Background: an optimization exercise with open tools, aiming at a short achievable clock period and few clock cycles. Do not read the settings as production practice.
Where RTL was checked, it was by simulation tests only, not by an equivalence proof against the original.
Not every run is shown, and edits may drop behaviour that the tests do not exercise.
No functional check of the RTL was part of runs 4 to 9.
Power figures rest on the tool's default switching activity, not on a simulated workload.

==> flow/design.v <==
`timescale 1ns / 1ps
module CacheController(
    rst,
    clk,
    wr,
    rd,
    data_rd,
    data_wr,
    addr_req,
    addr_resp,
    rdy,
    busy,
    wr_mem,
    rd_mem,
    busy_mem,
    data_rd_mem,
    data_wr_mem,
    addr_mem,
    cache_miss_count,
    cache_hit_count
    );
    input  rst;
    input  clk;
    input  wr;
    input  rd;
    output [31:0] data_rd;
    reg    [31:0] data_rd;
    input  [31:0] data_wr;
    input  [31:0] addr_req;
    output [31:0] addr_resp;
    reg    [31:0] addr_resp;
    output rdy;
    reg    rdy;
    output busy;
    reg    busy;
    output  wr_mem;
    output  rd_mem;
    input   busy_mem;
    input  [31:0] data_rd_mem;
    output [31:0] data_wr_mem;
    output [31:0] addr_mem;
    output [31:0] cache_miss_count;
    output [31:0] cache_hit_count;
    reg [15:0]  cache_valid;
    reg [23:0]  cache_tag [15:0];
    wire [23:0] addr_tag   = addr_req[31:8];
    wire [3:0]  addr_index = addr_req[7:4];
    wire req = wr | rd;
    assign rd_mem      = rd;
    assign wr_mem      = wr;
    assign addr_mem    = addr_req;
    assign data_wr_mem = data_wr;
    wire hit = cache_valid[addr_index] && (cache_tag[addr_index] == addr_tag);
    reg [31:0] hit_base, hit_base1, miss_base, miss_base1;
    reg        last_hit, last_miss;
    assign cache_hit_count  = last_hit  ? hit_base1  : hit_base;
    assign cache_miss_count = last_miss ? miss_base1 : miss_base;
    integer i;
    always @(posedge clk or posedge rst) begin
        if (rst) begin
            cache_valid <= 16'h0000;
            rdy         <= 1'b0;
            busy        <= 1'b1;
            last_hit    <= 1'b0;
            last_miss   <= 1'b0;
            hit_base    <= 32'd0;
            hit_base1   <= 32'd1;
            miss_base   <= 32'd0;
            miss_base1  <= 32'd1;
        end else begin
            rdy  <= req;
            busy <= busy_mem;
            if (req) begin
                cache_valid[addr_index] <= 1'b1;
                last_hit  <= hit;
                last_miss <= !hit;
                if (last_hit) begin
                    hit_base  <= hit_base1;
                    hit_base1 <= hit_base1 + 32'd1;
                end
                if (last_miss) begin
                    miss_base  <= miss_base1;
                    miss_base1 <= miss_base1 + 32'd1;
                end
            end
        end
    end
    always @(posedge clk) begin
        if (req)
            cache_tag[addr_index] <= addr_tag;
    end
    always @(posedge clk or posedge rst) begin
        if (rst) begin
            addr_resp <= 32'h00000000;
            data_rd   <= 32'h00000000;
        end else begin
            addr_resp <= addr_req;
            data_rd   <= data_rd_mem;
        end
    end
endmodule
==> flow/run.sh <==
#!/bin/bash
# synth_recipe.tcl (not shown) runs the flow's synth.tcl, then flattens the netlist and writes it again
# the make line also repeats each setting of config.mk as NAME=value (left out here)
make -C /OpenROAD-flow-scripts/flow DESIGN_CONFIG=/design/flow/config.mk WORK_HOME=/design/flow/orfs CLKGATE_MAP_FILE= SYNTH_SCRIPT=/design/flow/synth_recipe.tcl finish
==> flow/config.mk <==
export PLATFORM = sky130hd
export DESIGN_NAME = CacheController
export DESIGN_NICKNAME = CacheController
export VERILOG_FILES = /design/flow/design.v
export SDC_FILE = /design/flow/constraint.sdc
export NUM_CORES = 4
export LEC_CHECK = 0
export CAP_MARGIN = 20
export CORE_MARGIN = 2
export CORE_UTILIZATION = 45
export PLACE_DENSITY = 0.6
export SLEW_MARGIN = 20
==> flow/constraint.sdc <==
create_clock -name core_clock -period 5.5 [get_ports {clk}]
set_input_delay 1.1000 -clock core_clock [delete_from_list [all_inputs] [get_ports {clk}]]
set_output_delay 1.1000 -clock core_clock [all_outputs]
set_load 0.01 [all_outputs]
**Run 1: sequential cells grouped by signal name**

The bar under the picture is 50 um long. Other sequential cells in the stronger gray, the rest of the logic in the fainter gray.
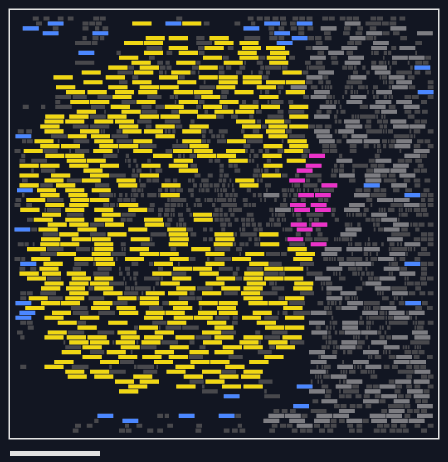
cache_tag: shown in yellow, placed flops 384. addr_resp: shown in blue, placed flops 32, where widely spread. cache_valid: shown in magenta, placed flops 16.
Another 164 sequential cells are not colored.

**Run 1: congestion heat map**

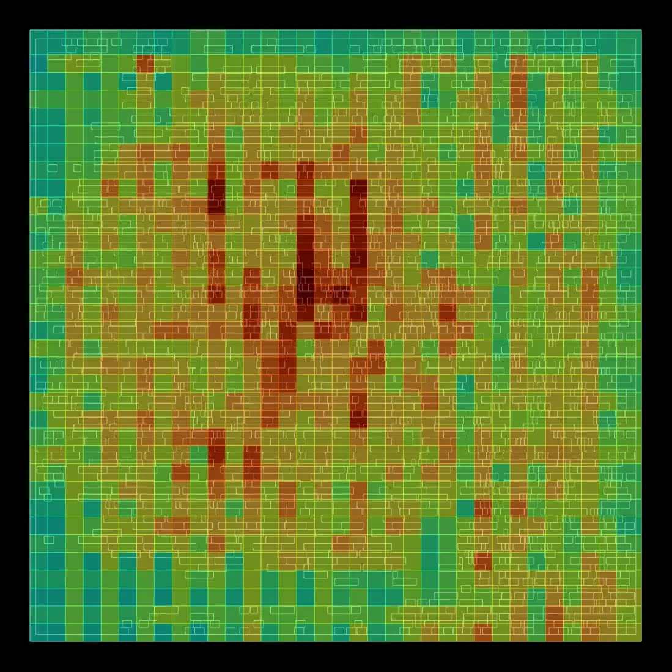
grt peak-use layer: met2
met2 track demand over resource: 31.89%
WL/cell: 22.73 um
final core utilization: 54.89%

==> results.sh, run 1 <==
export IMPL_status="no timing/DRC/antenna violations"
export IMPL_inv_count=24
export IMPL_holdWs_ns=0.4608
export IMPL_maxCapViolCount=0
export IMPL_crit_type="in -> out"
export IMPL_routed_wl_met2_mm=26.82
export IMPL_grt_pass1_wl_mm=86.33
export IMPL_syn_inst=1513
export IMPL_synth_ff_type="edfxtp_1"
export IMPL_dr_total_vias=13700
export IMPL_crit_path_frequent_cell="clkdlybuf4s50_1"
export IMPL_dominant_cells="registers"
export IMPL_fmax_ghz=0.2423
export IMPL_multi_input_area_um2=6669
export IMPL_final_nets=1859
export IMPL_num_antenna_cells=0
export IMPL_start_util_pct=45.51
export IMPL_synth_edf_count=384
export IMPL_first_pass_iters=5
export IMPL_synth_compound_area_share_pct=3.479
export IMPL_layout_commonest_cell="edfxtp_1"
export IMPL_cpPeakStageDelay_ns=1.14
export IMPL_clk_share_pct=7.395
export IMPL_synth_adder_area_share_pct=0.3576
export IMPL_synth_simple_area_share_pct=5.819
export IMPL_die_x_um=237.3
export IMPL_critPathCaptureType="output port"
export IMPL_io_pins=297
export IMPL_wl_met3_mm=3.685
export IMPL_finalWorstPathRequiredPeriod_ns=4.126
export IMPL_p_per_area_nw_per_um2=347.7
export IMPL_cts_resized=0
export IMPL_hold_viol=0
export IMPL_ys_ff_latch=596
export IMPL_rsz0062_at_grt="no"
export IMPL_max_slew_margin_pct=31.83
export IMPL_cts_setup_buffers=0
export IMPL_io_buffers=232
export IMPL_multi_input_area_share_pct=22.58
export IMPL_seq_cell_share_pct=57.01
export IMPL_antenna_found_initial=1
export IMPL_rows=85
export IMPL_multi_input_gates=766
export IMPL_seq_area_frac_synth_pct=68.76
export IMPL_floorplan_die_area_um2=56310
export IMPL_cts_tree="done"
export IMPL_holdBufCountCts=0
export IMPL_fin_setup_tns_ns=0
export IMPL_peakVddDrop_v=0.0002196
Testbench counts for the RTL of run 1, summed over its fixed seeds: cycles 16,008.
**Run 1: the clock network**

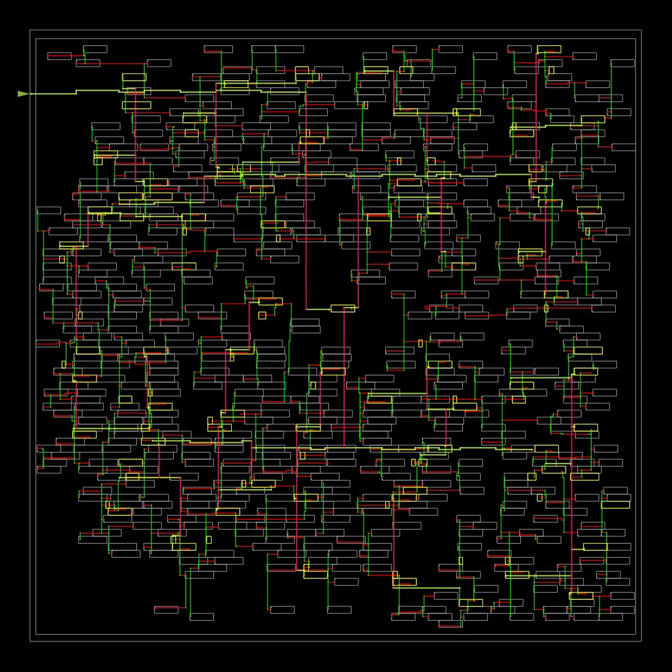
# clk buffers: 93
Clk power: 4.40 mW
clock sinks: 596
sequential cells: 596
latest clock arrival within the worst-skew pair: 0.61 ns

## run 1: report_power, final
part           internal [mW]  switching (mW)
Combinational          0.384           0.447
Sequential              4.96          0.0803
Clock                   2.63            1.77
Total                   7.98            2.29
## run 1: metal layers
metal	vias up	GRT usage [%]
met5	-	0
met4	0	6.118
met3	104	4.297
met2	445	31.89
met1	7055	28.89
li1	6093	-
## run 1: synthesized netlist by cell type (13+ instances only)
| master | instances | area, um2 |
|---|---|---|
| edfxtp_1 | 384 | 11530 |
| dfrtp_1 | 209 | 5230 |
| nand2_1 | 180 | 675.7 |
| mux2_2 | 104 | 1171 |
| buf_4 | 69 | 518.0 |
| mux2i_1 | 64 | 640.6 |
| xnor2_1 | 61 | 534.3 |
| mux4_2 | 51 | 1149 |
| nor2_1 | 48 | 180.2 |
| nand3_1 | 25 | 125.1 |
| xor2_1 | 25 | 219.0 |
| inv_1 | 22 | 82.58 |
| clkbuf_1 | 20 | 75.07 |
| mux4_1 | 20 | 525.5 |
| nand4_1 | 17 | 106.4 |
| and3_1 | 15 | 93.84 |
| a22oi_1 | 14 | 105.1 |
| buf_6 | 13 | 146.4 |
## run 1: through the flow
step	total power [mW]	cells	cell area (um2)	setup WS [ns]
after floorplan	5.601	1513	24500	1.233
after detailed placement	5.965	2377	27340	1.229
final	10.27	2502	29540	1.374
after global routing	10.64	2502	29540	1.258
after global placement	5.953	2377	27340	1.327
after CTS	10.39	2501	29520	1.367
## run 1: registers in the layout, indices dropped and copies added, names as in the netlist
signal and flops:
cache_tag 384, addr_resp 32, data_rd 32, hit_base1 32, hit_base 32, miss_base1 32, miss_base 32, cache_valid 16
busy 1, last_hit 1, last_miss 1, rdy 1
## run 1: final timing paths
kind                                                   from                     endpoint  slack [ns]  cells after the start
worst max register to register        last_miss$_DFFE_PP0N_   miss_base1[31]$_DFFE_PP0P_        2.53                     10
max in group asynchronous                               rst               busy$_DFF_PP1_        3.63                      4
worst min-delay path            cache_valid[14]$_DFFE_PP0N_  cache_valid[14]$_DFFE_PP0N_        0.46                      1
worst min register to register  cache_valid[14]$_DFFE_PP0N_  cache_valid[14]$_DFFE_PP0N_        0.46                      1
worst max-delay path                           addr_req[17]                 addr_mem[17]        1.37                      2
min in group asynchronous                               rst     miss_base[5]$_DFFE_PP0N_        0.85                      2
**Run 1: signal wires on met4**

The bar under the picture is 50 um long. Supply wires on this layer in gray.
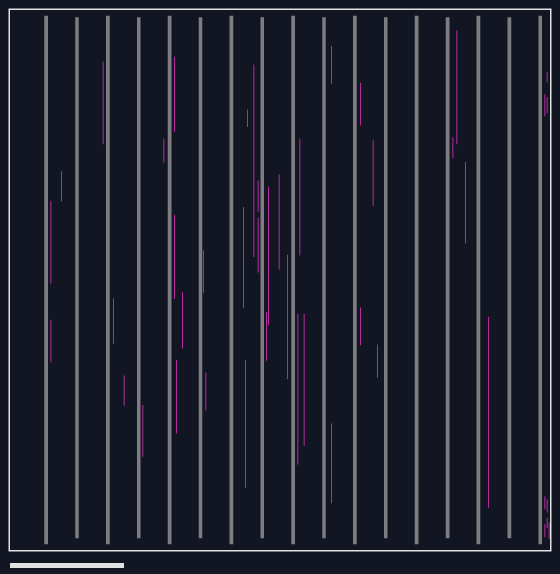

==> run 1 -> run 2 <==
--- a/flow/config.mk
+++ b/flow/config.mk
@@ -7,2 +7,3 @@
 export LEC_CHECK = 0
+export ABC_CLOCK_PERIOD_IN_PS = 2000
 export CAP_MARGIN = 20
@@ -11,2 +12,3 @@
 export PLACE_DENSITY = 0.6
+export SETUP_SLACK_MARGIN = 3.4
 export SLEW_MARGIN = 20
**Run 2: signal wires on met4**

The bar under the picture is 50 um long. Supply wires on this layer in gray.
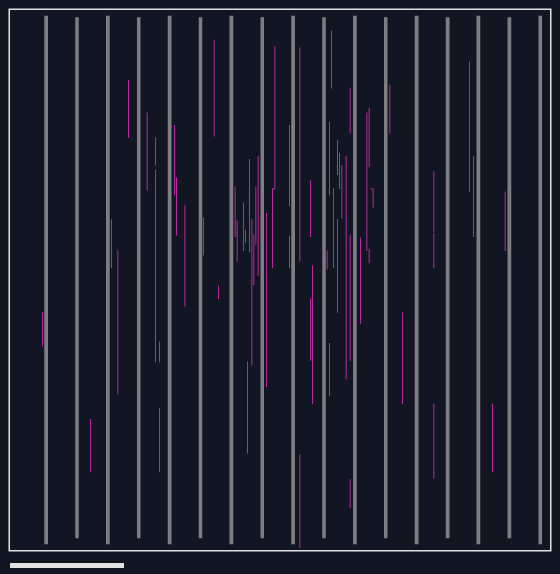
The layer holds 3.0% of the routed length. 38 nets have wire on it.

**Run 2: congestion heat map**

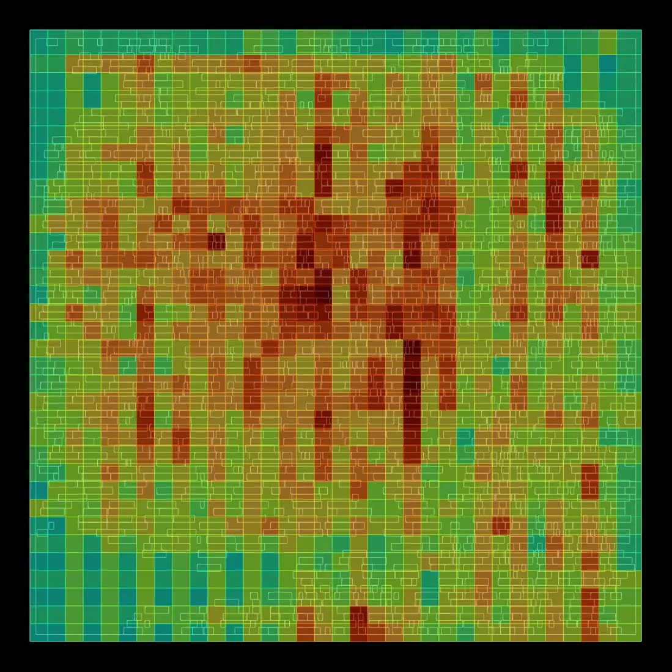
met2 track demand over resource: 38.76%
WL/cell: 25.92 um
final core utilization: 61.09%

==> run 2 against run 1 <==
Still clean on timing, DRC and antenna. Critical path depth up 3. Clock power down 7.7%. Cell area up 11%. Fmax up 37%. Synthesized area unchanged. Combinational power up 29%. Register-to-register slack better by 0.61 ns. Highest routed layer unchanged.
==> results.sh, run 2 <==
export IMPL_cpPeakStageDelay_ns=0.44
export IMPL_seq_area_frac_synth_pct=68.76
export IMPL_cts_htree_levels=2
export IMPL_pg_clk_mw=4.06
export IMPL_largest_reg_flops=384
export IMPL_syn_inst=1513
export IMPL_num_fill_cells=4012
export IMPL_holdBufCountCts=0
export IMPL_io_buffers=232
export IMPL_critPathCaptureType="output port"
export IMPL_yosysTopAreaCell="edfxtp_1"
export IMPL_p_sw_mw=2.372
export IMPL_antenna_found_initial=0
export IMPL_fmax_ghz=0.3321
export IMPL_area_growth_pct=34.22
export IMPL_status="no timing/DRC/antenna violations"
export IMPL_io_pins=297
export IMPL_regMostFlops="cache_tag"
export IMPL_die_x_um=237.3
export IMPL_p_comb_share_pct=10.5
export IMPL_p_per_area_nw_per_um2=309.4
export IMPL_maxPowerGroup="registers"
export IMPL_layout_commonest_cell="edfxtp_1"
export IMPL_mostFrequentLayoutCells="edfxtp_1, dfrtp_1, nand2_1, buf_6, buf_4"
export IMPL_cts_sinks=596
export IMPL_cts_resized=1119
export IMPL_ys_ff_latch=596
export IMPL_crit_type="reg -> out"
export IMPL_cts_setup_buffers=102
export IMPL_dr_total_vias=14870
export IMPL_swShare_pct=23.31
export IMPL_crit_path_frequent_cell="buf_6"
export IMPL_maxCapViolCount=0
export IMPL_finalWorstPathRequiredPeriod_ns=3.011
export IMPL_start_util_pct=45.51
export IMPL_hold_viol=0
export IMPL_yosysMostFrequentCell="edfxtp_1"
export IMPL_rows=85
export IMPL_p_clk_share_pct=39.9
export IMPL_fin_setup_tns_ns=0
export IMPL_synth_top_area_share_pct=47.08
export IMPL_pwr_share_seq_pct=49.6
export IMPL_p_comb_mw=1.07
export IMPL_p_seq_mw=5.04
export IMPL_hpwl_mm=34.99
export IMPL_p_int_mw=7.801
export IMPL_clk_latency_ns=0.63
export IMPL_synth_ff_type="edfxtp_1"
export IMPL_synth_edf_count=384
export IMPL_num_antenna_cells=0
export IMPL_power_total_mw=10.17
export IMPL_floorplan_die_area_um2=56310
export IMPL_peakVddDrop_v=0.0002436
export IMPL_rsz0062_at_grt="yes"
export IMPL_first_pass_iters=5
export IMPL_cts_tree="done"
run 2: changes by cell type in the layout (fill, tap and decap cells not counted), moves of 32 or more:
cell             previous run  this run
clkdlybuf4s50_1           229        34
buf_6                       1       151
buf_2                       2        59
buf_4                      57       110
mux2_2                    104        59
mux2_4                      0        45
buf_12                      7        51
nor2_4                      0        32
run 2: per-layer routing:
layer / GRT usage [%] / vias up / part of all wire (%) / wire length (um)
met2: 38.76 / 644 / 48 / 33040
met3: 5.040 / 142 / 8.0 / 5544
li1: - / 6466 / - / -
met4: 7.433 / 0 / 3.0 / 2084
met5: 0 / - / 0 / 0
met1: 32.83 / 7617 / 41 / 28360
run 2: final timing paths:
path / start / endpoint / slack (ns) / cells past startpoint
min in group asynchronous: rst / miss_base[18]$_DFFE_PP0N_ / 0.97 / 2
worst min register to register: cache_valid[10]$_DFFE_PP0N_ / cache_valid[10]$_DFFE_PP0N_ / 0.47 / 1
worst max-delay path: last_hit$_DFFE_PP0N_ / cache_hit_count[9] / 2.49 / 5
max in group asynchronous: rst / addr_resp[9]$_DFF_PP0_ / 3.59 / 3
worst max register to register: cache_tag[7][8]$_DFFE_PP_ / last_miss$_DFFE_PP0N_ / 3.14 / 6
worst min-delay path: cache_valid[10]$_DFFE_PP0N_ / cache_valid[10]$_DFFE_PP0N_ / 0.47 / 1
run 2: final cells by class:
type	count	area share (%)
clock buffer	77	4.917
clock inverter	38	1.012
inverter	24	0.3882
sequential	596	51.23
multi-input combinational	773	23.16
timing repair inverter	1	0.01522
tap	696	2.649
timing repair buffer	458	16.62
run 2: through the flow:
stage               std cells  hold WS [ns]  setup WS (ns)  util [%]  area, um2
detailed placement       2361        0.4461          1.300     51.41      27660
finish                   2663        0.4692          2.489     61.09      32870
global route             2663        0.4858          2.447     61.09      32870
floorplan                1513        0.4232          1.646         -      25540
CTS                      2613        0.4633          2.470     59.31      31920
global placement         2361        0.4369          1.410     51.41      27660
run 2: cells by family (layout without fill, tap and decap cells):
group,Yosys count,in the layout,share of synthesized area (%)
AO/OA/AOI/OAI,109,110,3.479
XOR/XNOR,86,86,3.075
adder cells (fa/ha/maj),7,7,0.3576
buffers and inverters,151,598,4.235
flip-flops,596,596,68.76
multiplexers,240,240,14.28
AND/OR/NAND/NOR,324,330,5.819
**Run 2: power grid**

The bar under the picture is 50 um long. Pins as bars on the die edge. Tap cells in gray.
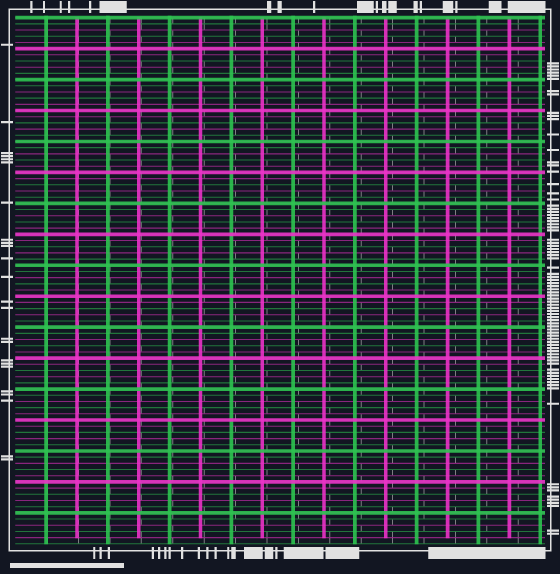

==> run 2 -> run 3 <==
--- a/flow/config.mk
+++ b/flow/config.mk
@@ -7,3 +7,3 @@
 export LEC_CHECK = 0
-export ABC_CLOCK_PERIOD_IN_PS = 2000
+export ABC_CLOCK_PERIOD_IN_PS = 2500
 export CAP_MARGIN = 20
@@ -12,3 +12,3 @@
 export PLACE_DENSITY = 0.6
-export SETUP_SLACK_MARGIN = 3.4
+export SETUP_SLACK_MARGIN = 3.0
 export SLEW_MARGIN = 20
**Run 3: power grid**

The bar under the picture is 50 um long. Pins as bars on the die edge. Tap cells in gray.
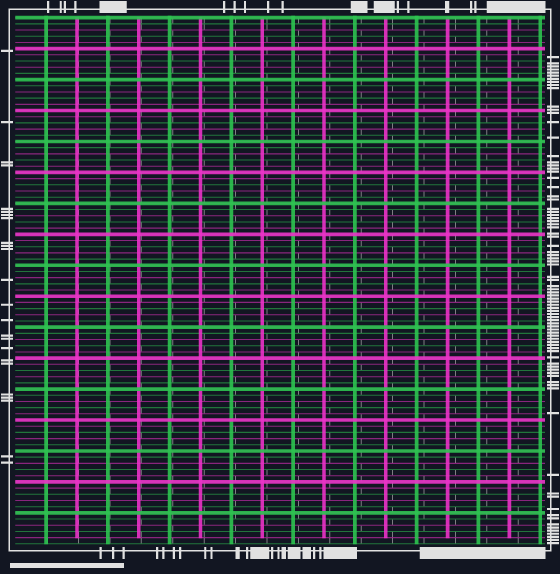
VDD: shown in magenta. VSS: shown in green.
17 straps on met5. 696 tap cells. 297 signal pins sit on the boundary. The core has 85 rows.

==> run 3 against run 2 <==
Still clean on timing, DRC and antenna. Non-clock buffer count fell by 57. Total power up 1.0%. Largest power group unchanged. Hold slack worse by 0.0031 ns. Combinational power down 8%. Register-to-register slack worse by 0.14 ns. Global-route usage shrank 0.46 points.
==> results.sh, run 3 <==
export IMPL_ys_ff_latch=596
export IMPL_holdBufCountCts=0
export IMPL_p_sw_mw=2.339
export IMPL_num_fill_cells=4124
export IMPL_swShare_pct=22.76
export IMPL_largest_reg_flops=384
export IMPL_regMostFlops="cache_tag"
export IMPL_fmax_ghz=0.3285
export IMPL_power_total_mw=10.28
export IMPL_io_pins=297
export IMPL_die_x_um=237.3
export IMPL_peakVddDrop_v=0.0002316
export IMPL_p_clk_share_pct=41.3
export IMPL_fin_util_pct=59.15
export IMPL_min_from="cache_valid[6]$_DFFE_PP0N_"
export IMPL_status="no timing/DRC/antenna violations"
export IMPL_min_to="cache_valid[6]$_DFFE_PP0N_"
export IMPL_reg2reg_from="last_miss$_DFFE_PP0N_"
export IMPL_area_growth_pct=29.97
export IMPL_rsz0062_at_grt="yes"
export IMPL_ff2ff_path_depth=11
export IMPL_layout_commonest_cell="edfxtp_1"
export IMPL_reg2reg_to="miss_base1[28]$_DFFE_PP0P_"
export IMPL_holdPathStages=1
export IMPL_synth_top_area_share_pct=47.08
export IMPL_wl_per_cell_um=25.31
export IMPL_hpwl_mm=34.77
export IMPL_pwr_share_seq_pct=49.1
**Run 3: signal wires on met4**

The bar under the picture is 50 um long. Supply wires on this layer in gray.
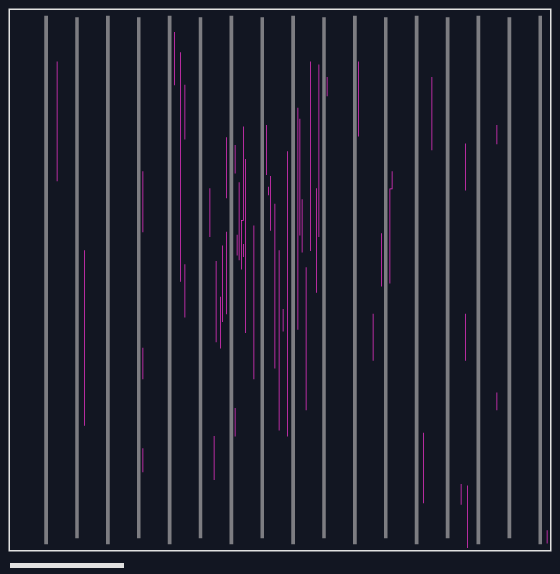
34 nets have wire on it. The longest straight run is 125 um.

-- run 3: metrics by stage --
stage                     cells  cell area (um2)  setup WS [ns]  hold slack (ns)
after floorplan            1513            24910          1.646           0.4232
after global placement     2366            27470          1.052           0.4436
after detailed placement   2366            27470          1.147           0.4543
after CTS                  2591            31350          2.439           0.4692
after global routing       2607            31830          2.406           0.4783
final                      2608            31830          2.456           0.4661
-- run 3: final cells by class --
| class | count | share of cell area (%) |
|---|---|---|
| diodes | 1 | 0.007861 |
| clock inverters | 33 | 1.211 |
| repair buffers | 401 | 14.25 |
| flip-flops and latches | 596 | 52.91 |
| well taps | 696 | 2.736 |
| inverters | 24 | 0.3773 |
| clock buffers | 82 | 5.263 |
| multi-input cells | 775 | 23.25 |
-- run 3: layer usage --
metal / GRT usage (%) / vias to the layer above / wire length (um)
met5: 0 / - / 0
met4: 6.556 / 0 / 1890
met3: 5.377 / 122 / 4760
met2: 38.09 / 592 / 31530
met1: 32.16 / 7419 / 27840
li1: - / 6350 / -
-- run 3: power by group through the flow --
stage / clock [mW] / combinational [mW] / sequential [mW]
final: 4.24 / 0.989 / 5.04
after global routing: 4.51 / 1.05 / 5.06
after CTS: 4.33 / 0.982 / 5.04
after detailed placement: 0 / 0.847 / 5.13
after global placement: 0 / 0.838 / 5.12
after floorplan: 0 / 0.506 / 5.12
-- run 3: timing repair --
action / in CTS / in global routing
hold endpoints to repair: 0 / 0
pin swaps: 29 / 15
gates cloned: 34 / 2
gates resized for setup: 833 / 92
buffers inserted: 76 / 14
setup endpoints to repair: 634 / 151
-- run 3: cell families after synthesis --
| group | share of synthesized area (%) |
|---|---|
| DFF | 68.76 |
| adders and majority gates | 0.3576 |
| and+or+nand+nor | 5.819 |
| muxes | 14.28 |
| AOI/OAI and AO/OA | 3.479 |
| buffers and inverters | 4.235 |
| xor gates and xnor gates | 3.075 |
-- run 3: how the worst max path moves through the flow --
stage	from	endpoint	slack [ns]	cells past startpoint
detailed placement	addr_req[4]	last_miss$_DFFE_PP0N_	1.15	11
global placement	addr_req[5]	last_miss$_DFFE_PP0N_	1.05	9
finish	last_miss$_DFFE_PP0N_	cache_miss_count[6]	2.46	5
floorplan	rst	addr_resp[0]$_DFF_PP0_	1.65	1
global route	last_miss$_DFFE_PP0N_	cache_miss_count[6]	2.41	5
CTS	last_miss$_DFFE_PP0N_	cache_miss_count[0]	2.44	5
**Run 3: the clock network**

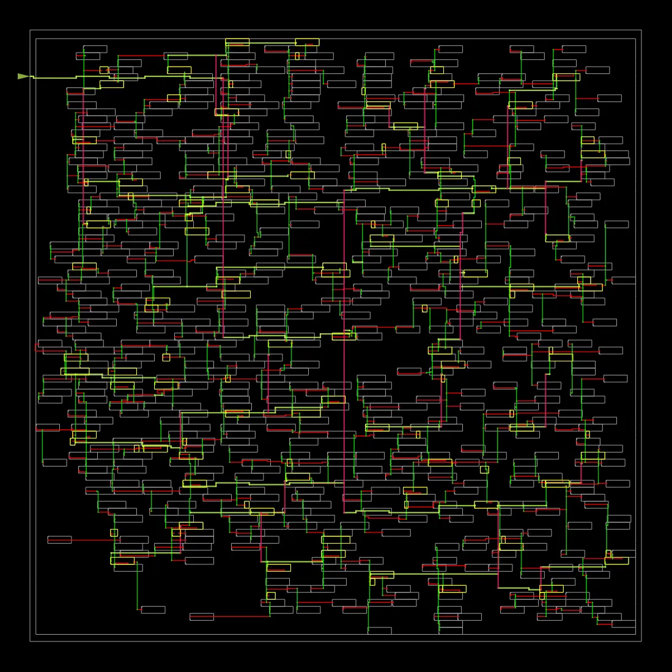

==> run 3 -> run 4 <==
--- a/flow/design.v
+++ b/flow/design.v
@@ -52,3 +52,9 @@
     assign data_wr_mem = data_wr;
-    wire hit = cache_valid[addr_index] && (cache_tag[addr_index] == addr_tag);
+    reg [15:0] line_hit;
+    integer i;
+    always @(*) begin
+        for (i = 0; i < 16; i = i + 1)
+            line_hit[i] = cache_valid[i] && (cache_tag[i] == addr_tag);
+    end
+    wire hit = line_hit[addr_index];
     reg [31:0] hit_base, hit_base1, miss_base, miss_base1;
@@ -57,3 +63,2 @@
     assign cache_miss_count = last_miss ? miss_base1 : miss_base;
-    integer i;
     always @(posedge clk or posedge rst) begin
@@ -70,17 +75,12 @@
         end else begin
-            rdy  <= req;
-            busy <= busy_mem;
-            if (req) begin
+            rdy        <= req;
+            busy       <= busy_mem;
+            last_hit   <= req && hit;
+            last_miss  <= req && !hit;
+            hit_base   <= cache_hit_count;
+            hit_base1  <= cache_hit_count + 32'd1;
+            miss_base  <= cache_miss_count;
+            miss_base1 <= cache_miss_count + 32'd1;
+            if (req)
                 cache_valid[addr_index] <= 1'b1;
-                last_hit  <= hit;
-                last_miss <= !hit;
-                if (last_hit) begin
-                    hit_base  <= hit_base1;
-                    hit_base1 <= hit_base1 + 32'd1;
-                end
-                if (last_miss) begin
-                    miss_base  <= miss_base1;
-                    miss_base1 <= miss_base1 + 32'd1;
-                end
-            end
         end
--- a/flow/config.mk
+++ b/flow/config.mk
@@ -7,8 +7,8 @@
 export LEC_CHECK = 0
-export ABC_CLOCK_PERIOD_IN_PS = 2500
+export ABC_CLOCK_PERIOD_IN_PS = 1500
 export CAP_MARGIN = 20
 export CORE_MARGIN = 2
-export CORE_UTILIZATION = 45
-export PLACE_DENSITY = 0.6
-export SETUP_SLACK_MARGIN = 3.0
+export CORE_UTILIZATION = 55
+export PLACE_DENSITY = 0.7
+export SETUP_SLACK_MARGIN = 3.3
 export SLEW_MARGIN = 20
**Run 4: the clock network**

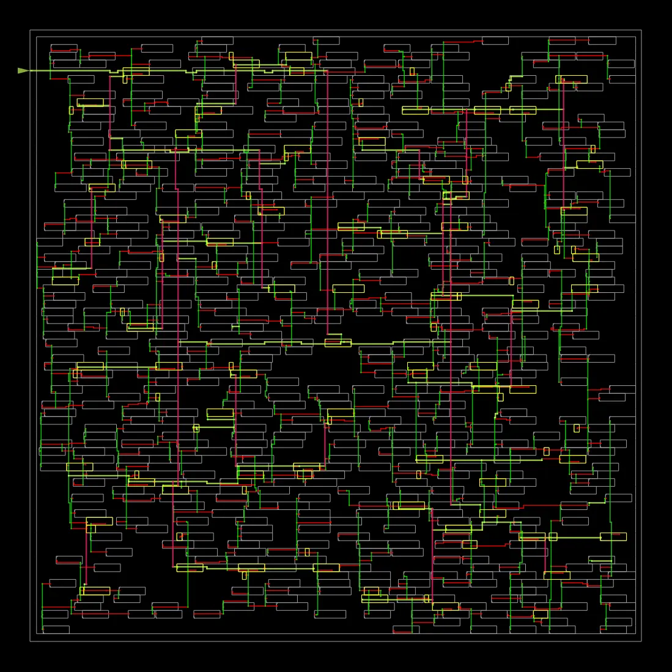
Clk power: 3.94 mW
Max Clock Skew: 0.01665 ns
Num CTS Buffers: 60
latest clock arrival within the worst-skew pair: 0.62 ns

==> run 4 against run 3 <==
Still clean. Die area decreased by 18%. Wire length increased by 20%. Sequential cell count unchanged. Critical path type unchanged.
==> results.sh, run 4 <==
export IMPL_status="no timing/DRC/antenna violations"
export IMPL_p_sw_mw=2.728
export IMPL_crit_type="reg -> out"
export IMPL_fmax_ghz=0.3228
export IMPL_hold_path_class="reg -> reg"
export IMPL_ys_ff_latch=596
export IMPL_yosysTopAreaCell="edfxtp_1"
export IMPL_rsz0062_at_grt="yes"
export IMPL_pwr_share_seq_pct=47.4
export IMPL_placed_area_um2=27410
export IMPL_holdBufCountCts=0
export IMPL_p_int_mw=8.137
export IMPL_synth_cell_type_count=59
export IMPL_min_to="cache_valid[6]$_DFFE_PP0N_"
export IMPL_power_total_mw=10.87
export IMPL_reg2reg_to="miss_base1[29]$_DFF_PP0_"
export IMPL_pre_cts_ws_ns=1.533
export IMPL_synth_top_area_share_pct=47.30
export IMPL_yosysMostFrequentCell="edfxtp_1"
export IMPL_swShare_pct=25.11
export IMPL_setup_ws_ns=2.403
export IMPL_holdWs_ns=0.4741
export IMPL_holdPathStages=1
export IMPL_peakVddDrop_v=0.0003041
export IMPL_largest_reg_flops=384
export IMPL_place_inst=2343
export IMPL_ff2ff_path_depth=11
export IMPL_fin_util_pct=79.38
export IMPL_ys_warn_count=1
export IMPL_reg2reg_from="last_miss$_DFF_PP0_"
export IMPL_ant_nets=0
export IMPL_cts_setup_buffers=228
export IMPL_stdcell_count=2828
export IMPL_layout_commonest_cell="edfxtp_1"
export IMPL_mappedNetlistArea_um2=24380
export IMPL_hpwl_mm=34.61
export IMPL_regMostFlops="cache_tag"
export IMPL_p_clk_share_pct=36.2
export IMPL_final_period_utilization_pct=56.32
export IMPL_die_x_um=214.5
export IMPL_finalWorstPathRequiredPeriod_ns=3.097
export IMPL_cts_resized=1132
export IMPL_wl_per_cell_um=27.96
export IMPL_cts_max_path_buffers=3
export IMPL_cts_sinks=596
export IMPL_io_pins=297
export IMPL_area_growth_pct=43.37
export IMPL_min_from="cache_valid[6]$_DFFE_PP0N_"
export IMPL_num_fill_cells=2250
export IMPL_clkTransAtPathRegs_ns=0.06
export IMPL_finalInstanceArea_um2=34950
export IMPL_place_gp_congestion=0.8491
**Run 4: signal wires on met4**

The bar under the picture is 50 um long. Supply wires on this layer in gray.
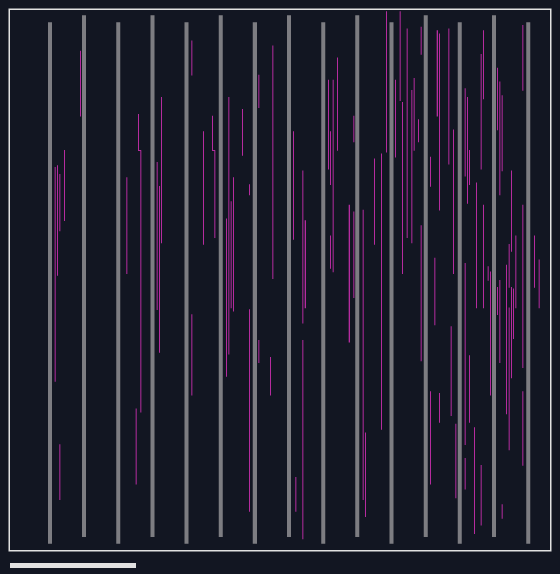
The layer carries 3870 um of wire. The longest straight run is 115 um. 76 nets have wire on it. The wires run mostly vertical.

-- run 4: cell count changes after synthesis, sizes merged, moves of 11 or more --
cell,previous run,this run
mux4,71,0
nand4,17,43
nand2,180,37
xnor2,61,164
nor4,1,63
o21ai,13,2
a22oi,15,0
nor2,48,34
xor2,25,279
mux2,105,34
mux2i,64,26
nor3,12,30
-- run 4: area by class of cell --
cell class	count	area, um2	share of cell area (%)
tap	592	740.7	2.119
timing repair buffer	639	6948	19.88
timing repair inverter	1	5.005	0.01432
sequential	596	16850	48.20
inverter	34	153.9	0.4403
clock inverter	18	116.4	0.3329
antenna	1	2.502	0.007160
clock buffer	93	1738	4.972
multi-input combinational	854	8399	24.03
-- run 4: cells by family (layout without fill, tap and decap cells) --
logic type                 after synthesis  count (layout)  synth area share [%]
buffers and inverters                  162             785                 3.747
DFF                                    596             596                 69.08
AOI/OAI and AO/OA                       53              53                 1.786
other                                    0               1                     0
adders and majority gates                7               7                0.3593
and+or+nand+nor                        281             291                 6.462
muxes                                   60              60                 2.653
xor gates and xnor gates               443             443                 15.92
-- run 4: worst max-delay path by stage --
| stage | start | end | cells past startpoint | slack, ns |
|---|---|---|---|---|
| 2_1_floorplan | rst | addr_resp[0]$_DFF_PP0_ | 1 | 1.65 |
| 3_3_place_gp | addr_req[5] | cache_tag[2][15]$_DFFE_PP_ | 5 | 1.57 |
| 3_5_place_dp | addr_req[5] | cache_tag[2][5]$_DFFE_PP_ | 5 | 1.53 |
| 4_1_cts | last_hit$_DFF_PP0_ | cache_hit_count[21] | 4 | 2.46 |
| 5_1_grt | last_hit$_DFF_PP0_ | cache_hit_count[15] | 5 | 2.39 |
| 6_report | last_hit$_DFF_PP0_ | cache_hit_count[15] | 5 | 2.40 |
-- run 4: power by group through the flow --
stage               sequential (mW)  combinational [mW]  clock (mW)
finish                         5.15                1.78        3.94
global route                   5.16                1.85        4.14
CTS                            5.13                1.46        3.91
detailed placement             5.21                1.01           0
global placement               5.20               0.990           0
floorplan                      5.18               0.677           0
-- run 4: per-layer routing --
layer  vias to the layer above  part of all wire (%)  wire length (um)  GRT usage [%]
li1                       6832                     -                 -              -
met1                      8443                    39             30500          39.57
met2                       796                    50             39410          50.98
met3                       218                   6.7              5283          5.348
met4                         0                   4.9              3872          11.67
met5                         -                     0                 0              0
**Run 4: power grid**

The bar under the picture is 50 um long. Pins as bars on the die edge. Tap cells in gray.
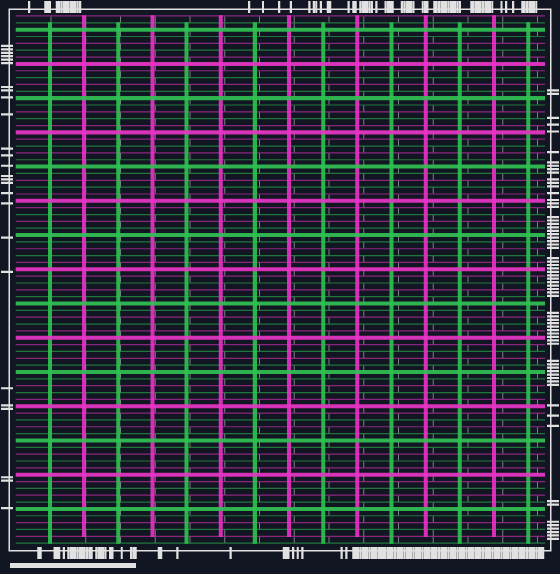

==> run 4 -> run 5 <==
--- a/flow/config.mk
+++ b/flow/config.mk
@@ -7,8 +7,8 @@
 export LEC_CHECK = 0
-export ABC_CLOCK_PERIOD_IN_PS = 1500
+export ABC_CLOCK_PERIOD_IN_PS = 2000
 export CAP_MARGIN = 20
 export CORE_MARGIN = 2
-export CORE_UTILIZATION = 55
-export PLACE_DENSITY = 0.7
-export SETUP_SLACK_MARGIN = 3.3
+export CORE_UTILIZATION = 45
+export PLACE_DENSITY = 0.6
+export SETUP_SLACK_MARGIN = 3.1
 export SLEW_MARGIN = 20
**Run 5: power grid**

The bar under the picture is 50 um long. Pins as bars on the die edge. Tap cells in gray.
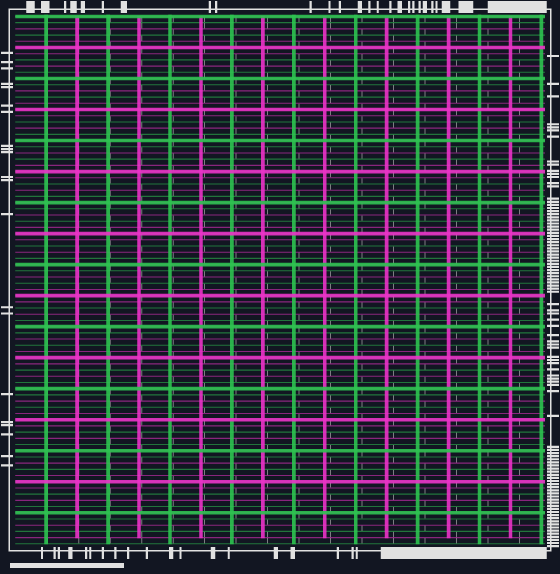
VDD: shown in magenta. VSS: shown in green.
17 straps on met5. 17 straps on met4.

**Run 5: the clock network**

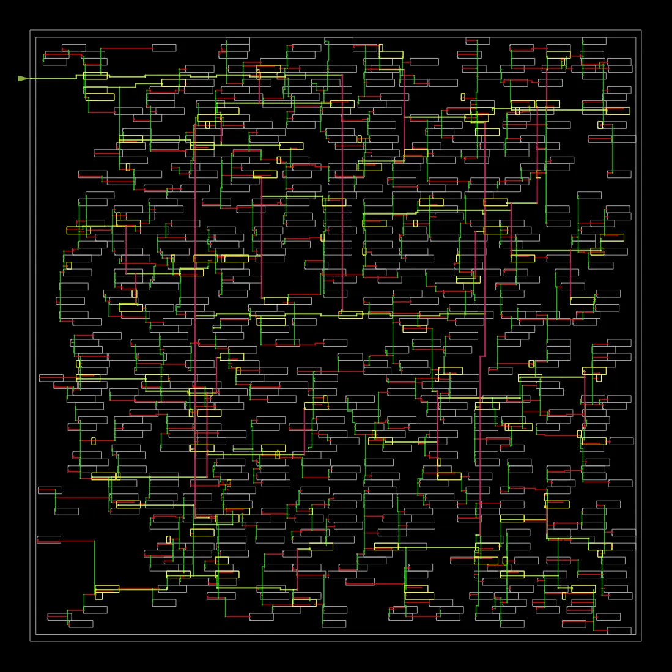
Clk power: 4.34 mW
Max Clock Skew: 0.01711 ns

==> run 5 against run 4 <==
Cell count increased by 1.7%. Utilization decreased by 15 points. Synthesized cell count unchanged. Largest power group unchanged. Register-to-register slack improved by 0.05 ns. Worst setup slack improved by 0.060 ns. Synthesized area unchanged. Via count decreased by 8.3%. Combinational power decreased by 8%. Hold slack got worse by 0.013 ns. First-iteration DRC count decreased by 18%. Largest cell class unchanged. Sequential share of layout area increased by 0.32 points. Total power increased by 2.3%.
==> results.sh, run 5 <==
export IMPL_status="no timing/DRC/antenna violations"
export IMPL_synth_top_family_by_area="XOR/XNOR gates"
export IMPL_io_pins=297
export IMPL_wl_per_cell_um=24.91
export IMPL_fin_util_pct=64.64
export IMPL_place_gp_congestion=0.8171
export IMPL_startpoint="last_hit$_DFF_PP0_"
export IMPL_pwr_share_seq_pct=46.2
export IMPL_hpwl_mm=35.82
export IMPL_holdWs_ns=0.4613
export IMPL_synth_mux_area_share_pct=2.653
export IMPL_synth_xor_xnor_area_share_pct=15.92
export IMPL_fmax_ghz=0.3292
export IMPL_synth_compound_area_share_pct=1.786
export IMPL_cts_buffers=67
export IMPL_regMostFlops="cache_tag"
export IMPL_reg2reg_from="last_miss$_DFF_PP0_"
export IMPL_ys_warn_count=1
export IMPL_yosysTopAreaCell="edfxtp_1"
export IMPL_reg2reg_to="miss_base1[14]$_DFF_PP0_"
export IMPL_mappedNetlistArea_um2=24380
export IMPL_rsz0062_at_grt="yes"
export IMPL_yosysMostFrequentCell="edfxtp_1"
export IMPL_min_from="cache_valid[6]$_DFFE_PP0N_"
export IMPL_cts_max_path_buffers=3
[run 5: cell counts after synthesis]
No cell type changed its count.
[run 5: per-layer routing]
layer  part of all wire, %  global-route usage, %  up-vias
met4                   3.7                  10.03        0
met3                   5.4                  4.850      127
met5                     0                      0        -
li1                      -                      -     6702
met1                    42                  33.70     7648
met2                    48                  40.81      461
[run 5: what timing repair did]
item | 4_1_cts | 5_1_grt
pin swaps | 43 | 60
resized for setup | 939 | 149
endpoints found under the setup margin | 610 | 160
cloned | 22 | 1
buffers inserted | 211 | 69
[run 5: how the worst max path moves through the flow]
stage | to | cells past startpoint
5_1_grt | cache_hit_count[14] | 5
3_3_place_gp | cache_tag[0][13]$_DFFE_PP_ | 6
4_1_cts | cache_hit_count[5] | 4
3_5_place_dp | cache_tag[1][7]$_DFFE_PP_ | 6
6_report | cache_hit_count[14] | 5
2_1_floorplan | addr_resp[0]$_DFF_PP0_ | 1
[run 5: cell type report]
| class | instances | area (um2) |
|---|---|---|
| Clock buffer | 91 | 1914 |
| Tap cell | 696 | 870.8 |
| Sequential cell | 596 | 16840 |
| Fill cell | 3746 | 18990 |
| Inverter | 34 | 153.9 |
| Clock inverter | 30 | 206.4 |
| Timing Repair Buffer | 580 | 6598 |
| Multi-Input combinational cell | 848 | 8129 |
[run 5: worst max-delay path, cell delays in order (launching register included)]
cell     delay [ns]
dfrtp_4        0.56
buf_12         0.18
buf_4          0.13
mux2i_4        0.24
inv_2          0.08
buf_2          0.14
[run 5: logic make-up (layout without fill, tap and decap cells)]
| family | after synthesis | count (layout) |
|---|---|---|
| buf+inv | 162 | 735 |
| compound gates | 53 | 53 |
| fa+ha+maj | 7 | 7 |
| xor+xnor | 443 | 443 |
| simple gates | 281 | 285 |
| mux | 60 | 60 |
| flops | 596 | 596 |
[run 5: power by group through the flow]
stage | registers [mW] | clock network, mW | logic (mW)
2_1_floorplan | 5.18 | 0 | 0.646
3_3_place_gp | 5.20 | 0 | 1.01
3_5_place_dp | 5.20 | 0 | 1.03
4_1_cts | 5.13 | 4.41 | 1.46
5_1_grt | 5.15 | 4.62 | 1.73
6_report | 5.13 | 4.34 | 1.64
**Run 5: routed clock nets over the placement**

The bar under the picture is 50 um long.
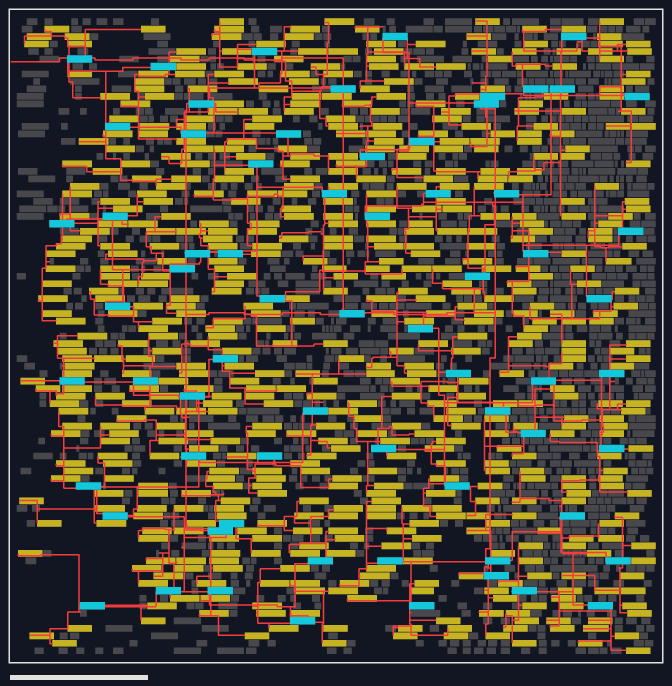

==> run 5 -> run 6 <==
--- a/flow/design.v
+++ b/flow/design.v
@@ -59,28 +59,26 @@
     wire hit = line_hit[addr_index];
-    reg [31:0] hit_base, hit_base1, miss_base, miss_base1;
-    reg        last_hit, last_miss;
-    assign cache_hit_count  = last_hit  ? hit_base1  : hit_base;
-    assign cache_miss_count = last_miss ? miss_base1 : miss_base;
+    reg [31:0] cache_hit_count, cache_miss_count;
+    reg [31:0] hit_count1, miss_count1;
     always @(posedge clk or posedge rst) begin
         if (rst) begin
-            cache_valid <= 16'h0000;
-            rdy         <= 1'b0;
-            busy        <= 1'b1;
-            last_hit    <= 1'b0;
-            last_miss   <= 1'b0;
-            hit_base    <= 32'd0;
-            hit_base1   <= 32'd1;
-            miss_base   <= 32'd0;
-            miss_base1  <= 32'd1;
+            cache_valid      <= 16'h0000;
+            rdy              <= 1'b0;
+            busy             <= 1'b1;
+            cache_hit_count  <= 32'd0;
+            hit_count1       <= 32'd1;
+            cache_miss_count <= 32'd0;
+            miss_count1      <= 32'd1;
         end else begin
-            rdy        <= req;
-            busy       <= busy_mem;
-            last_hit   <= req && hit;
-            last_miss  <= req && !hit;
-            hit_base   <= cache_hit_count;
-            hit_base1  <= cache_hit_count + 32'd1;
-            miss_base  <= cache_miss_count;
-            miss_base1 <= cache_miss_count + 32'd1;
-            if (req)
+            rdy  <= req;
+            busy <= busy_mem;
+            if (req) begin
                 cache_valid[addr_index] <= 1'b1;
+                if (hit) begin
+                    cache_hit_count <= hit_count1;
+                    hit_count1      <= hit_count1 + 32'd1;
+                end else begin
+                    cache_miss_count <= miss_count1;
+                    miss_count1      <= miss_count1 + 32'd1;
+                end
+            end
         end
**Run 6: routed clock nets over the placement**

The bar under the picture is 50 um long.
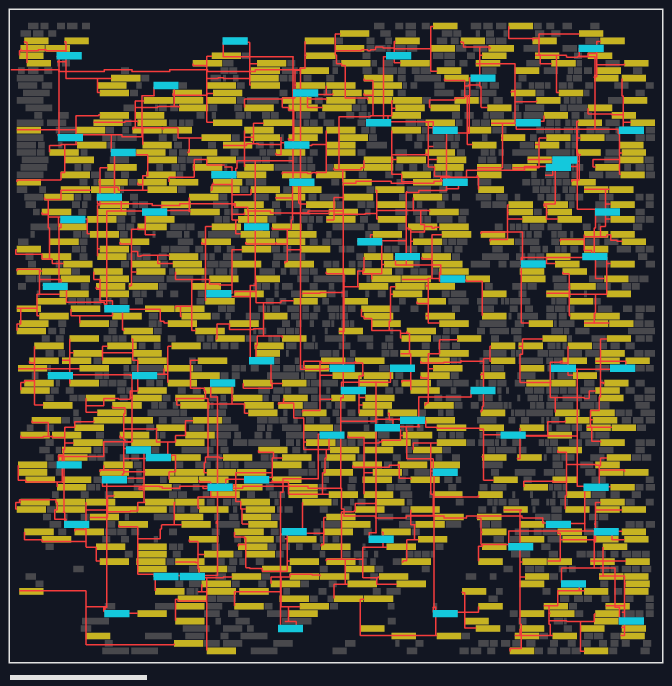
clock wires: shown in red, length 7620 um. clock-net drivers: shown in cyan, count 67. flip-flops: shown in yellow, count 594.
There are 68 routed clock nets.

==> run 6 against run 5 <==
Still clean. Die area up 1.4%. Critical path depth rose by 7. Global-route usage down 1.1 points. Register-to-register slack improved by 0.14 ns. Fmax decreased by 2.9%. Combinational power fell by 12%. Worst setup slack got worse by 0.089 ns. Cell area fell by 5.4%. Utilization shrank 3.8 points. Critical endpoint is now cache_hit_count[19]$_DFFE_PP0P_. Largest power group unchanged.
==> results.sh, run 6 <==
export IMPL_num_fill_cells=4092
export IMPL_synth_compound_area_share_pct=0.9663
export IMPL_synth_area_leaders="edfxtp_1, dfrtp_1, xnor2_1"
export IMPL_io_buffers=232
export IMPL_maxCapViolCount=0
export IMPL_rows=85
export IMPL_area_growth_pct=32.86
export IMPL_cts_sinks=594
export IMPL_cts_max_path_buffers=3
export IMPL_synth_mux_area_share_pct=3.385
export IMPL_crit_arrival_ns=3.61
export IMPL_fmax_ghz=0.3199
export IMPL_hpwl_mm=36.93
export IMPL_io_pins=297
export IMPL_crit_fanout=8
export IMPL_rsz0062_at_grt="yes"
export IMPL_synth_top_family_by_area="XOR/XNOR gates"
export IMPL_leakagePower_nw=12.58
export IMPL_first_pass_iters=5
export IMPL_status="no timing/DRC/antenna violations"
export IMPL_yosysMostFrequentCell="edfxtp_1"
export IMPL_dr_total_vias=14490
export IMPL_track_usage_pct=24.09
export IMPL_setup_ws_ns=2.374
export IMPL_wl_per_cell_um=25.12
export IMPL_synth_commonest_cells="edfxtp_1, xnor2_1, dfrtp_1"
export IMPL_worstSetupStartpointType="primary input"
export IMPL_path_cells="buf_16, buf_12, xor2_2, nor4_2, and4_1, nand4_1, a41oi_2, nand4_4, buf_6, nand2b_4, buf_12, mux2_4"
export IMPL_fin_util_pct=60.82
export IMPL_place_gp_congestion=0.8170
export IMPL_path_buf_inv=4
export IMPL_pre_cts_ws_ns=0.7355
export IMPL_mappedNetlistArea_um2=24730
export IMPL_synth_xor_xnor_area_share_pct=15.87
export IMPL_cpPeakStageDelay_ns=0.34
export IMPL_slowest_stage="nor4_2"
export IMPL_fin_setup_tns_ns=0
export IMPL_cp_top_family="simple AND/OR/NAND/NOR gates"
export IMPL_synth_ff_type="edfxtp_1"
export IMPL_power_total_mw=10.93
export IMPL_synth_edf_count=384
export IMPL_fin_skew_ns=0.01604
export IMPL_synth_simple_area_share_pct=7.462
export IMPL_regMostFlops="cache_tag"
export IMPL_yosysTopAreaCell="edfxtp_1"
export IMPL_gr_total_overflow=0
export IMPL_finalInstanceArea_um2=32860
export IMPL_crit_path_frequent_cell="buf_12"
export IMPL_holdWs_ns=0.4518
export IMPL_die_h_um=238.4
export IMPL_ys_warn_count=1
export IMPL_ys_ff_latch=594
export IMPL_crit_required_ns=5.98
export IMPL_cts_buffers=67
**Run 6: sequential cells grouped by signal name**

The bar under the picture is 50 um long. Other sequential cells in the stronger gray, the rest of the logic in the fainter gray.
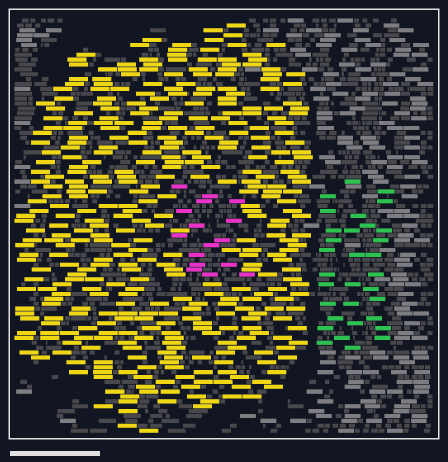
cache_valid: shown in magenta, placed flops 16, where center. hit_count1: shown in green, placed flops 32. cache_tag: shown in yellow, placed flops 384.

## run 6: changes by cell type after synthesis, sizes merged, moves of 19 or more
cell   change
and3      +26
buf       +23
inv       -27
mux2      +31
mux2i     -26
nand3     +19
nand4     +44
nor4      -24
xnor2    +157
xor2     -152
## run 6: timing repair
item | CTS | global route
gates resized for setup | 622 | 68
pin swaps | 22 | 29
setup endpoints to repair | 692 | 231
gates cloned | 24 | 5
setup buffers | 76 | 13
## run 6: layout make-up
type                       instances  area [um2]  share of cell area, %
clock inverter                    24       138.9                 0.4227
inverter                           8       42.54                 0.1295
timing repair inverter             1       5.005                0.01523
sequential                       594       16790                  51.10
tap                              696       870.8                  2.650
timing repair buffer             405        4999                  15.21
multi-input combinational        871        8043                  24.48
clock buffer                      98        1971                  5.997
## run 6: cell families after synthesis
group / count (synthesis)
adder cells (fa/ha/maj): 7
AO/OA/AOI/OAI: 30
buffers and inverters: 147
multiplexers: 65
flip-flops: 594
XOR/XNOR: 448
AND/OR/NAND/NOR: 316
## run 6: final timing paths
check / startpoint / end / slack (ns) / depth (start not counted)
max: addr_req[30] / cache_hit_count[19]$_DFFE_PP0P_ / 2.37 / 12
min: cache_valid[14]$_DFFE_PP0N_ / cache_valid[14]$_DFFE_PP0N_ / 0.45 / 1
max reg2reg: cache_tag[2][22]$_DFFE_PP_ / cache_hit_count[19]$_DFFE_PP0P_ / 2.69 / 10
min reg2reg: cache_valid[14]$_DFFE_PP0N_ / cache_valid[14]$_DFFE_PP0N_ / 0.45 / 1
max in group asynchronous: rst / cache_miss_count[7]$_DFFE_PP0P_ / 3.43 / 3
min in group asynchronous: rst / data_rd[2]$_DFF_PP0_ / 1.00 / 2
## run 6: where the power goes
group	internal [mW]	switching, mW	leakage (nW)
clock network	2.53	1.77	1.03
registers	5.02	0.169	6.11
logic	0.741	0.697	5.45
total	8.29	2.64	12.6
## run 6: per-layer routing
layer / wire [um] / GRT usage [%]
met1: 28490 / 32.70
met4: 1898 / 7.405
met2: 33230 / 39.54
met5: 0 / 0
met3: 4134 / 4.500
## run 6: worst reg2reg max path: stages (launching register included)
cell      delay, ns
edfxtp_1       0.41
xor2_2         0.19
nor4_2         0.34
and4_1         0.26
nand4_1        0.20
a41oi_2        0.26
nand4_4        0.23
buf_6          0.20
nand2b_4       0.16
buf_12         0.16
mux2_4         0.29
**Run 6: the clock network**

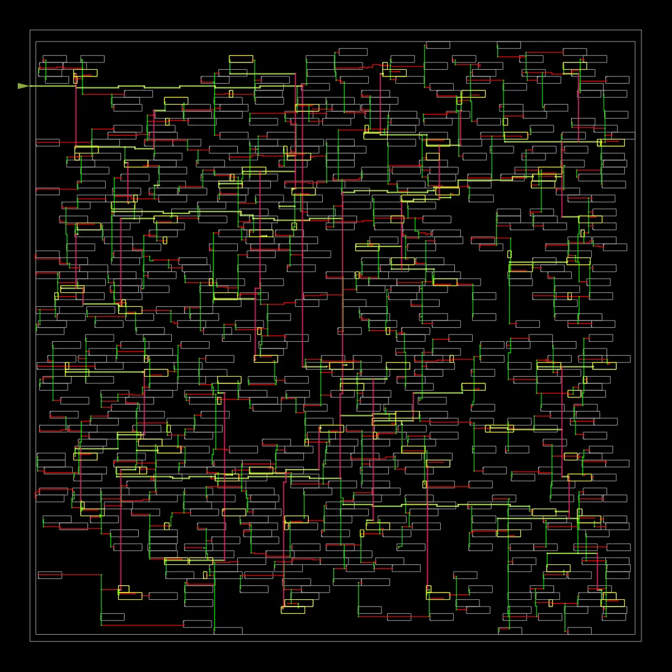

==> run 6 -> run 7 <==
--- a/flow/config.mk
+++ b/flow/config.mk
@@ -7,3 +7,3 @@
 export LEC_CHECK = 0
-export ABC_CLOCK_PERIOD_IN_PS = 2000
+export ABC_CLOCK_PERIOD_IN_PS = 1500
 export CAP_MARGIN = 20
@@ -12,3 +12,3 @@
 export PLACE_DENSITY = 0.6
-export SETUP_SLACK_MARGIN = 3.1
+export SETUP_SLACK_MARGIN = 3.4
 export SLEW_MARGIN = 20
**Run 7: the clock network**

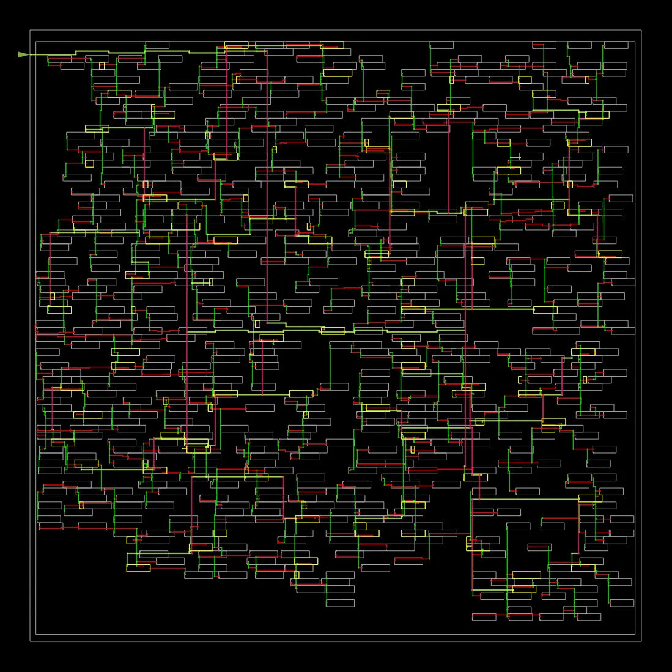
Clk power: 4.25 mW
Num CTS Buffers: 61
# clk buffers: 88
sequential cells: 594

==> run 7 against run 6 <==
Global-route usage rose by 1.3 points. Synthesized cell count unchanged. Clock-buffer cell count decreased by 10. Synthesized area is the same. Worst setup slack better by 0.059 ns. Sequential cell count stayed put. Sequential share of layout area fell by 3.1 points.
==> results.sh, run 7 <==
export IMPL_track_usage_pct=25.42
export IMPL_p_seq_mw=5.19
export IMPL_status="no timing/DRC/antenna violations"
export IMPL_mappedNetlistArea_um2=24730
export IMPL_synth_area_leaders="edfxtp_1, dfrtp_1, xnor2_1"
export IMPL_io_pins=297
export IMPL_setup_ws_ns=2.432
export IMPL_fmax_ghz=0.3260
export IMPL_cts_max_path_buffers=3
export IMPL_cts_sinks=594
export IMPL_area_growth_pct=41.54
export IMPL_yosysTopAreaCell="edfxtp_1"
export IMPL_holdWs_ns=0.4683
export IMPL_p_clk_share_pct=38.0
export IMPL_p_comb_share_pct=15.6
export IMPL_p_int_mw=8.472
export IMPL_worstSetupStartpointType="primary input"
export IMPL_swShare_pct=24.31
export IMPL_pre_cts_ws_ns=0.7370
export IMPL_crit_fanout=8
export IMPL_yosysMostFrequentCell="edfxtp_1"
export IMPL_fin_skew_ns=0.01381
export IMPL_crit_arrival_ns=3.57
export IMPL_num_fill_cells=3927
export IMPL_ys_ff_latch=594
export IMPL_first_pass_iters=5
export IMPL_regMostFlops="cache_tag"
export IMPL_rows=85
export IMPL_place_gp_congestion=0.7843
export IMPL_synth_ff_type="edfxtp_1"
export IMPL_rsz0062_at_grt="yes"
export IMPL_synth_edf_count=384
export IMPL_wl_per_cell_um=25.65
export IMPL_die_h_um=238.4
export IMPL_crit_required_ns=6.00
export IMPL_cts_setup_buffers=183
export IMPL_gr_total_overflow=0
export IMPL_ys_warn_count=1
export IMPL_synth_commonest_cells="edfxtp_1, xnor2_1, dfrtp_1"
**Run 7: sequential cells grouped by signal name**

The bar under the picture is 50 um long. Other sequential cells in the stronger gray, the rest of the logic in the fainter gray.
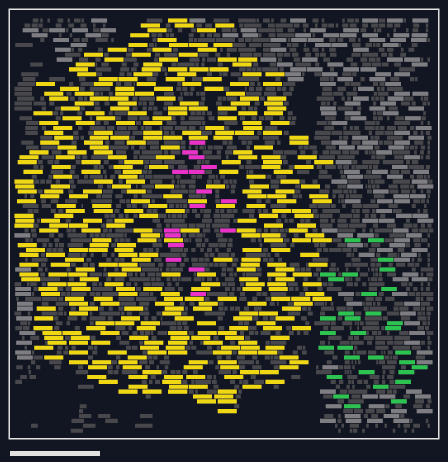
hit_count1: shown in green, placed flops 32, where lower right. cache_valid: shown in magenta, placed flops 16, where center. cache_tag: shown in yellow, placed flops 384.
Another 162 sequential cells are not colored.

run 7: cell counts after synthesis:
No cell type changed its count.
run 7: metal layers:
metal	GRT usage (%)	wire length [um]	up-vias
met3	3.609	4067	101
met5	0	0	-
met2	42.68	36910	541
met4	7.008	1725	0
met1	34.75	30620	8049
li1	-	-	6740
run 7: through the flow:
stage / instance area, um2 / util [%] / instances
3_5_place_dp: 28220 / 52.23 / 2458
6_report: 35000 / 64.79 / 2859
4_1_cts: 33950 / 62.84 / 2799
3_3_place_gp: 28220 / 52.23 / 2458
2_1_floorplan: 25960 / - / 1607
5_1_grt: 35000 / 64.78 / 2858
run 7: path summary, 6_finish.rpt:
path                       depth (start not counted)                              end                        start
setup / recovery                                  12  cache_hit_count[14]$_DFFE_PP0P_                 addr_req[19]
hold / removal                                     1      cache_valid[14]$_DFFE_PP0N_  cache_valid[14]$_DFFE_PP0N_
setup reg to reg                                  10  cache_hit_count[14]$_DFFE_PP0P_  cache_tag[13][19]$_DFFE_PP_
hold reg to reg                                    1      cache_valid[14]$_DFFE_PP0N_  cache_valid[14]$_DFFE_PP0N_
max in group asynchronous                          4           addr_resp[5]$_DFF_PP0_                          rst
min in group asynchronous                          2          addr_resp[19]$_DFF_PP0_                          rst
run 7: layout make-up:
type,instances,area [um2],area share [%]
Timing Repair Buffer,571,6664,19.04
Tap cell,696,870.8,2.488
Clock inverter,26,261.5,0.7471
Sequential cell,594,16790,47.97
Clock buffer,88,1802,5.147
Multi-Input combinational cell,874,8561,24.46
Inverter,8,47.55,0.1358
Antenna cell,1,2.502,0.007149
Timing Repair inverter,1,5.005,0.01430
run 7: kinds of logic (layout without fill, tap and decap cells):
kind of cell / count (synthesis) / after routing / synth area share, %
xor+xnor: 448 / 448 / 15.87
mux: 65 / 65 / 3.385
simple gates: 316 / 324 / 7.462
compound gates: 30 / 30 / 0.9663
flops: 594 / 594 / 67.89
fa+ha+maj: 7 / 7 / 0.3541
buf+inv: 147 / 694 / 4.078
other cells: 0 / 1 / 0
run 7: worst max-delay path, stage by stage:
cell       delay [ns]
buf_16           0.13
bufbuf_16        0.28
xnor2_1          0.16
nand4_1          0.21
nor4_2           0.31
a221oi_2         0.14
o21ai_2          0.22
nand4_4          0.15
buf_12           0.18
buf_12           0.12
nand2b_4         0.22
mux2_4           0.33
**Run 7: signal wires on met4**

The bar under the picture is 50 um long. Supply wires on this layer in gray.
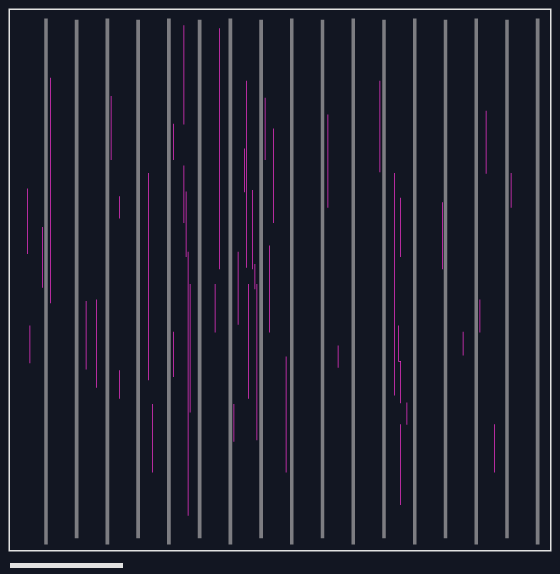

==> run 7 -> run 8 <==
--- a/flow/design.v
+++ b/flow/design.v
@@ -56,7 +56,6 @@
         for (i = 0; i < 16; i = i + 1)
-            line_hit[i] = cache_valid[i] && (cache_tag[i] == addr_tag);
+            line_hit[i] = (addr_index == i) && cache_valid[i] && (cache_tag[i] == addr_tag);
     end
-    wire hit = line_hit[addr_index];
+    wire hit = |line_hit;
     reg [31:0] cache_hit_count, cache_miss_count;
-    reg [31:0] hit_count1, miss_count1;
     always @(posedge clk or posedge rst) begin
@@ -67,5 +66,3 @@
             cache_hit_count  <= 32'd0;
-            hit_count1       <= 32'd1;
             cache_miss_count <= 32'd0;
-            miss_count1      <= 32'd1;
         end else begin
@@ -75,9 +72,6 @@
                 cache_valid[addr_index] <= 1'b1;
-                if (hit) begin
-                    cache_hit_count <= hit_count1;
-                    hit_count1      <= hit_count1 + 32'd1;
-                end else begin
-                    cache_miss_count <= miss_count1;
-                    miss_count1      <= miss_count1 + 32'd1;
-                end
+                if (hit)
+                    cache_hit_count <= cache_hit_count + 32'd1;
+                else
+                    cache_miss_count <= cache_miss_count + 32'd1;
             end
--- a/flow/config.mk
+++ b/flow/config.mk
@@ -7,3 +7,3 @@
 export LEC_CHECK = 0
-export ABC_CLOCK_PERIOD_IN_PS = 1500
+export ABC_CLOCK_PERIOD_IN_PS = 2000
 export CAP_MARGIN = 20
@@ -12,3 +12,3 @@
 export PLACE_DENSITY = 0.6
-export SETUP_SLACK_MARGIN = 3.4
+export SETUP_SLACK_MARGIN = 3.1
 export SLEW_MARGIN = 20
**Run 8: signal wires on met4**

The bar under the picture is 50 um long. Supply wires on this layer in gray.
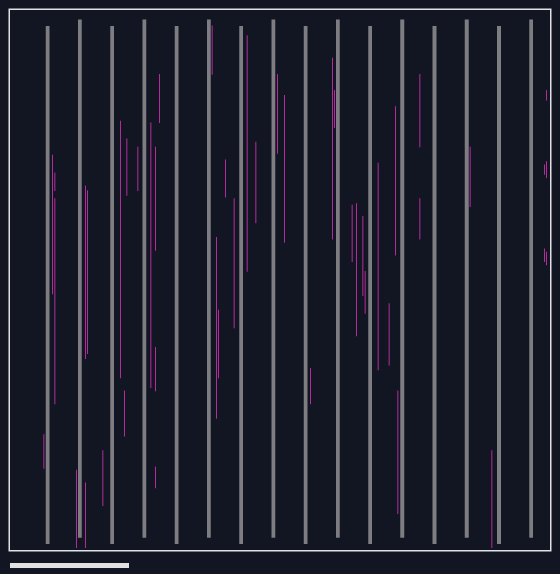
The layer carries 1790 um of wire. The wires run mostly vertical. 31 nets have wire on it. The layer holds 2.6% of the routed length. The longest straight run is 112 um.

**Run 8: sequential cells grouped by signal name**

The bar under the picture is 50 um long. Other sequential cells in the stronger gray, the rest of the logic in the fainter gray.
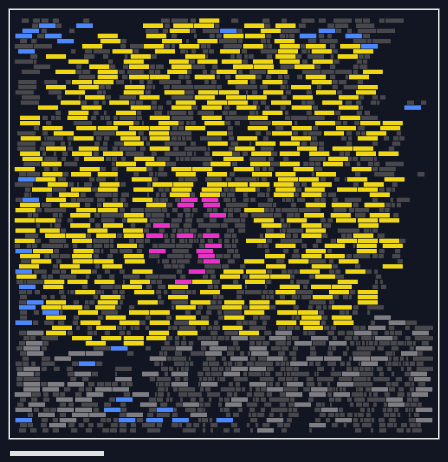
cache_valid: shown in magenta, placed flops 16, where center. addr_resp: shown in blue, placed flops 32, where widely spread. cache_tag: shown in yellow, placed flops 384.

==> run 8 against run 7 <==
Still clean on timing, DRC and antenna. Total power fell by 15%. Fmax is 4.5% higher. Cell count down 8.0%. Cell area fell by 10%. Sequential share of layout area increased by 0.49 points. Synthesized area is 9.2% lower. Clock skew rose by 0.011 ns. Clock-buffer cell count down 7. Wire length decreased by 6.3%. Utilization decreased by 0.82 points. Sequential power shrank 13%. Via count shrank 8.6%. Critical endpoint is now cache_hit_count[6]$_DFFE_PP0P_. Largest power group unchanged.
==> results.sh, run 8 <==
export IMPL_status="no timing/DRC/antenna violations"
export IMPL_synth_mux_area_share_pct=0.1003
export IMPL_fin_util_pct=63.97
export IMPL_fmax_ghz=0.3406
export IMPL_crit_required_ns=6.01
export IMPL_yosysTopAreaCell="edfxtp_1"
export IMPL_path_cells="buf_12, inv_12, ha_4, nand4b_1, nor4_2, nand4_1, o22ai_4, nor4_4, buf_4, and2_4, or4b_4, xnor2_2"
export IMPL_first_pass_iters=5
export IMPL_pg_clk_mw=3.80
export IMPL_crit_arrival_ns=3.45
export IMPL_rsz0062_at_grt="yes"
export IMPL_synth_edf_count=384
export IMPL_met2_usage_pct=42.51
export IMPL_rows=81
export IMPL_cts_buffers=56
export IMPL_swShare_pct=24.20
export IMPL_mappedNetlistArea_um2=22440
export IMPL_die_h_um=227.3
export IMPL_synth_xor_xnor_area_share_pct=17.59
export IMPL_worstSetupStartpointType="primary input"
export IMPL_synth_adder_area_share_pct=0.3902
export IMPL_wl_per_cell_um=26.11
export IMPL_met3_usage_pct=5.034
export IMPL_gr_total_overflow=0
export IMPL_synth_ff_type="edfxtp_1"
export IMPL_p_int_mw=7.202
export IMPL_track_usage_pct=26.72
export IMPL_synth_compound_area_share_pct=0.8139
export IMPL_synth_area_leaders="edfxtp_1, dfrtp_1, xor2_1"
export IMPL_num_fill_cells=3583
export IMPL_top_layer="met4"
export IMPL_ys_ff_latch=530
export IMPL_p_seq_mw=4.53
export IMPL_p_clk_share_pct=39.9
export IMPL_fin_skew_ns=0.02444
export IMPL_met1_length_mm=28.95
export IMPL_place_gp_congestion=0.7943
export IMPL_regMostFlops="cache_tag"
run 8: cell count changes after synthesis, sizes merged, moves of 7 or more:
cell	previous run	this run
nor3	26	33
nor2	24	36
xor2	127	409
xnor2	321	40
and3	33	11
nand4	87	37
nor4	39	99
o22ai	1	8
nand2	22	34
mux2	65	2
nand4b	0	9
dfrtp	207	145
run 8: path summary, 6_finish.rpt:
kind / startpoint / endpoint / slack [ns] / cells past startpoint
worst max register to register: cache_miss_count[6]$_DFFE_PP0P_ / cache_miss_count[28]$_DFFE_PP0P_ / 2.84 / 8
worst max-delay path: addr_req[5] / cache_hit_count[6]$_DFFE_PP0P_ / 2.56 / 12
min in group asynchronous: rst / data_rd[9]$_DFF_PP0_ / 1.06 / 3
worst min-delay path: cache_valid[7]$_DFFE_PP0N_ / cache_valid[7]$_DFFE_PP0N_ / 0.46 / 1
max in group asynchronous: rst / cache_hit_count[20]$_DFFE_PP0P_ / 3.70 / 3
worst min register to register: cache_valid[7]$_DFFE_PP0N_ / cache_valid[7]$_DFFE_PP0N_ / 0.46 / 1
run 8: area by class of cell:
cell class	count	area (um2)	share of cell area, %
tap	664	830.8	2.648
inverter	9	58.81	0.1874
antenna	2	5.005	0.01595
sequential	530	15200	48.46
clock inverter	25	230.2	0.7337
clock buffer	81	1607	5.120
timing repair buffer	495	6113	19.48
multi-input combinational	824	7330	23.36
run 8: cell families after synthesis:
logic type,count (synthesis)
adders and majority gates,7
DFF,530
buffers and inverters,143
and+or+nand+nor,342
AOI/OAI and AO/OA,24
xor gates and xnor gates,449
muxes,2
run 8: stage by stage:
stage	worst slack (ns)	instance area (um2)	cells	total power, mW	hold WS [ns]
floorplan	2.270	23200	1497	5.098	0.4274
global placement	0.4630	25370	2307	5.418	0.4395
detailed placement	0.4450	25370	2307	5.429	0.4462
CTS	2.617	30920	2605	9.510	0.4591
global route	2.521	31380	2629	9.790	0.4700
finish	2.564	31380	2630	9.501	0.4563
run 8: critical path: cells and delay by family:
kind            cells  cell delay [ns]
compound gates      1             0.23
xor+xnor            1             0.14
fa+ha+maj           1             0.16
buf+inv             3             0.34
simple gates        6             1.46
run 8: timing repair:
| item | 4_1_cts | 5_1_grt |
|---|---|---|
| cloned | 36 | 1 |
| setup endpoints to repair | 628 | 149 |
| resized for setup | 790 | 72 |
| pin swaps | 64 | 32 |
| setup buffers | 156 | 22 |
**Run 8: routed clock nets over the placement**

The bar under the picture is 50 um long.
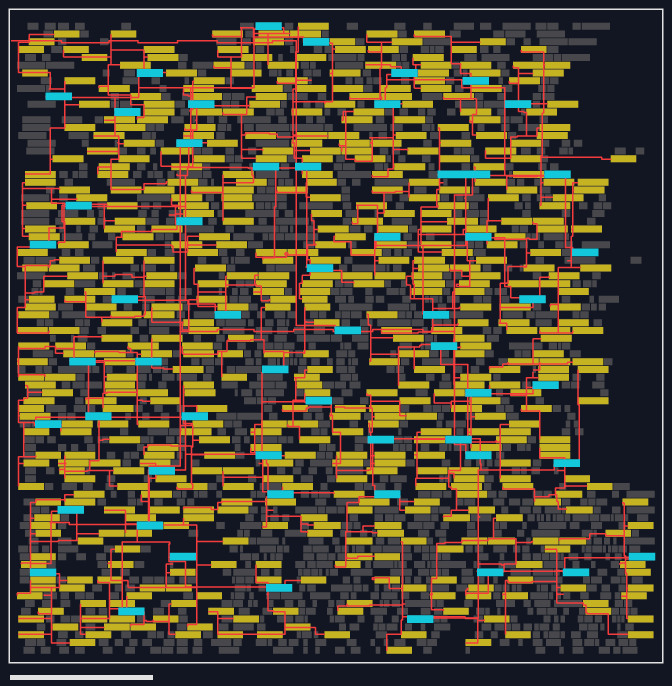

==> run 8 -> run 9 <==
--- a/flow/config.mk
+++ b/flow/config.mk
@@ -7,3 +7,3 @@
 export LEC_CHECK = 0
-export ABC_CLOCK_PERIOD_IN_PS = 2000
+export ABC_CLOCK_PERIOD_IN_PS = 1000
 export CAP_MARGIN = 20
@@ -12,3 +12,3 @@
 export PLACE_DENSITY = 0.6
-export SETUP_SLACK_MARGIN = 3.1
+export SETUP_SLACK_MARGIN = 3.3
 export SLEW_MARGIN = 20
**Run 9: routed clock nets over the placement**

The bar under the picture is 50 um long.
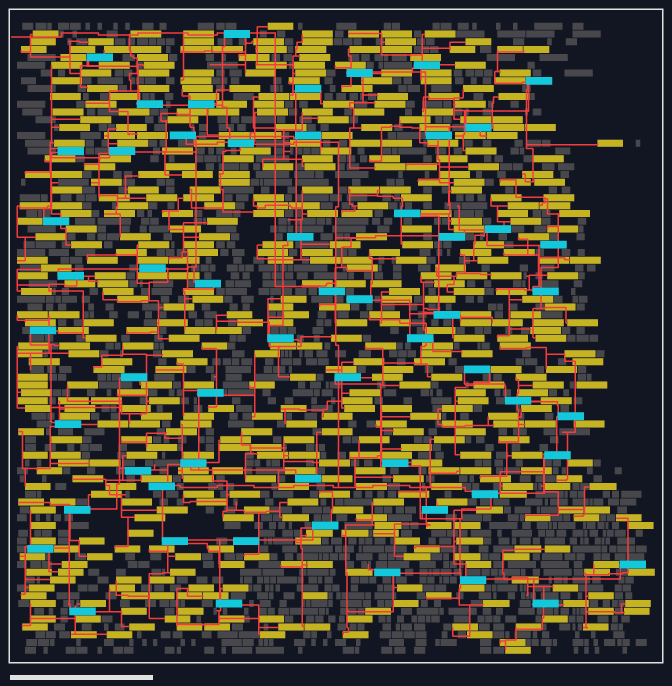
flip-flops: shown in yellow, count 530. clock-net drivers: shown in cyan, count 57. clock wires: shown in red, length 6650 um.
Position of the flops: widely spread.

**Run 9: signal wires on met4**

The bar under the picture is 50 um long. Supply wires on this layer in gray.
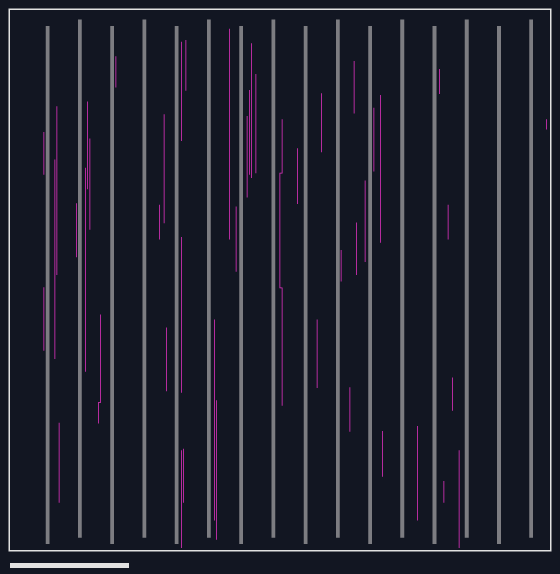
The wires run mostly vertical. 27 nets have wire on it. The layer holds 2.6% of the routed length. The layer carries 1720 um of wire. The longest straight run is 88.4 um.

==> run 9 against run 8 <==
Global-route usage is 0.68 points lower. Synthesized area unchanged. Utilization decreased by 0.15 points. Via count increased by 0.12%. Clock power barely moved. Critical endpoint is now cache_hit_count[1]$_DFFE_PP0P_.
==> results.sh, run 9 <==
export IMPL_status="no timing/DRC/antenna violations"
export IMPL_die_h_um=227.3
export IMPL_rsz0062_at_grt="yes"
export IMPL_min_from="cache_valid[5]$_DFFE_PP0N_"
export IMPL_first_pass_iters=5
export IMPL_holdWs_ns=0.4573
export IMPL_holdPathStages=1
export IMPL_mappedNetlistArea_um2=22440
export IMPL_cts_buffers=57
export IMPL_clkTransAtPathRegs_ns=0.06
export IMPL_fin_setup_tns_ns=0
export IMPL_seq_area_frac_synth_pct=67.66
export IMPL_rows=81
export IMPL_reg2reg_to="cache_hit_count[27]$_DFFE_PP0P_"
export IMPL_ys_ff_latch=530
export IMPL_synth_compound_area_share_pct=0.8139
export IMPL_wl_per_cell_um=25.31
export IMPL_fin_skew_ns=0.02813
export IMPL_track_usage_pct=26.05
export IMPL_core_area_um2=49050
export IMPL_hold_viol=0
export IMPL_yosysTopAreaCell="edfxtp_1"
export IMPL_viasPerCell=5.349
export IMPL_finalInstanceArea_um2=31310
export IMPL_regMostFlops="cache_tag"
export IMPL_synth_mux_area_share_pct=0.1003
export IMPL_num_antenna_cells=0
export IMPL_synth_ff_type="edfxtp_1"
export IMPL_path_cells="buf_16, xor2_1, nor4_1, nand4_1, o22ai_4, nor4_4, buf_4, nand2_8, buf_6, buf_16, nand2_4, mux2_4"
export IMPL_fmax_ghz=0.3340
export IMPL_synth_edf_count=384
export IMPL_place_gp_congestion=0.7695
export IMPL_reg2reg_from="cache_hit_count[4]$_DFFE_PP0P_"
export IMPL_worstSetupStartpointType="primary input"
export IMPL_r2r_slack_ns=2.75
export IMPL_cp_top_family="simple AND/OR/NAND/NOR gates"
export IMPL_gr_total_overflow=0
export IMPL_synth_xor_xnor_area_share_pct=17.59
## run 9: through the flow
stage | utilization (%) | power [mW] | std cells | worst slack, ns
2_1_floorplan | - | 5.116 | 1497 | 2.270
3_3_place_gp | 51.89 | 5.424 | 2314 | 0.5947
3_5_place_dp | 51.89 | 5.438 | 2314 | 0.5084
4_1_cts | 61.98 | 9.536 | 2605 | 2.502
5_1_grt | 63.82 | 9.849 | 2641 | 2.470
6_report | 63.82 | 9.546 | 2641 | 2.506
## run 9: how the worst max path moves through the flow
stage          depth (start not counted)                               end  slack, ns          from
6_report                              12    cache_hit_count[1]$_DFFE_PP0P_       2.51  addr_req[17]
5_1_grt                               12    cache_hit_count[1]$_DFFE_PP0P_       2.47  addr_req[17]
4_1_cts                               12   cache_hit_count[20]$_DFFE_PP0P_       2.50  addr_req[24]
3_5_place_dp                          10    cache_hit_count[6]$_DFFE_PP0P_       0.51   addr_req[5]
3_3_place_gp                          11  cache_miss_count[28]$_DFFE_PP0P_       0.59   addr_req[5]
2_1_floorplan                         12    cache_hit_count[6]$_DFFE_PP0P_       2.27   addr_req[5]
## run 9: final cells by class
cell class	instances	area (um2)
Sequential cell	530	15210
Timing Repair Buffer	506	5936
Clock buffer	78	1556
Multi-Input combinational cell	824	7425
Inverter	9	58.81
Tap cell	664	830.8
Clock inverter	30	290.3
Fill cell	3638	17750
## run 9: kinds of logic (layout without fill, tap and decap cells)
group	count (synthesis)	in the layout
AOI/OAI and AO/OA	24	24
xor gates and xnor gates	449	449
adders and majority gates	7	7
buffers and inverters	143	623
DFF	530	530
muxes	2	2
and+or+nand+nor	342	342
## run 9: power breakdown
group | internal, mW | switching [mW] | total, mW
clock network | 2.22 | 1.60 | 3.81
logic | 0.582 | 0.611 | 1.19
registers | 4.46 | 0.0797 | 4.54
## run 9: metal layers
layer  wire length (um)  up-vias  GRT usage (%)
met5                  0        -              0
met4               1723        0          7.590
met3               4021      104          4.633
met2              32960      420          42.20
met1              28130     7405          36.16
li1                   -     6197              -
## run 9: repair_timing
item                                    4_1_cts  5_1_grt
pin swaps                                    52       80
cloned                                       29        2
endpoints found under the setup margin      660      331
buffers inserted                            154       34
gates resized for setup                    1090       95
**Run 9: congestion heat map**

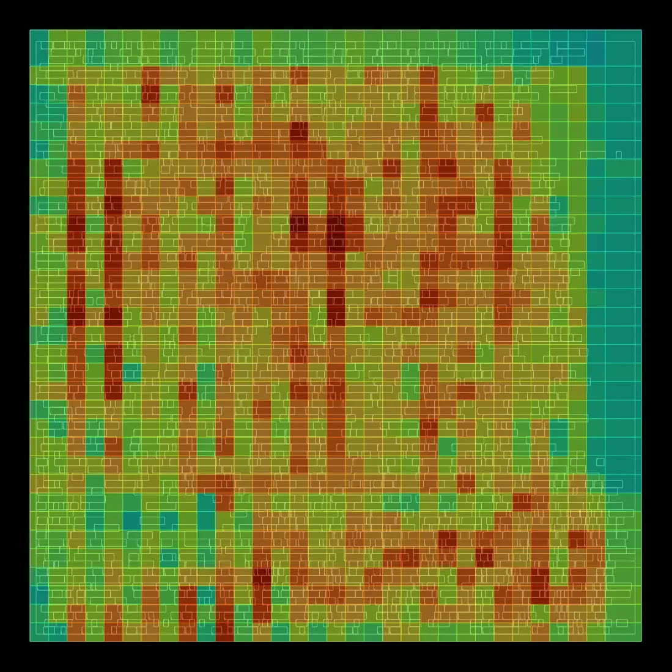

==> run 9 -> run 10 <==
--- a/flow/design.v
+++ b/flow/design.v
@@ -59,20 +59,48 @@
     wire hit = |line_hit;
-    reg [31:0] cache_hit_count, cache_miss_count;
+    reg [31:0] hit_base, hit_base1, miss_base, miss_base1;
+    reg [7:0]  hit_sel, miss_sel;
+    wire [31:0] hit_now, miss_now;    
+    genvar g;
+    generate
+        for (g = 0; g < 8; g = g + 1) begin : grp
+            assign hit_now[4*g+3:4*g]  = hit_sel[g]  ? hit_base1[4*g+3:4*g]  : hit_base[4*g+3:4*g];
+            assign miss_now[4*g+3:4*g] = miss_sel[g] ? miss_base1[4*g+3:4*g] : miss_base[4*g+3:4*g];
+        end
+    endgenerate
+    assign cache_hit_count  = hit_now;
+    assign cache_miss_count = miss_now;
+    wire [7:0] hit_carry, miss_carry;
+    generate
+        for (g = 0; g < 8; g = g + 1) begin : cry
+            if (g == 0) begin : c0
+                assign hit_carry[g]  = 1'b1;
+                assign miss_carry[g] = 1'b1;
+            end else begin : cn
+                assign hit_carry[g]  = &hit_now[4*g-1:0];
+                assign miss_carry[g] = &miss_now[4*g-1:0];
+            end
+        end
+    endgenerate
     always @(posedge clk or posedge rst) begin
         if (rst) begin
-            cache_valid      <= 16'h0000;
-            rdy              <= 1'b0;
-            busy             <= 1'b1;
-            cache_hit_count  <= 32'd0;
-            cache_miss_count <= 32'd0;
+            cache_valid <= 16'h0000;
+            rdy         <= 1'b0;
+            busy        <= 1'b1;
+            hit_sel     <= 8'h00;
+            miss_sel    <= 8'h00;
+            hit_base    <= 32'd0;
+            hit_base1   <= 32'd1;
+            miss_base   <= 32'd0;
+            miss_base1  <= 32'd1;
         end else begin
-            rdy  <= req;
-            busy <= busy_mem;
-            if (req) begin
+            rdy        <= req;
+            busy       <= busy_mem;
+            hit_sel    <= (req &&  hit) ? hit_carry  : 8'h00;
+            miss_sel   <= (req && !hit) ? miss_carry : 8'h00;
+            hit_base   <= hit_now;
+            hit_base1  <= hit_now + 32'd1;
+            miss_base  <= miss_now;
+            miss_base1 <= miss_now + 32'd1;
+            if (req)
                 cache_valid[addr_index] <= 1'b1;
-                if (hit)
-                    cache_hit_count <= cache_hit_count + 32'd1;
-                else
-                    cache_miss_count <= cache_miss_count + 32'd1;
-            end
         end
--- a/flow/config.mk
+++ b/flow/config.mk
@@ -7,3 +7,3 @@
 export LEC_CHECK = 0
-export ABC_CLOCK_PERIOD_IN_PS = 1000
+export ABC_CLOCK_PERIOD_IN_PS = 2000
 export CAP_MARGIN = 20
@@ -12,3 +12,3 @@
 export PLACE_DENSITY = 0.6
-export SETUP_SLACK_MARGIN = 3.3
+export SETUP_SLACK_MARGIN = 3.1
 export SLEW_MARGIN = 20
**Run 10: congestion heat map**

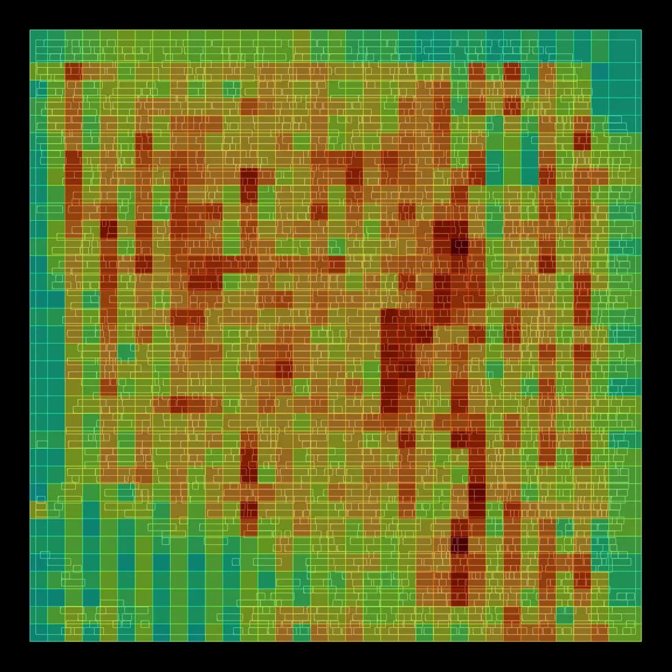
final core utilization: 64.11%
M3 GR Usage: 4.827%
WL/cell: 24.14 um
Tot GR Track Use: 24.84%
met2 track demand over resource: 40.33%

**Run 10: power grid**

The bar under the picture is 50 um long. Pins as bars on the die edge. Tap cells in gray.
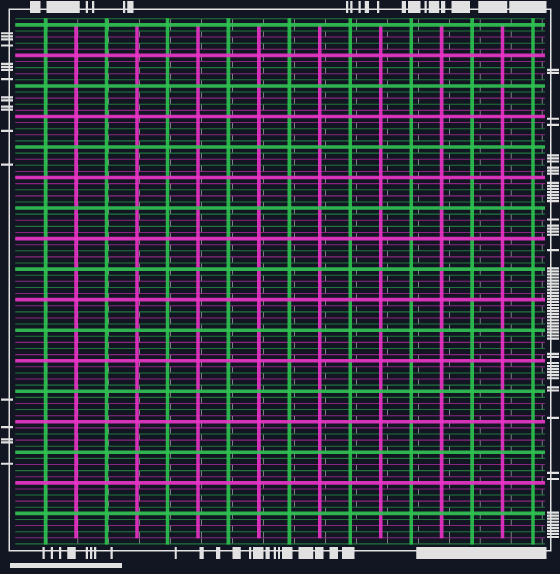
VDD: shown in magenta. VSS: shown in green.
748 tap cells. 17 straps on met4. 297 signal pins sit on the boundary.

==> run 10 against run 9 <==
First-iteration DRC count is 11% higher. Utilization increased by 0.29 points. Die area up 12%. Synthesized cell count up 9.6%. Critical path depth shrank 7. Critical path type is now reg -> out. Largest power group unchanged.
==> results.sh, run 10 <==
export IMPL_place_inst=2547
export IMPL_swShare_pct=23.00
export IMPL_holdWs_ns=0.4647
export IMPL_fin_setup_tns_ns=0
export IMPL_synth_edf_count=384
export IMPL_yosysTopAreaCell="edfxtp_1"
export IMPL_rows=86
export IMPL_synth_area_leaders="edfxtp_1, dfrtp_1, xnor2_1"
export IMPL_pre_cts_ws_ns=1.236
export IMPL_pwr_share_seq_pct=47.3
export IMPL_rsz0062_at_grt="yes"
export IMPL_setup_ws_ns=2.743
export IMPL_p_comb_share_pct=10.6
export IMPL_place_gp_congestion=0.8135
export IMPL_met1_length_mm=30.47
export IMPL_fin_skew_ns=0.02232
export IMPL_drc=0
export IMPL_regMostFlops="cache_tag"
export IMPL_crit_arrival_ns=1.66
export IMPL_grt_pass1_vias=15620
export IMPL_die_h_um=240.5
export IMPL_finalInstanceArea_um2=35390
export IMPL_met1_usage_pct=33.08
export IMPL_avgSynthCellArea_um2=15.35
export IMPL_hold_viol=0
export IMPL_clkTransAtPathRegs_ns=0.06
export IMPL_routed_wl_met2_mm=35.32
export IMPL_path_cells="buf_6, buf_6, mux2i_4, inv_2, buf_6"
export IMPL_num_fill_cells=3971
export IMPL_hold_path_class="reg -> reg"
export IMPL_p_seq_mw=5.14
export IMPL_first_pass_iters=7
export IMPL_maxPowerGroup="registers"
export IMPL_grt_busiest_layer="met2"
export IMPL_wl_met3_mm=4.235
export IMPL_seq_area_frac_synth_pct=68.27
export IMPL_pg_clk_mw=4.58
export IMPL_viasPerCell=5.154
export IMPL_synth_ff_type="edfxtp_1"
export IMPL_gr_total_overflow=0
export IMPL_p_comb_mw=1.16
export IMPL_top_layer="met5"
export IMPL_core_area_um2=55200
export IMPL_fmax_ghz=0.3627
export IMPL_worstSetupStartpointType="register"
export IMPL_status="no timing/DRC/antenna violations"
export IMPL_p_sw_mw=2.502
export IMPL_cp_top_family="buffers and inverters"
export IMPL_cts_buffers=67
export IMPL_stdcell_count=2997
export IMPL_p_int_mw=8.378
export IMPL_mappedNetlistArea_um2=25180
Testbench counts for the RTL of run 10, summed over its fixed seeds: cycles 16,008.
run 10: changes by cell type in the layout (fill, tap and decap cells not counted), moves of 24 or more:
cell           delta
buf_4            +87
buf_6            +50
xnor2_1         +310
nor4_2           -27
nand4_1          +44
inv_2            +27
dfrtp_1          +80
buf_2            -72
mux2i_4          +24
mux2_4           +31
nor4_1           -25
dlygate4sd2_1    +63
xor2_1          -308
run 10: stage by stage:
step / util [%] / power, mW
3_3_place_gp: 50.70 / 6.025
2_1_floorplan: - / 5.732
5_1_grt: 64.11 / 11.23
3_5_place_dp: 50.77 / 6.040
4_1_cts: 62.21 / 10.90
6_report: 64.11 / 10.88
run 10: kinds of logic after synthesis:
family | Yosys count | share of synthesized area (%)
flip-flops | 610 | 68.27
XOR/XNOR | 441 | 15.34
AND/OR/NAND/NOR | 314 | 7.056
buffers and inverters | 163 | 4.939
multiplexers | 62 | 2.629
AO/OA/AOI/OAI | 43 | 1.416
adder cells (fa/ha/maj) | 7 | 0.3478
run 10: timing repair:
item | CTS | global route
pin swaps | 17 | 40
setup endpoints to repair | 588 | 200
hold endpoints to repair | 0 | 0
cloned | 15 | 0
setup buffers | 260 | 55
gates resized for setup | 991 | 133
run 10: cell type report:
type	count	area (um2)	area share [%]
antenna	1	2.502	0.007071
clock buffer	92	1873	5.292
clock inverter	27	356.6	1.008
inverter	33	150.1	0.4242
multi-input combinational	868	8000	22.60
sequential	610	17210	48.63
tap	748	935.9	2.644
timing repair buffer	618	6863	19.39
run 10: worst paths after layout:
path	from	end	slack, ns	cells after the start
setup / recovery	miss_sel[4]$_DFF_PP0_	cache_miss_count[16]	2.74	5
hold / removal	cache_valid[11]$_DFFE_PP0N_	cache_valid[11]$_DFFE_PP0N_	0.46	1
setup reg to reg	miss_sel[4]$_DFF_PP0_	miss_base1[17]$_DFF_PP0_	2.78	19
hold reg to reg	cache_valid[11]$_DFFE_PP0N_	cache_valid[11]$_DFFE_PP0N_	0.46	1
max in group asynchronous	rst	miss_sel[3]$_DFF_PP0_	3.51	3
min in group asynchronous	rst	data_rd[20]$_DFF_PP0_	1.07	3
run 10: worst reg2reg max path: cells and delay by family (launching register included):
| kind | cells | cell delay, ns |
|---|---|---|
| buffers and inverters | 16 | 1.71 |
| flip-flops | 1 | 0.44 |
| multiplexers | 1 | 0.18 |
| AND/OR/NAND/NOR | 1 | 0.15 |
| XOR/XNOR | 1 | 0.12 |
**Run 10: routed clock nets over the placement**

The bar under the picture is 50 um long.
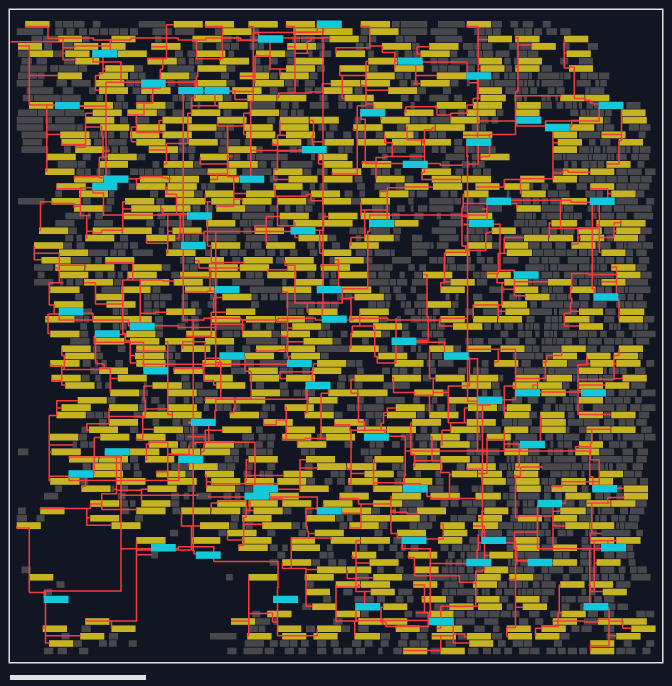

==> run 10 -> run 11 <==
--- a/flow/config.mk
+++ b/flow/config.mk
@@ -7,3 +7,3 @@
 export LEC_CHECK = 0
-export ABC_CLOCK_PERIOD_IN_PS = 2000
+export ABC_CLOCK_PERIOD_IN_PS = 400
 export CAP_MARGIN = 20
@@ -11,4 +11,6 @@
 export CORE_UTILIZATION = 45
+export CTS_CLUSTER_DIAMETER = 80
+export CTS_CLUSTER_SIZE = 40
 export PLACE_DENSITY = 0.6
-export SETUP_SLACK_MARGIN = 3.1
+export SETUP_SLACK_MARGIN = 3.2
 export SLEW_MARGIN = 20
**Run 11: routed clock nets over the placement**

The bar under the picture is 50 um long.
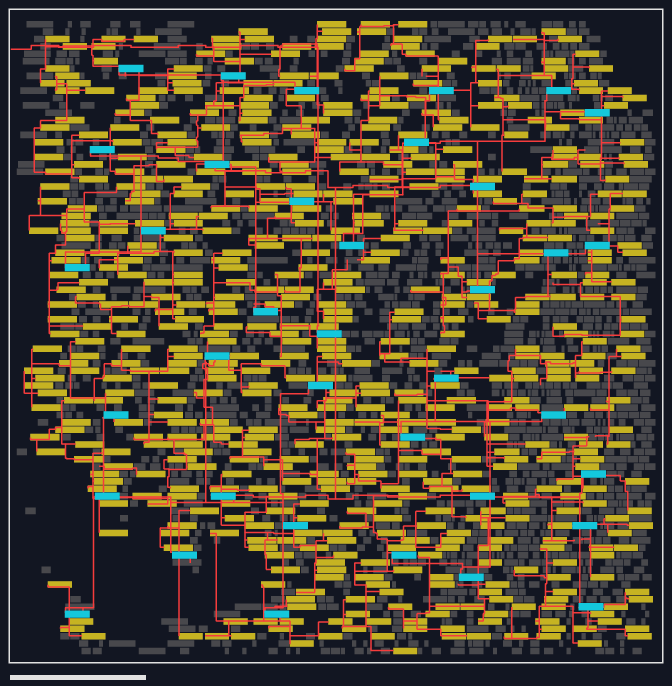
flip-flops: shown in yellow, count 610. clock-net drivers: shown in cyan, count 37. clock wires: shown in red, length 6930 um.
Position of the flops: widely spread. There are 38 routed clock nets.

==> run 11 against run 10 <==
Via count fell by 0.83%. Fmax rose by 1.7%. Worst setup slack improved by 0.046 ns. Sequential power barely moved. Critical path depth fell by 2. Cell area fell by 2.0%. Clock skew rose by 0.0070 ns. Highest routed layer is now met4. Register-to-register slack improved by 0.25 ns.
==> results.sh, run 11 <==
export IMPL_rows=86
export IMPL_first_pass_iters=5
export IMPL_num_antenna_cells=0
export IMPL_yosysTopAreaCell="edfxtp_1"
export IMPL_regMostFlops="cache_tag"
export IMPL_grt_pass1_vias=15380
export IMPL_finalInstanceArea_um2=34680
export IMPL_met1_length_mm=30.18
export IMPL_fin_setup_tns_ns=0
export IMPL_avgSynthCellArea_um2=15.35
export IMPL_top_layer="met4"
export IMPL_core_area_um2=55200
export IMPL_pre_cts_ws_ns=1.244
export IMPL_finalSetupViolCount=0
export IMPL_clkTransAtPathRegs_ns=0.10
export IMPL_worstSetupStartpointType="register"
export IMPL_seq_area_frac_synth_pct=68.27
export IMPL_slowest_stage="dfrtp_2"
export IMPL_ff_latch_area_um2=17210
export IMPL_hold_viol=0
export IMPL_p_sw_mw=2.334
export IMPL_pwr_share_seq_pct=54.5
export IMPL_cts_buffers=37
export IMPL_fin_util_pct=62.83
export IMPL_rsz0062_at_grt="yes"
export IMPL_synth_area_leaders="edfxtp_1, dfrtp_1, xnor2_1"
export IMPL_gr_total_overflow=0
export IMPL_p_int_mw=7.086
export IMPL_die_h_um=240.5
export IMPL_place_inst=2551
export IMPL_synth_edf_count=384
export IMPL_swShare_pct=24.78
export IMPL_stdcell_count=2977
export IMPL_num_fill_cells=4056
export IMPL_synth_ff_type="edfxtp_1"
export IMPL_setup_ws_ns=2.789
export IMPL_cp_top_family="flip-flops"
export IMPL_crit_arrival_ns=1.61
export IMPL_fmax_ghz=0.3688
export IMPL_multi_input_area_um2=8130
export IMPL_routed_wl_met2_mm=36.56
export IMPL_place_gp_congestion=0.8321
export IMPL_p_comb_share_pct=12.4
export IMPL_drc=0
export IMPL_status="no timing/DRC/antenna violations"
**Run 11: congestion heat map**

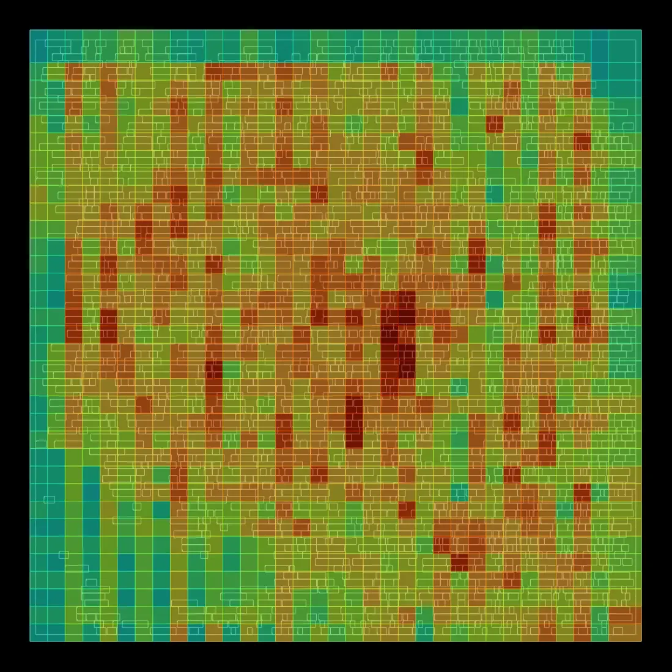
WL/cell: 23.99 um
Tot GR Track Use: 24.51%
met1 Usage GRT: 33.51%

run 11: layout make-up:
class,count,area share [%]
flip-flops and latches,610,49.62
clock buffers,40,2.731
inverters,33,0.4329
repair buffers,652,20.13
well taps,748,2.698
clock inverters,25,0.9487
multi-input cells,869,23.44
run 11: power by group through the flow:
stage / registers (mW) / logic [mW] / clock network [mW]
2_1_floorplan: 5.22 / 0.533 / 0
3_3_place_gp: 5.22 / 0.810 / 0
3_5_place_dp: 5.22 / 0.822 / 0
4_1_cts: 5.13 / 1.13 / 3.18
5_1_grt: 5.15 / 1.24 / 3.35
6_report: 5.14 / 1.17 / 3.11
run 11: cells by family (layout without fill, tap and decap cells):
logic type	Yosys count	after routing	synth area share, %
AO/OA/AOI/OAI	43	43	1.416
XOR/XNOR	441	441	15.34
multiplexers	62	62	2.629
AND/OR/NAND/NOR	314	316	7.056
buffers and inverters	163	750	4.939
adder cells (fa/ha/maj)	7	7	0.3478
flip-flops	610	610	68.27
run 11: routing by layer:
| metal | GRT usage, % | vias to the layer above |
|---|---|---|
| met3 | 2.802 | 92 |
| met1 | 33.51 | 7992 |
| met5 | 0 | - |
| met2 | 42.07 | 370 |
| met4 | 5.872 | 0 |
| li1 | - | 6865 |
run 11: path summary, 6_finish.rpt:
| path | slack [ns] | startpoint | to | depth (start not counted) |
|---|---|---|---|---|
| worst max-delay path | 2.79 | miss_sel[6]$_DFF_PP0_ | cache_miss_count[26] | 3 |
| worst min-delay path | 0.47 | cache_valid[3]$_DFFE_PP0N_ | cache_valid[3]$_DFFE_PP0N_ | 1 |
| worst max register to register | 3.03 | hit_sel[6]$_DFF_PP0_ | hit_base1[30]$_DFF_PP0_ | 18 |
| worst min register to register | 0.47 | cache_valid[3]$_DFFE_PP0N_ | cache_valid[3]$_DFFE_PP0N_ | 1 |
| max in group asynchronous | 3.41 | rst | miss_sel[0]$_DFF_PP0_ | 3 |
| min in group asynchronous | 1.09 | rst | hit_base1[14]$_DFF_PP0_ | 2 |
run 11: what timing repair did:
| action | in CTS | in global routing |
|---|---|---|
| endpoints found under the setup margin | 591 | 198 |
| resized for setup | 1156 | 155 |
| cloned | 18 | 2 |
| pin swaps | 37 | 39 |
| setup buffers | 281 | 60 |
| hold endpoints to repair | 0 | 0 |
**Run 11: power grid**

The bar under the picture is 50 um long. Pins as bars on the die edge. Tap cells in gray.
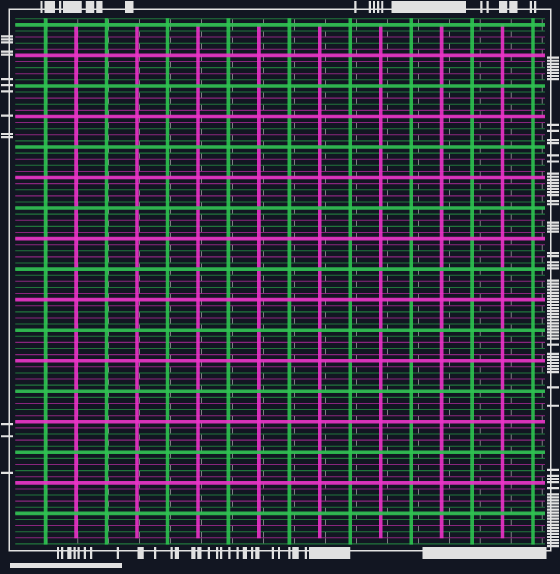

==> run 11 -> run 12 <==
--- a/flow/config.mk
+++ b/flow/config.mk
@@ -7,3 +7,3 @@
 export LEC_CHECK = 0
-export ABC_CLOCK_PERIOD_IN_PS = 400
+export ABC_AREA = 1
 export CAP_MARGIN = 20
**Run 12: power grid**

The bar under the picture is 50 um long. Pins as bars on the die edge. Tap cells in gray.
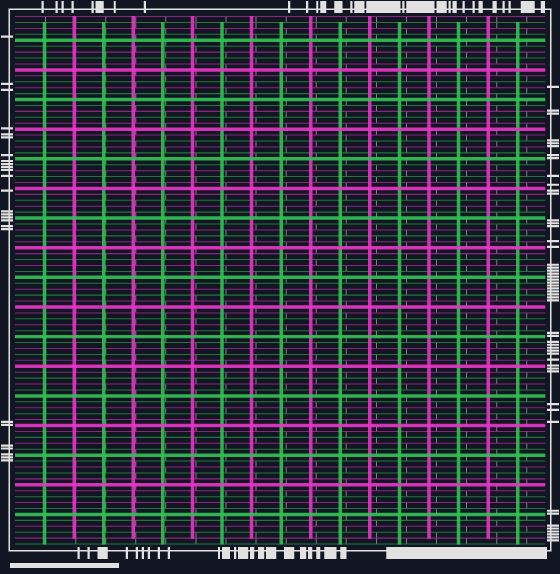
VDD: shown in magenta. VSS: shown in green.
17 straps on met5. 17 straps on met4.

==> run 12 against run 11 <==
Still clean on timing, DRC and antenna. Total power grew 1.9%. Fmax shrank 0.90%. Critical path depth grew 2. Sequential power is essentially flat. Utilization shrank 0.69 points. Critical path type unchanged. Critical endpoint is now cache_hit_count[28]. Highest routed layer unchanged.
==> results.sh, run 12 <==
export IMPL_yosysTopAreaCell="edfxtp_1"
export IMPL_ff2ff_path_depth=18
export IMPL_first_pass_iters=7
export IMPL_holdPathStages=2
export IMPL_finalSetupViolCount=0
export IMPL_hold_viol=0
export IMPL_setup_ws_ns=2.764
export IMPL_ff_latch_area_um2=17210
export IMPL_status="no timing/DRC/antenna violations"
export IMPL_clkTransAtPathRegs_ns=0.10
export IMPL_slowest_stage="dfrtp_2"
export IMPL_reg2reg_to="hit_base1[27]$_DFF_PP0_"
export IMPL_grt_pass1_vias=19950
export IMPL_fmax_ghz=0.3655
export IMPL_drc=0
export IMPL_regMostFlops="cache_tag"
export IMPL_num_antenna_cells=0
export IMPL_fin_setup_tns_ns=0
export IMPL_rsz0062_at_grt="yes"
export IMPL_cp_top_family="buffers and inverters"
export IMPL_fin_util_pct=62.14
export IMPL_place_inst=3528
export IMPL_gr_total_overflow=0
export IMPL_avgSynthCellArea_um2=10.28
export IMPL_stdcell_count=3952
export IMPL_synth_mux_area_share_pct=0.5052
export IMPL_finalInstanceArea_um2=36610
export IMPL_crit_arrival_ns=1.64
export IMPL_synth_compound_area_share_pct=3.672
export IMPL_min_to="cache_valid[1]$_DFFE_PP0N_"
export IMPL_synth_top_family_by_area="simple AND/OR/NAND/NOR gates"
export IMPL_synth_simple_area_share_pct=17.83
export IMPL_wl_per_cell_um=22.22
export IMPL_synth_edf_count=384
export IMPL_synth_ff_type="edfxtp_1"
export IMPL_num_fill_cells=4590
export IMPL_synth_xor_xnor_area_share_pct=5.992
**Run 12: sequential cells grouped by signal name**

The bar under the picture is 50 um long. Other sequential cells in the stronger gray, the rest of the logic in the fainter gray.
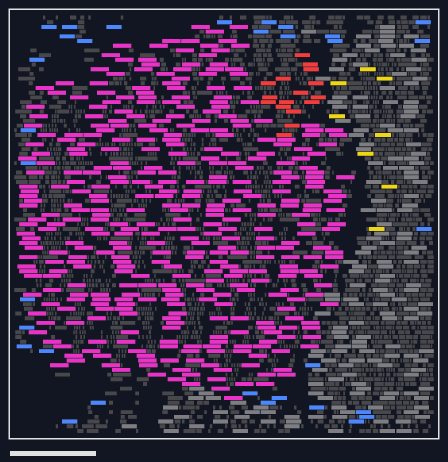
cache_tag: shown in magenta, placed flops 384. addr_resp: shown in blue, placed flops 32, where widely spread. cache_valid: shown in red, placed flops 16. miss_sel: shown in yellow, placed flops 8.
Another 170 sequential cells are not colored.

run 12: per-layer routing:
metal / GRT usage, % / wire [um] / vias to the layer above
met1: 35.46 / 34540 / 10110
met5: 0 / 0 / -
met2: 47.00 / 43540 / 811
met4: 10.92 / 3731 / 0
met3: 3.612 / 6005 / 206
li1: - / - / 9302
run 12: layout make-up:
| cell class | count | area share, % |
|---|---|---|
| Inverter | 318 | 3.613 |
| Timing Repair Buffer | 630 | 18.29 |
| Clock inverter | 23 | 0.9365 |
| Timing Repair inverter | 1 | 0.02393 |
| Clock buffer | 42 | 2.639 |
| Sequential cell | 610 | 47.01 |
| Multi-Input combinational cell | 1555 | 24.84 |
| Tap cell | 773 | 2.642 |
run 12: repair_timing:
action | 4_1_cts | 5_1_grt
gates cloned | 12 | 3
resized for setup | 1355 | 255
setup buffers | 272 | 72
pin swaps | 81 | 84
setup endpoints to repair | 596 | 159
run 12: worst max path at each step:
| stage | to | slack, ns | start | depth (start not counted) |
|---|---|---|---|---|
| after floorplan | addr_resp[0]$_DFF_PP0_ | 1.45 | rst | 1 |
| after global placement | miss_sel[7]$_DFF_PP0_ | 1.54 | addr_req[6] | 13 |
| after detailed placement | miss_sel[2]$_DFF_PP0_ | 1.49 | addr_req[6] | 13 |
| after CTS | cache_miss_count[30] | 2.75 | miss_sel[7]$_DFF_PP0_ | 3 |
| after global routing | cache_hit_count[28] | 2.71 | hit_sel[7]$_DFF_PP0_ | 5 |
| final | cache_hit_count[28] | 2.76 | hit_sel[7]$_DFF_PP0_ | 5 |
run 12: cells by family (layout without fill, tap and decap cells):
kind of cell / after synthesis / in the layout
AOI/OAI and AO/OA: 184 / 184
xor gates and xnor gates: 183 / 183
adders and majority gates: 7 / 7
buffers and inverters: 438 / 1014
DFF: 610 / 610
muxes: 12 / 12
and+or+nand+nor: 1169 / 1169
run 12: worst register-to-register path: stages (launching register included):
cell and delay [ns]:
dfrtp_2 0.50, buf_6 0.17, nand2_4 0.06, o21ai_4 0.06, inv_2 0.07, buf_6 0.09, buf_6 0.08, buf_6 0.08
buf_6 0.08, buf_6 0.09, buf_6 0.08, buf_6 0.09, buf_6 0.09, buf_6 0.11, nand2_8 0.07, nor3_4 0.24
nand2_2 0.09, nor4_4 0.32, xor2_1 0.25
run 12: power breakdown:
group	switching (mW)	internal, mW
Sequential	0.0716	5.05
Clock	1.73	1.47
Combinational	0.712	0.571
Total	2.52	7.08
**Run 12: signal wires on met4**

The bar under the picture is 50 um long. Supply wires on this layer in gray.
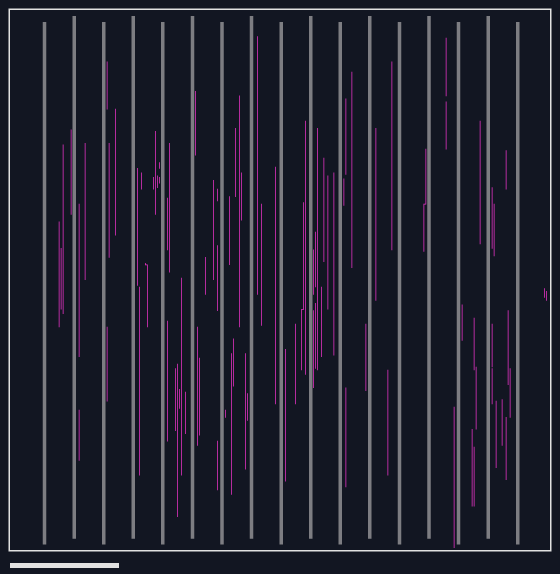

==> run 12 -> run 13 <==
--- a/flow/config.mk
+++ b/flow/config.mk
@@ -7,3 +7,3 @@
 export LEC_CHECK = 0
-export ABC_AREA = 1
+export ABC_CLOCK_PERIOD_IN_PS = 2000
 export CAP_MARGIN = 20
**Run 13: signal wires on met4**

The bar under the picture is 50 um long. Supply wires on this layer in gray.
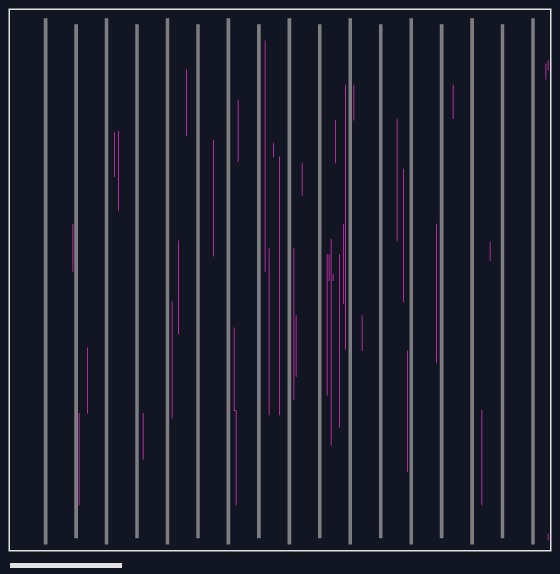
The layer holds 2.3% of the routed length. The layer carries 1610 um of wire.

**Run 13: the clock network**

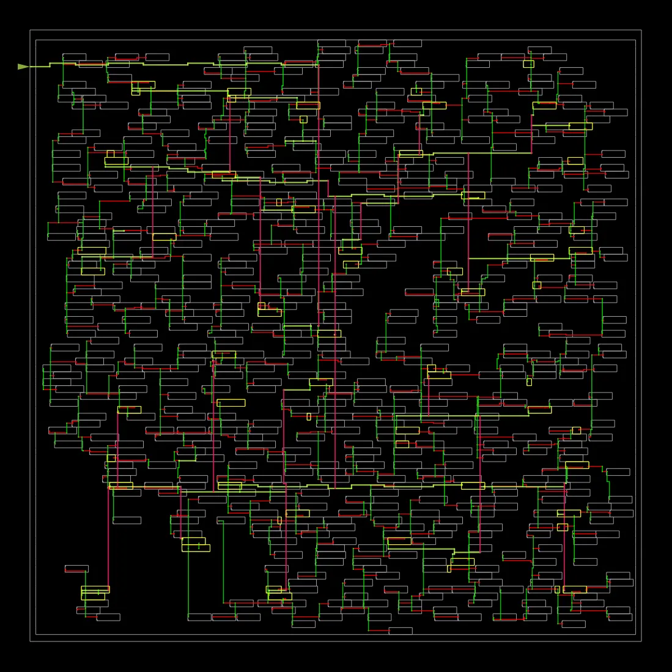
latest clock arrival within the worst-skew pair: 0.59 ns
Clk power: 3.11 mW

==> run 13 against run 12 <==
Still clean on timing, DRC and antenna. Critical path depth shrank 2. Global-route usage shrank 3.0 points. Cell area shrank 5.3%. Utilization grew 0.69 points. Fmax grew 0.90%. Sequential cell count is the same. Via count shrank 25%. Clock skew shrank 0.018 ns. Combinational power shrank 9%. Sequential share of layout area grew 2.6 points.
==> results.sh, run 13 <==
export IMPL_status="no timing/DRC/antenna violations"
export IMPL_drc=0
export IMPL_synth_commonest_cells="edfxtp_1, xnor2_1, dfrtp_1"
export IMPL_fin_skew_ns=0.02934
export IMPL_largest_reg_flops=384
export IMPL_synth_fp_nets=1748
export IMPL_stdcell_count=2977
export IMPL_hold_viol=0
export IMPL_drt_total_wl_mm=71.42
export IMPL_num_antenna_cells=0
export IMPL_gr_total_overflow=0
export IMPL_mostFrequentLayoutCells="edfxtp_1, xnor2_1, buf_4, dfrtp_1, buf_6"
export IMPL_fin_setup_tns_ns=0
export IMPL_reg2reg_to="hit_base1[30]$_DFF_PP0_"
export IMPL_cts_tree="done"
export IMPL_tightest_slew_ns=0.9734
export IMPL_die_h_um=240.5
export IMPL_rsz0062_at_grt="yes"
export IMPL_synth_area_leaders="edfxtp_1, dfrtp_1, xnor2_1"
export IMPL_finalWorstPathRequiredPeriod_ns=2.711
export IMPL_ys_warn_count=1
export IMPL_io_pins=297
export IMPL_synth_ff_type="edfxtp_1"
export IMPL_place_inst=2551
export IMPL_first_pass_iters=5
export IMPL_fmax_ghz=0.3688
export IMPL_grt_pass1_vias=15380
export IMPL_hpwl_mm=37.30
export IMPL_seq_area_frac_synth_pct=68.27
export IMPL_regMostFlops="cache_tag"
export IMPL_cts_htree_levels=2
export IMPL_final_period_utilization_pct=49.30
export IMPL_antenna_found_initial=0
export IMPL_slowest_stage="dfrtp_2"
export IMPL_min_to="cache_valid[3]$_DFFE_PP0N_"
export IMPL_viasPerCell=5.146
export IMPL_holdPathStages=1
export IMPL_cts_buffers=37
export IMPL_grt_max_degree=86
export IMPL_drt_iter0_drc=1135
export IMPL_cts_max_path_buffers=3
export IMPL_synthArstFlopShare_pct=37.05
export IMPL_r2r_slack_ns=3.03
export IMPL_yosysTopAreaCell="edfxtp_1"
export IMPL_slew_violations=0
export IMPL_crit_type="reg -> out"
export IMPL_finalSetupViolCount=0
export IMPL_track_usage_pct=24.51
export IMPL_p_per_area_nw_per_um2=271.6
export IMPL_wl_per_cell_um=23.99
export IMPL_ant_nets=0
export IMPL_startpoint="miss_sel[6]$_DFF_PP0_"
export IMPL_crit_arrival_ns=1.61
export IMPL_crit_fanout=4
export IMPL_synth_edf_count=384
export IMPL_avgSynthCellArea_um2=15.35
export IMPL_clkTransAtPathRegs_ns=0.10
export IMPL_ff2ff_path_depth=18
export IMPL_final_nets=2311
[run 13: cell count changes after synthesis, sizes merged, moves of 9 or more]
cell,delta
nand3b,+9
nand4,+57
or2,-18
mux2,+21
mux2i,+29
nor4,+41
nor2,-258
xor2,+37
nand2,-698
o21ai,-161
nand3,-26
inv,-281
xnor2,+221
[run 13: final cells by class]
| class | count | area, um2 |
|---|---|---|
| Timing Repair Buffer | 652 | 6982 |
| Clock buffer | 40 | 947.2 |
| Fill cell | 4056 | 20520 |
| Tap cell | 748 | 935.9 |
| Sequential cell | 610 | 17210 |
| Multi-Input combinational cell | 869 | 8130 |
| Inverter | 33 | 150.1 |
| Clock inverter | 25 | 329.1 |
[run 13: metal layers]
layer,share of wire (%),vias up,global-route usage (%)
met5,0,-,0
met1,42,7992,33.51
met2,51,370,42.07
met3,4.3,92,2.802
li1,-,6865,-
met4,2.3,0,5.872
[run 13: kinds of logic after synthesis]
group	share of synthesized area [%]
mux	2.629
flops	68.27
xor+xnor	15.34
buf+inv	4.939
fa+ha+maj	0.3478
compound gates	1.416
simple gates	7.056
[run 13: metrics by stage]
step                      area, um2  power, mW  hold slack, ns  worst slack, ns  util, %
after detailed placement      28070      6.046          0.4317            1.244    50.85
after global placement        28040      6.030          0.4224            1.310    50.80
after global routing          34680      9.740          0.4910            2.746    62.83
final                         34680      9.419          0.4727            2.789    62.83
after floorplan               25910      5.749          0.4073            1.450        -
after CTS                     33820      9.446          0.4664            2.765    61.26
[run 13: report_power, final]
part	leakage, nW	switching [mW]	internal [mW]
logic	6.58	0.565	0.604
registers	6.36	0.0881	5.05
clock network	0.602	1.68	1.43
total	13.5	2.33	7.09
[run 13: critical path: cells and delay by family (launching register included)]
kind,cells,cell delay [ns]
DFF,1,0.47
buffers and inverters,2,0.26
muxes,1,0.30
[run 13: what timing repair did]
action / in CTS / in global routing
setup endpoints to repair: 591 / 198
cloned: 18 / 2
gates resized for setup: 1156 / 155
buffers inserted: 281 / 60
pin swaps: 37 / 39
[run 13: worst max path at each step]
stage / end / slack [ns] / cells after the start
floorplan: addr_resp[0]$_DFF_PP0_ / 1.45 / 1
global placement: hit_sel[2]$_DFF_PP0_ / 1.31 / 9
detailed placement: hit_sel[5]$_DFF_PP0_ / 1.24 / 9
CTS: cache_miss_count[26] / 2.76 / 3
global route: cache_hit_count[15] / 2.75 / 3
finish: cache_miss_count[26] / 2.79 / 3

==> layout pictures side by side <==
Sequential cells grouped by signal name.
The bar under the picture is 50 um long. Other sequential cells in the stronger gray, the rest of the logic in the fainter gray.
shot_01.png
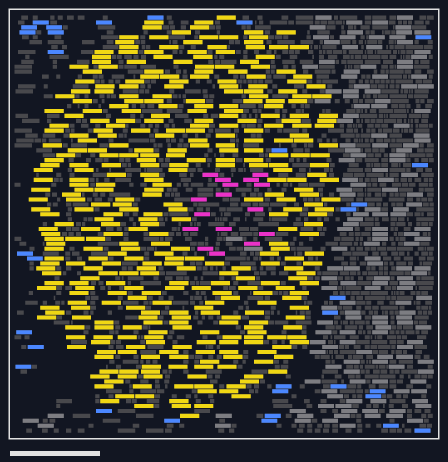
shot_02.png
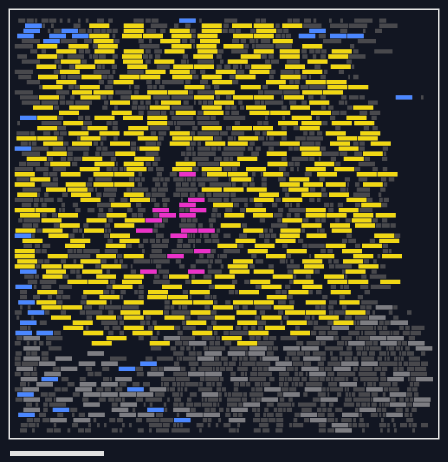
shot_03.png
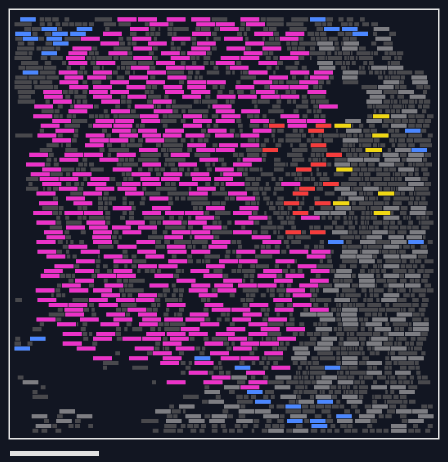
shot_03.png comes from run 10.
shot_02.png comes from run 9.
shot_01.png comes from run 5.

Key to shot_01.png:
cache_valid: shown in magenta, placed flops 16, where center. addr_resp: shown in blue, placed flops 32, where widely spread. cache_tag: shown in yellow, placed flops 384.


## Gallery

Routed clock nets over the placement.
The bar under the picture is 50 um long.
image #1
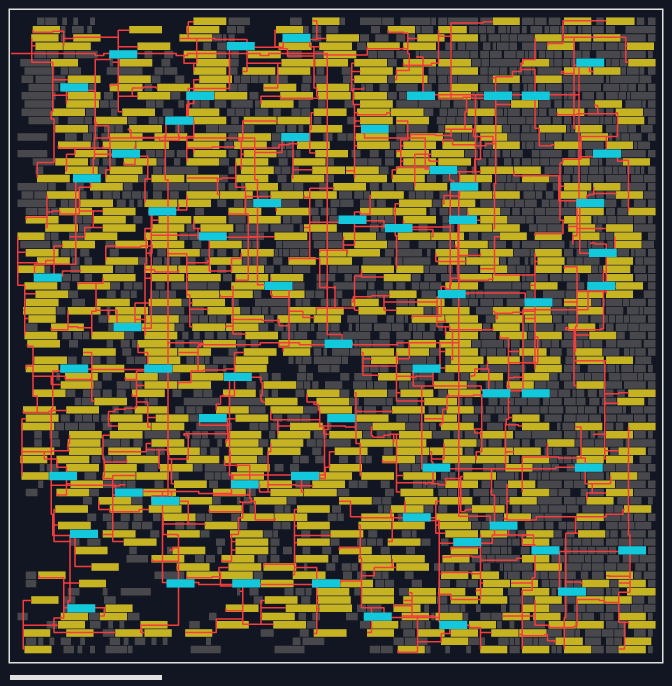
image #2
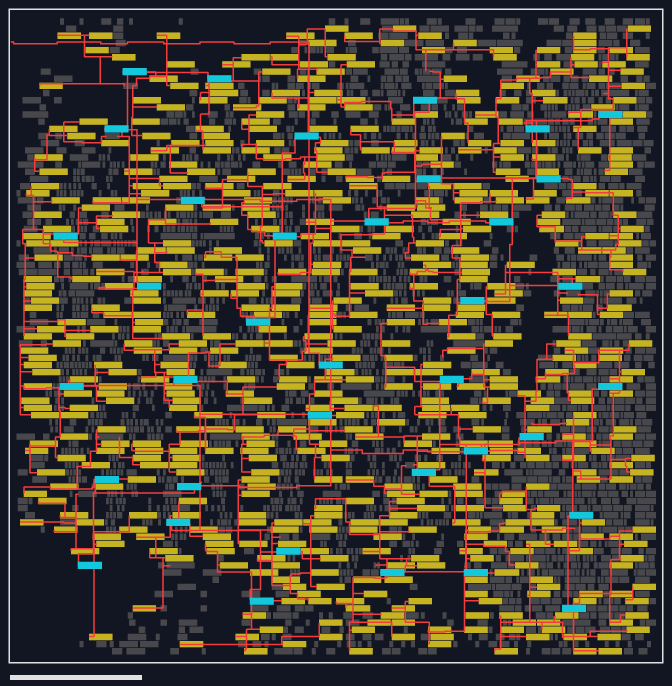
image #3
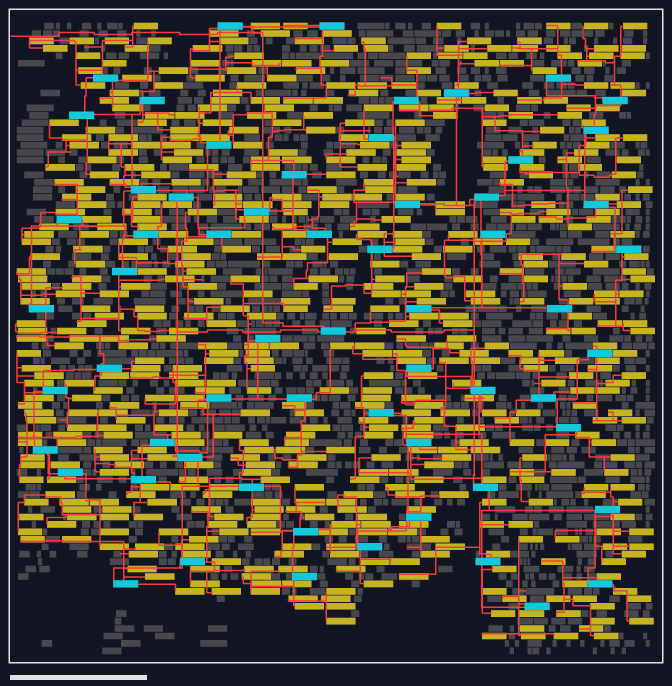
image #4
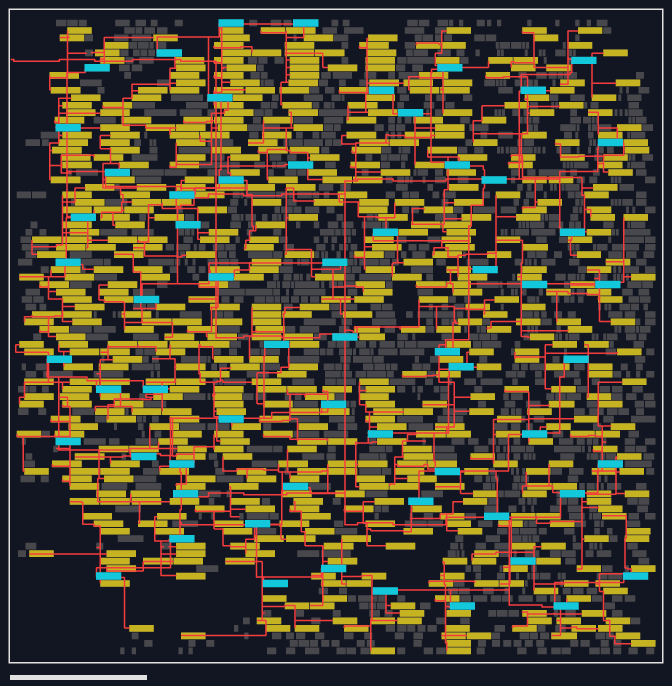
image #4: run 3
image #1: run 4
image #2: run 12
image #3: run 7

Key to image #1:
clock wires: shown in red, length 7210 um. flip-flops: shown in yellow, count 596. clock-net drivers: shown in cyan, count 60.
There are 61 routed clock nets.

[afterwards: timing with drivers on the ports]
The results above use ideal ports. As a check the final layouts listed here were re-extracted and re-timed, cells and wires unchanged. Step 1 assumes that a clkbuf_16 drives the clock port and a buf_2 every other input. Step 2 times the ports against the registers' clock, not the clock port: input delays grow and output delays shrink by t, the midpoint of the rising clock arrivals with the driver on. a / b / c = ideal / step 1 / step 2; a / b = the first two.
| run | shift t [ns] | setup slack, ns | worst setup path after step 2 |
|---|---|---|---|
| run 1 | 0.651 | 1.374 / 1.352 / 1.237 | input to register |
| run 2 | 0.682 | 2.489 / 2.415 / 1.732 | input to register |
| run 3 | 0.691 | 2.456 / 2.390 / 1.699 | input to register |
| run 4 | 0.675 | 2.403 / 2.342 / 2.307 | input to register |
| run 5 | 0.642 | 2.463 / 2.404 / 2.350 | input to register |
| run 6 | 0.651 | 2.374 / 2.324 / 1.673 | input to register |
| run 7 | 0.679 | 2.432 / 2.378 / 1.699 | input to register |
| run 8 | 0.684 | 2.564 / 2.499 / 1.815 | input to register |
| run 9 | 0.681 | 2.506 / 2.441 / 1.760 | input to register |
| run 10 | 0.657 | 2.743 / 2.681 / 2.110 | input to register |
| run 11 | 0.634 | 2.789 / 2.727 / 2.180 | input to register |
| run 12 | 0.647 | 2.764 / 2.700 / 2.346 | input to register |
| run 13 | 0.634 | 2.789 / 2.727 / 2.180 | input to register |
After both steps every run listed still meets setup and hold.
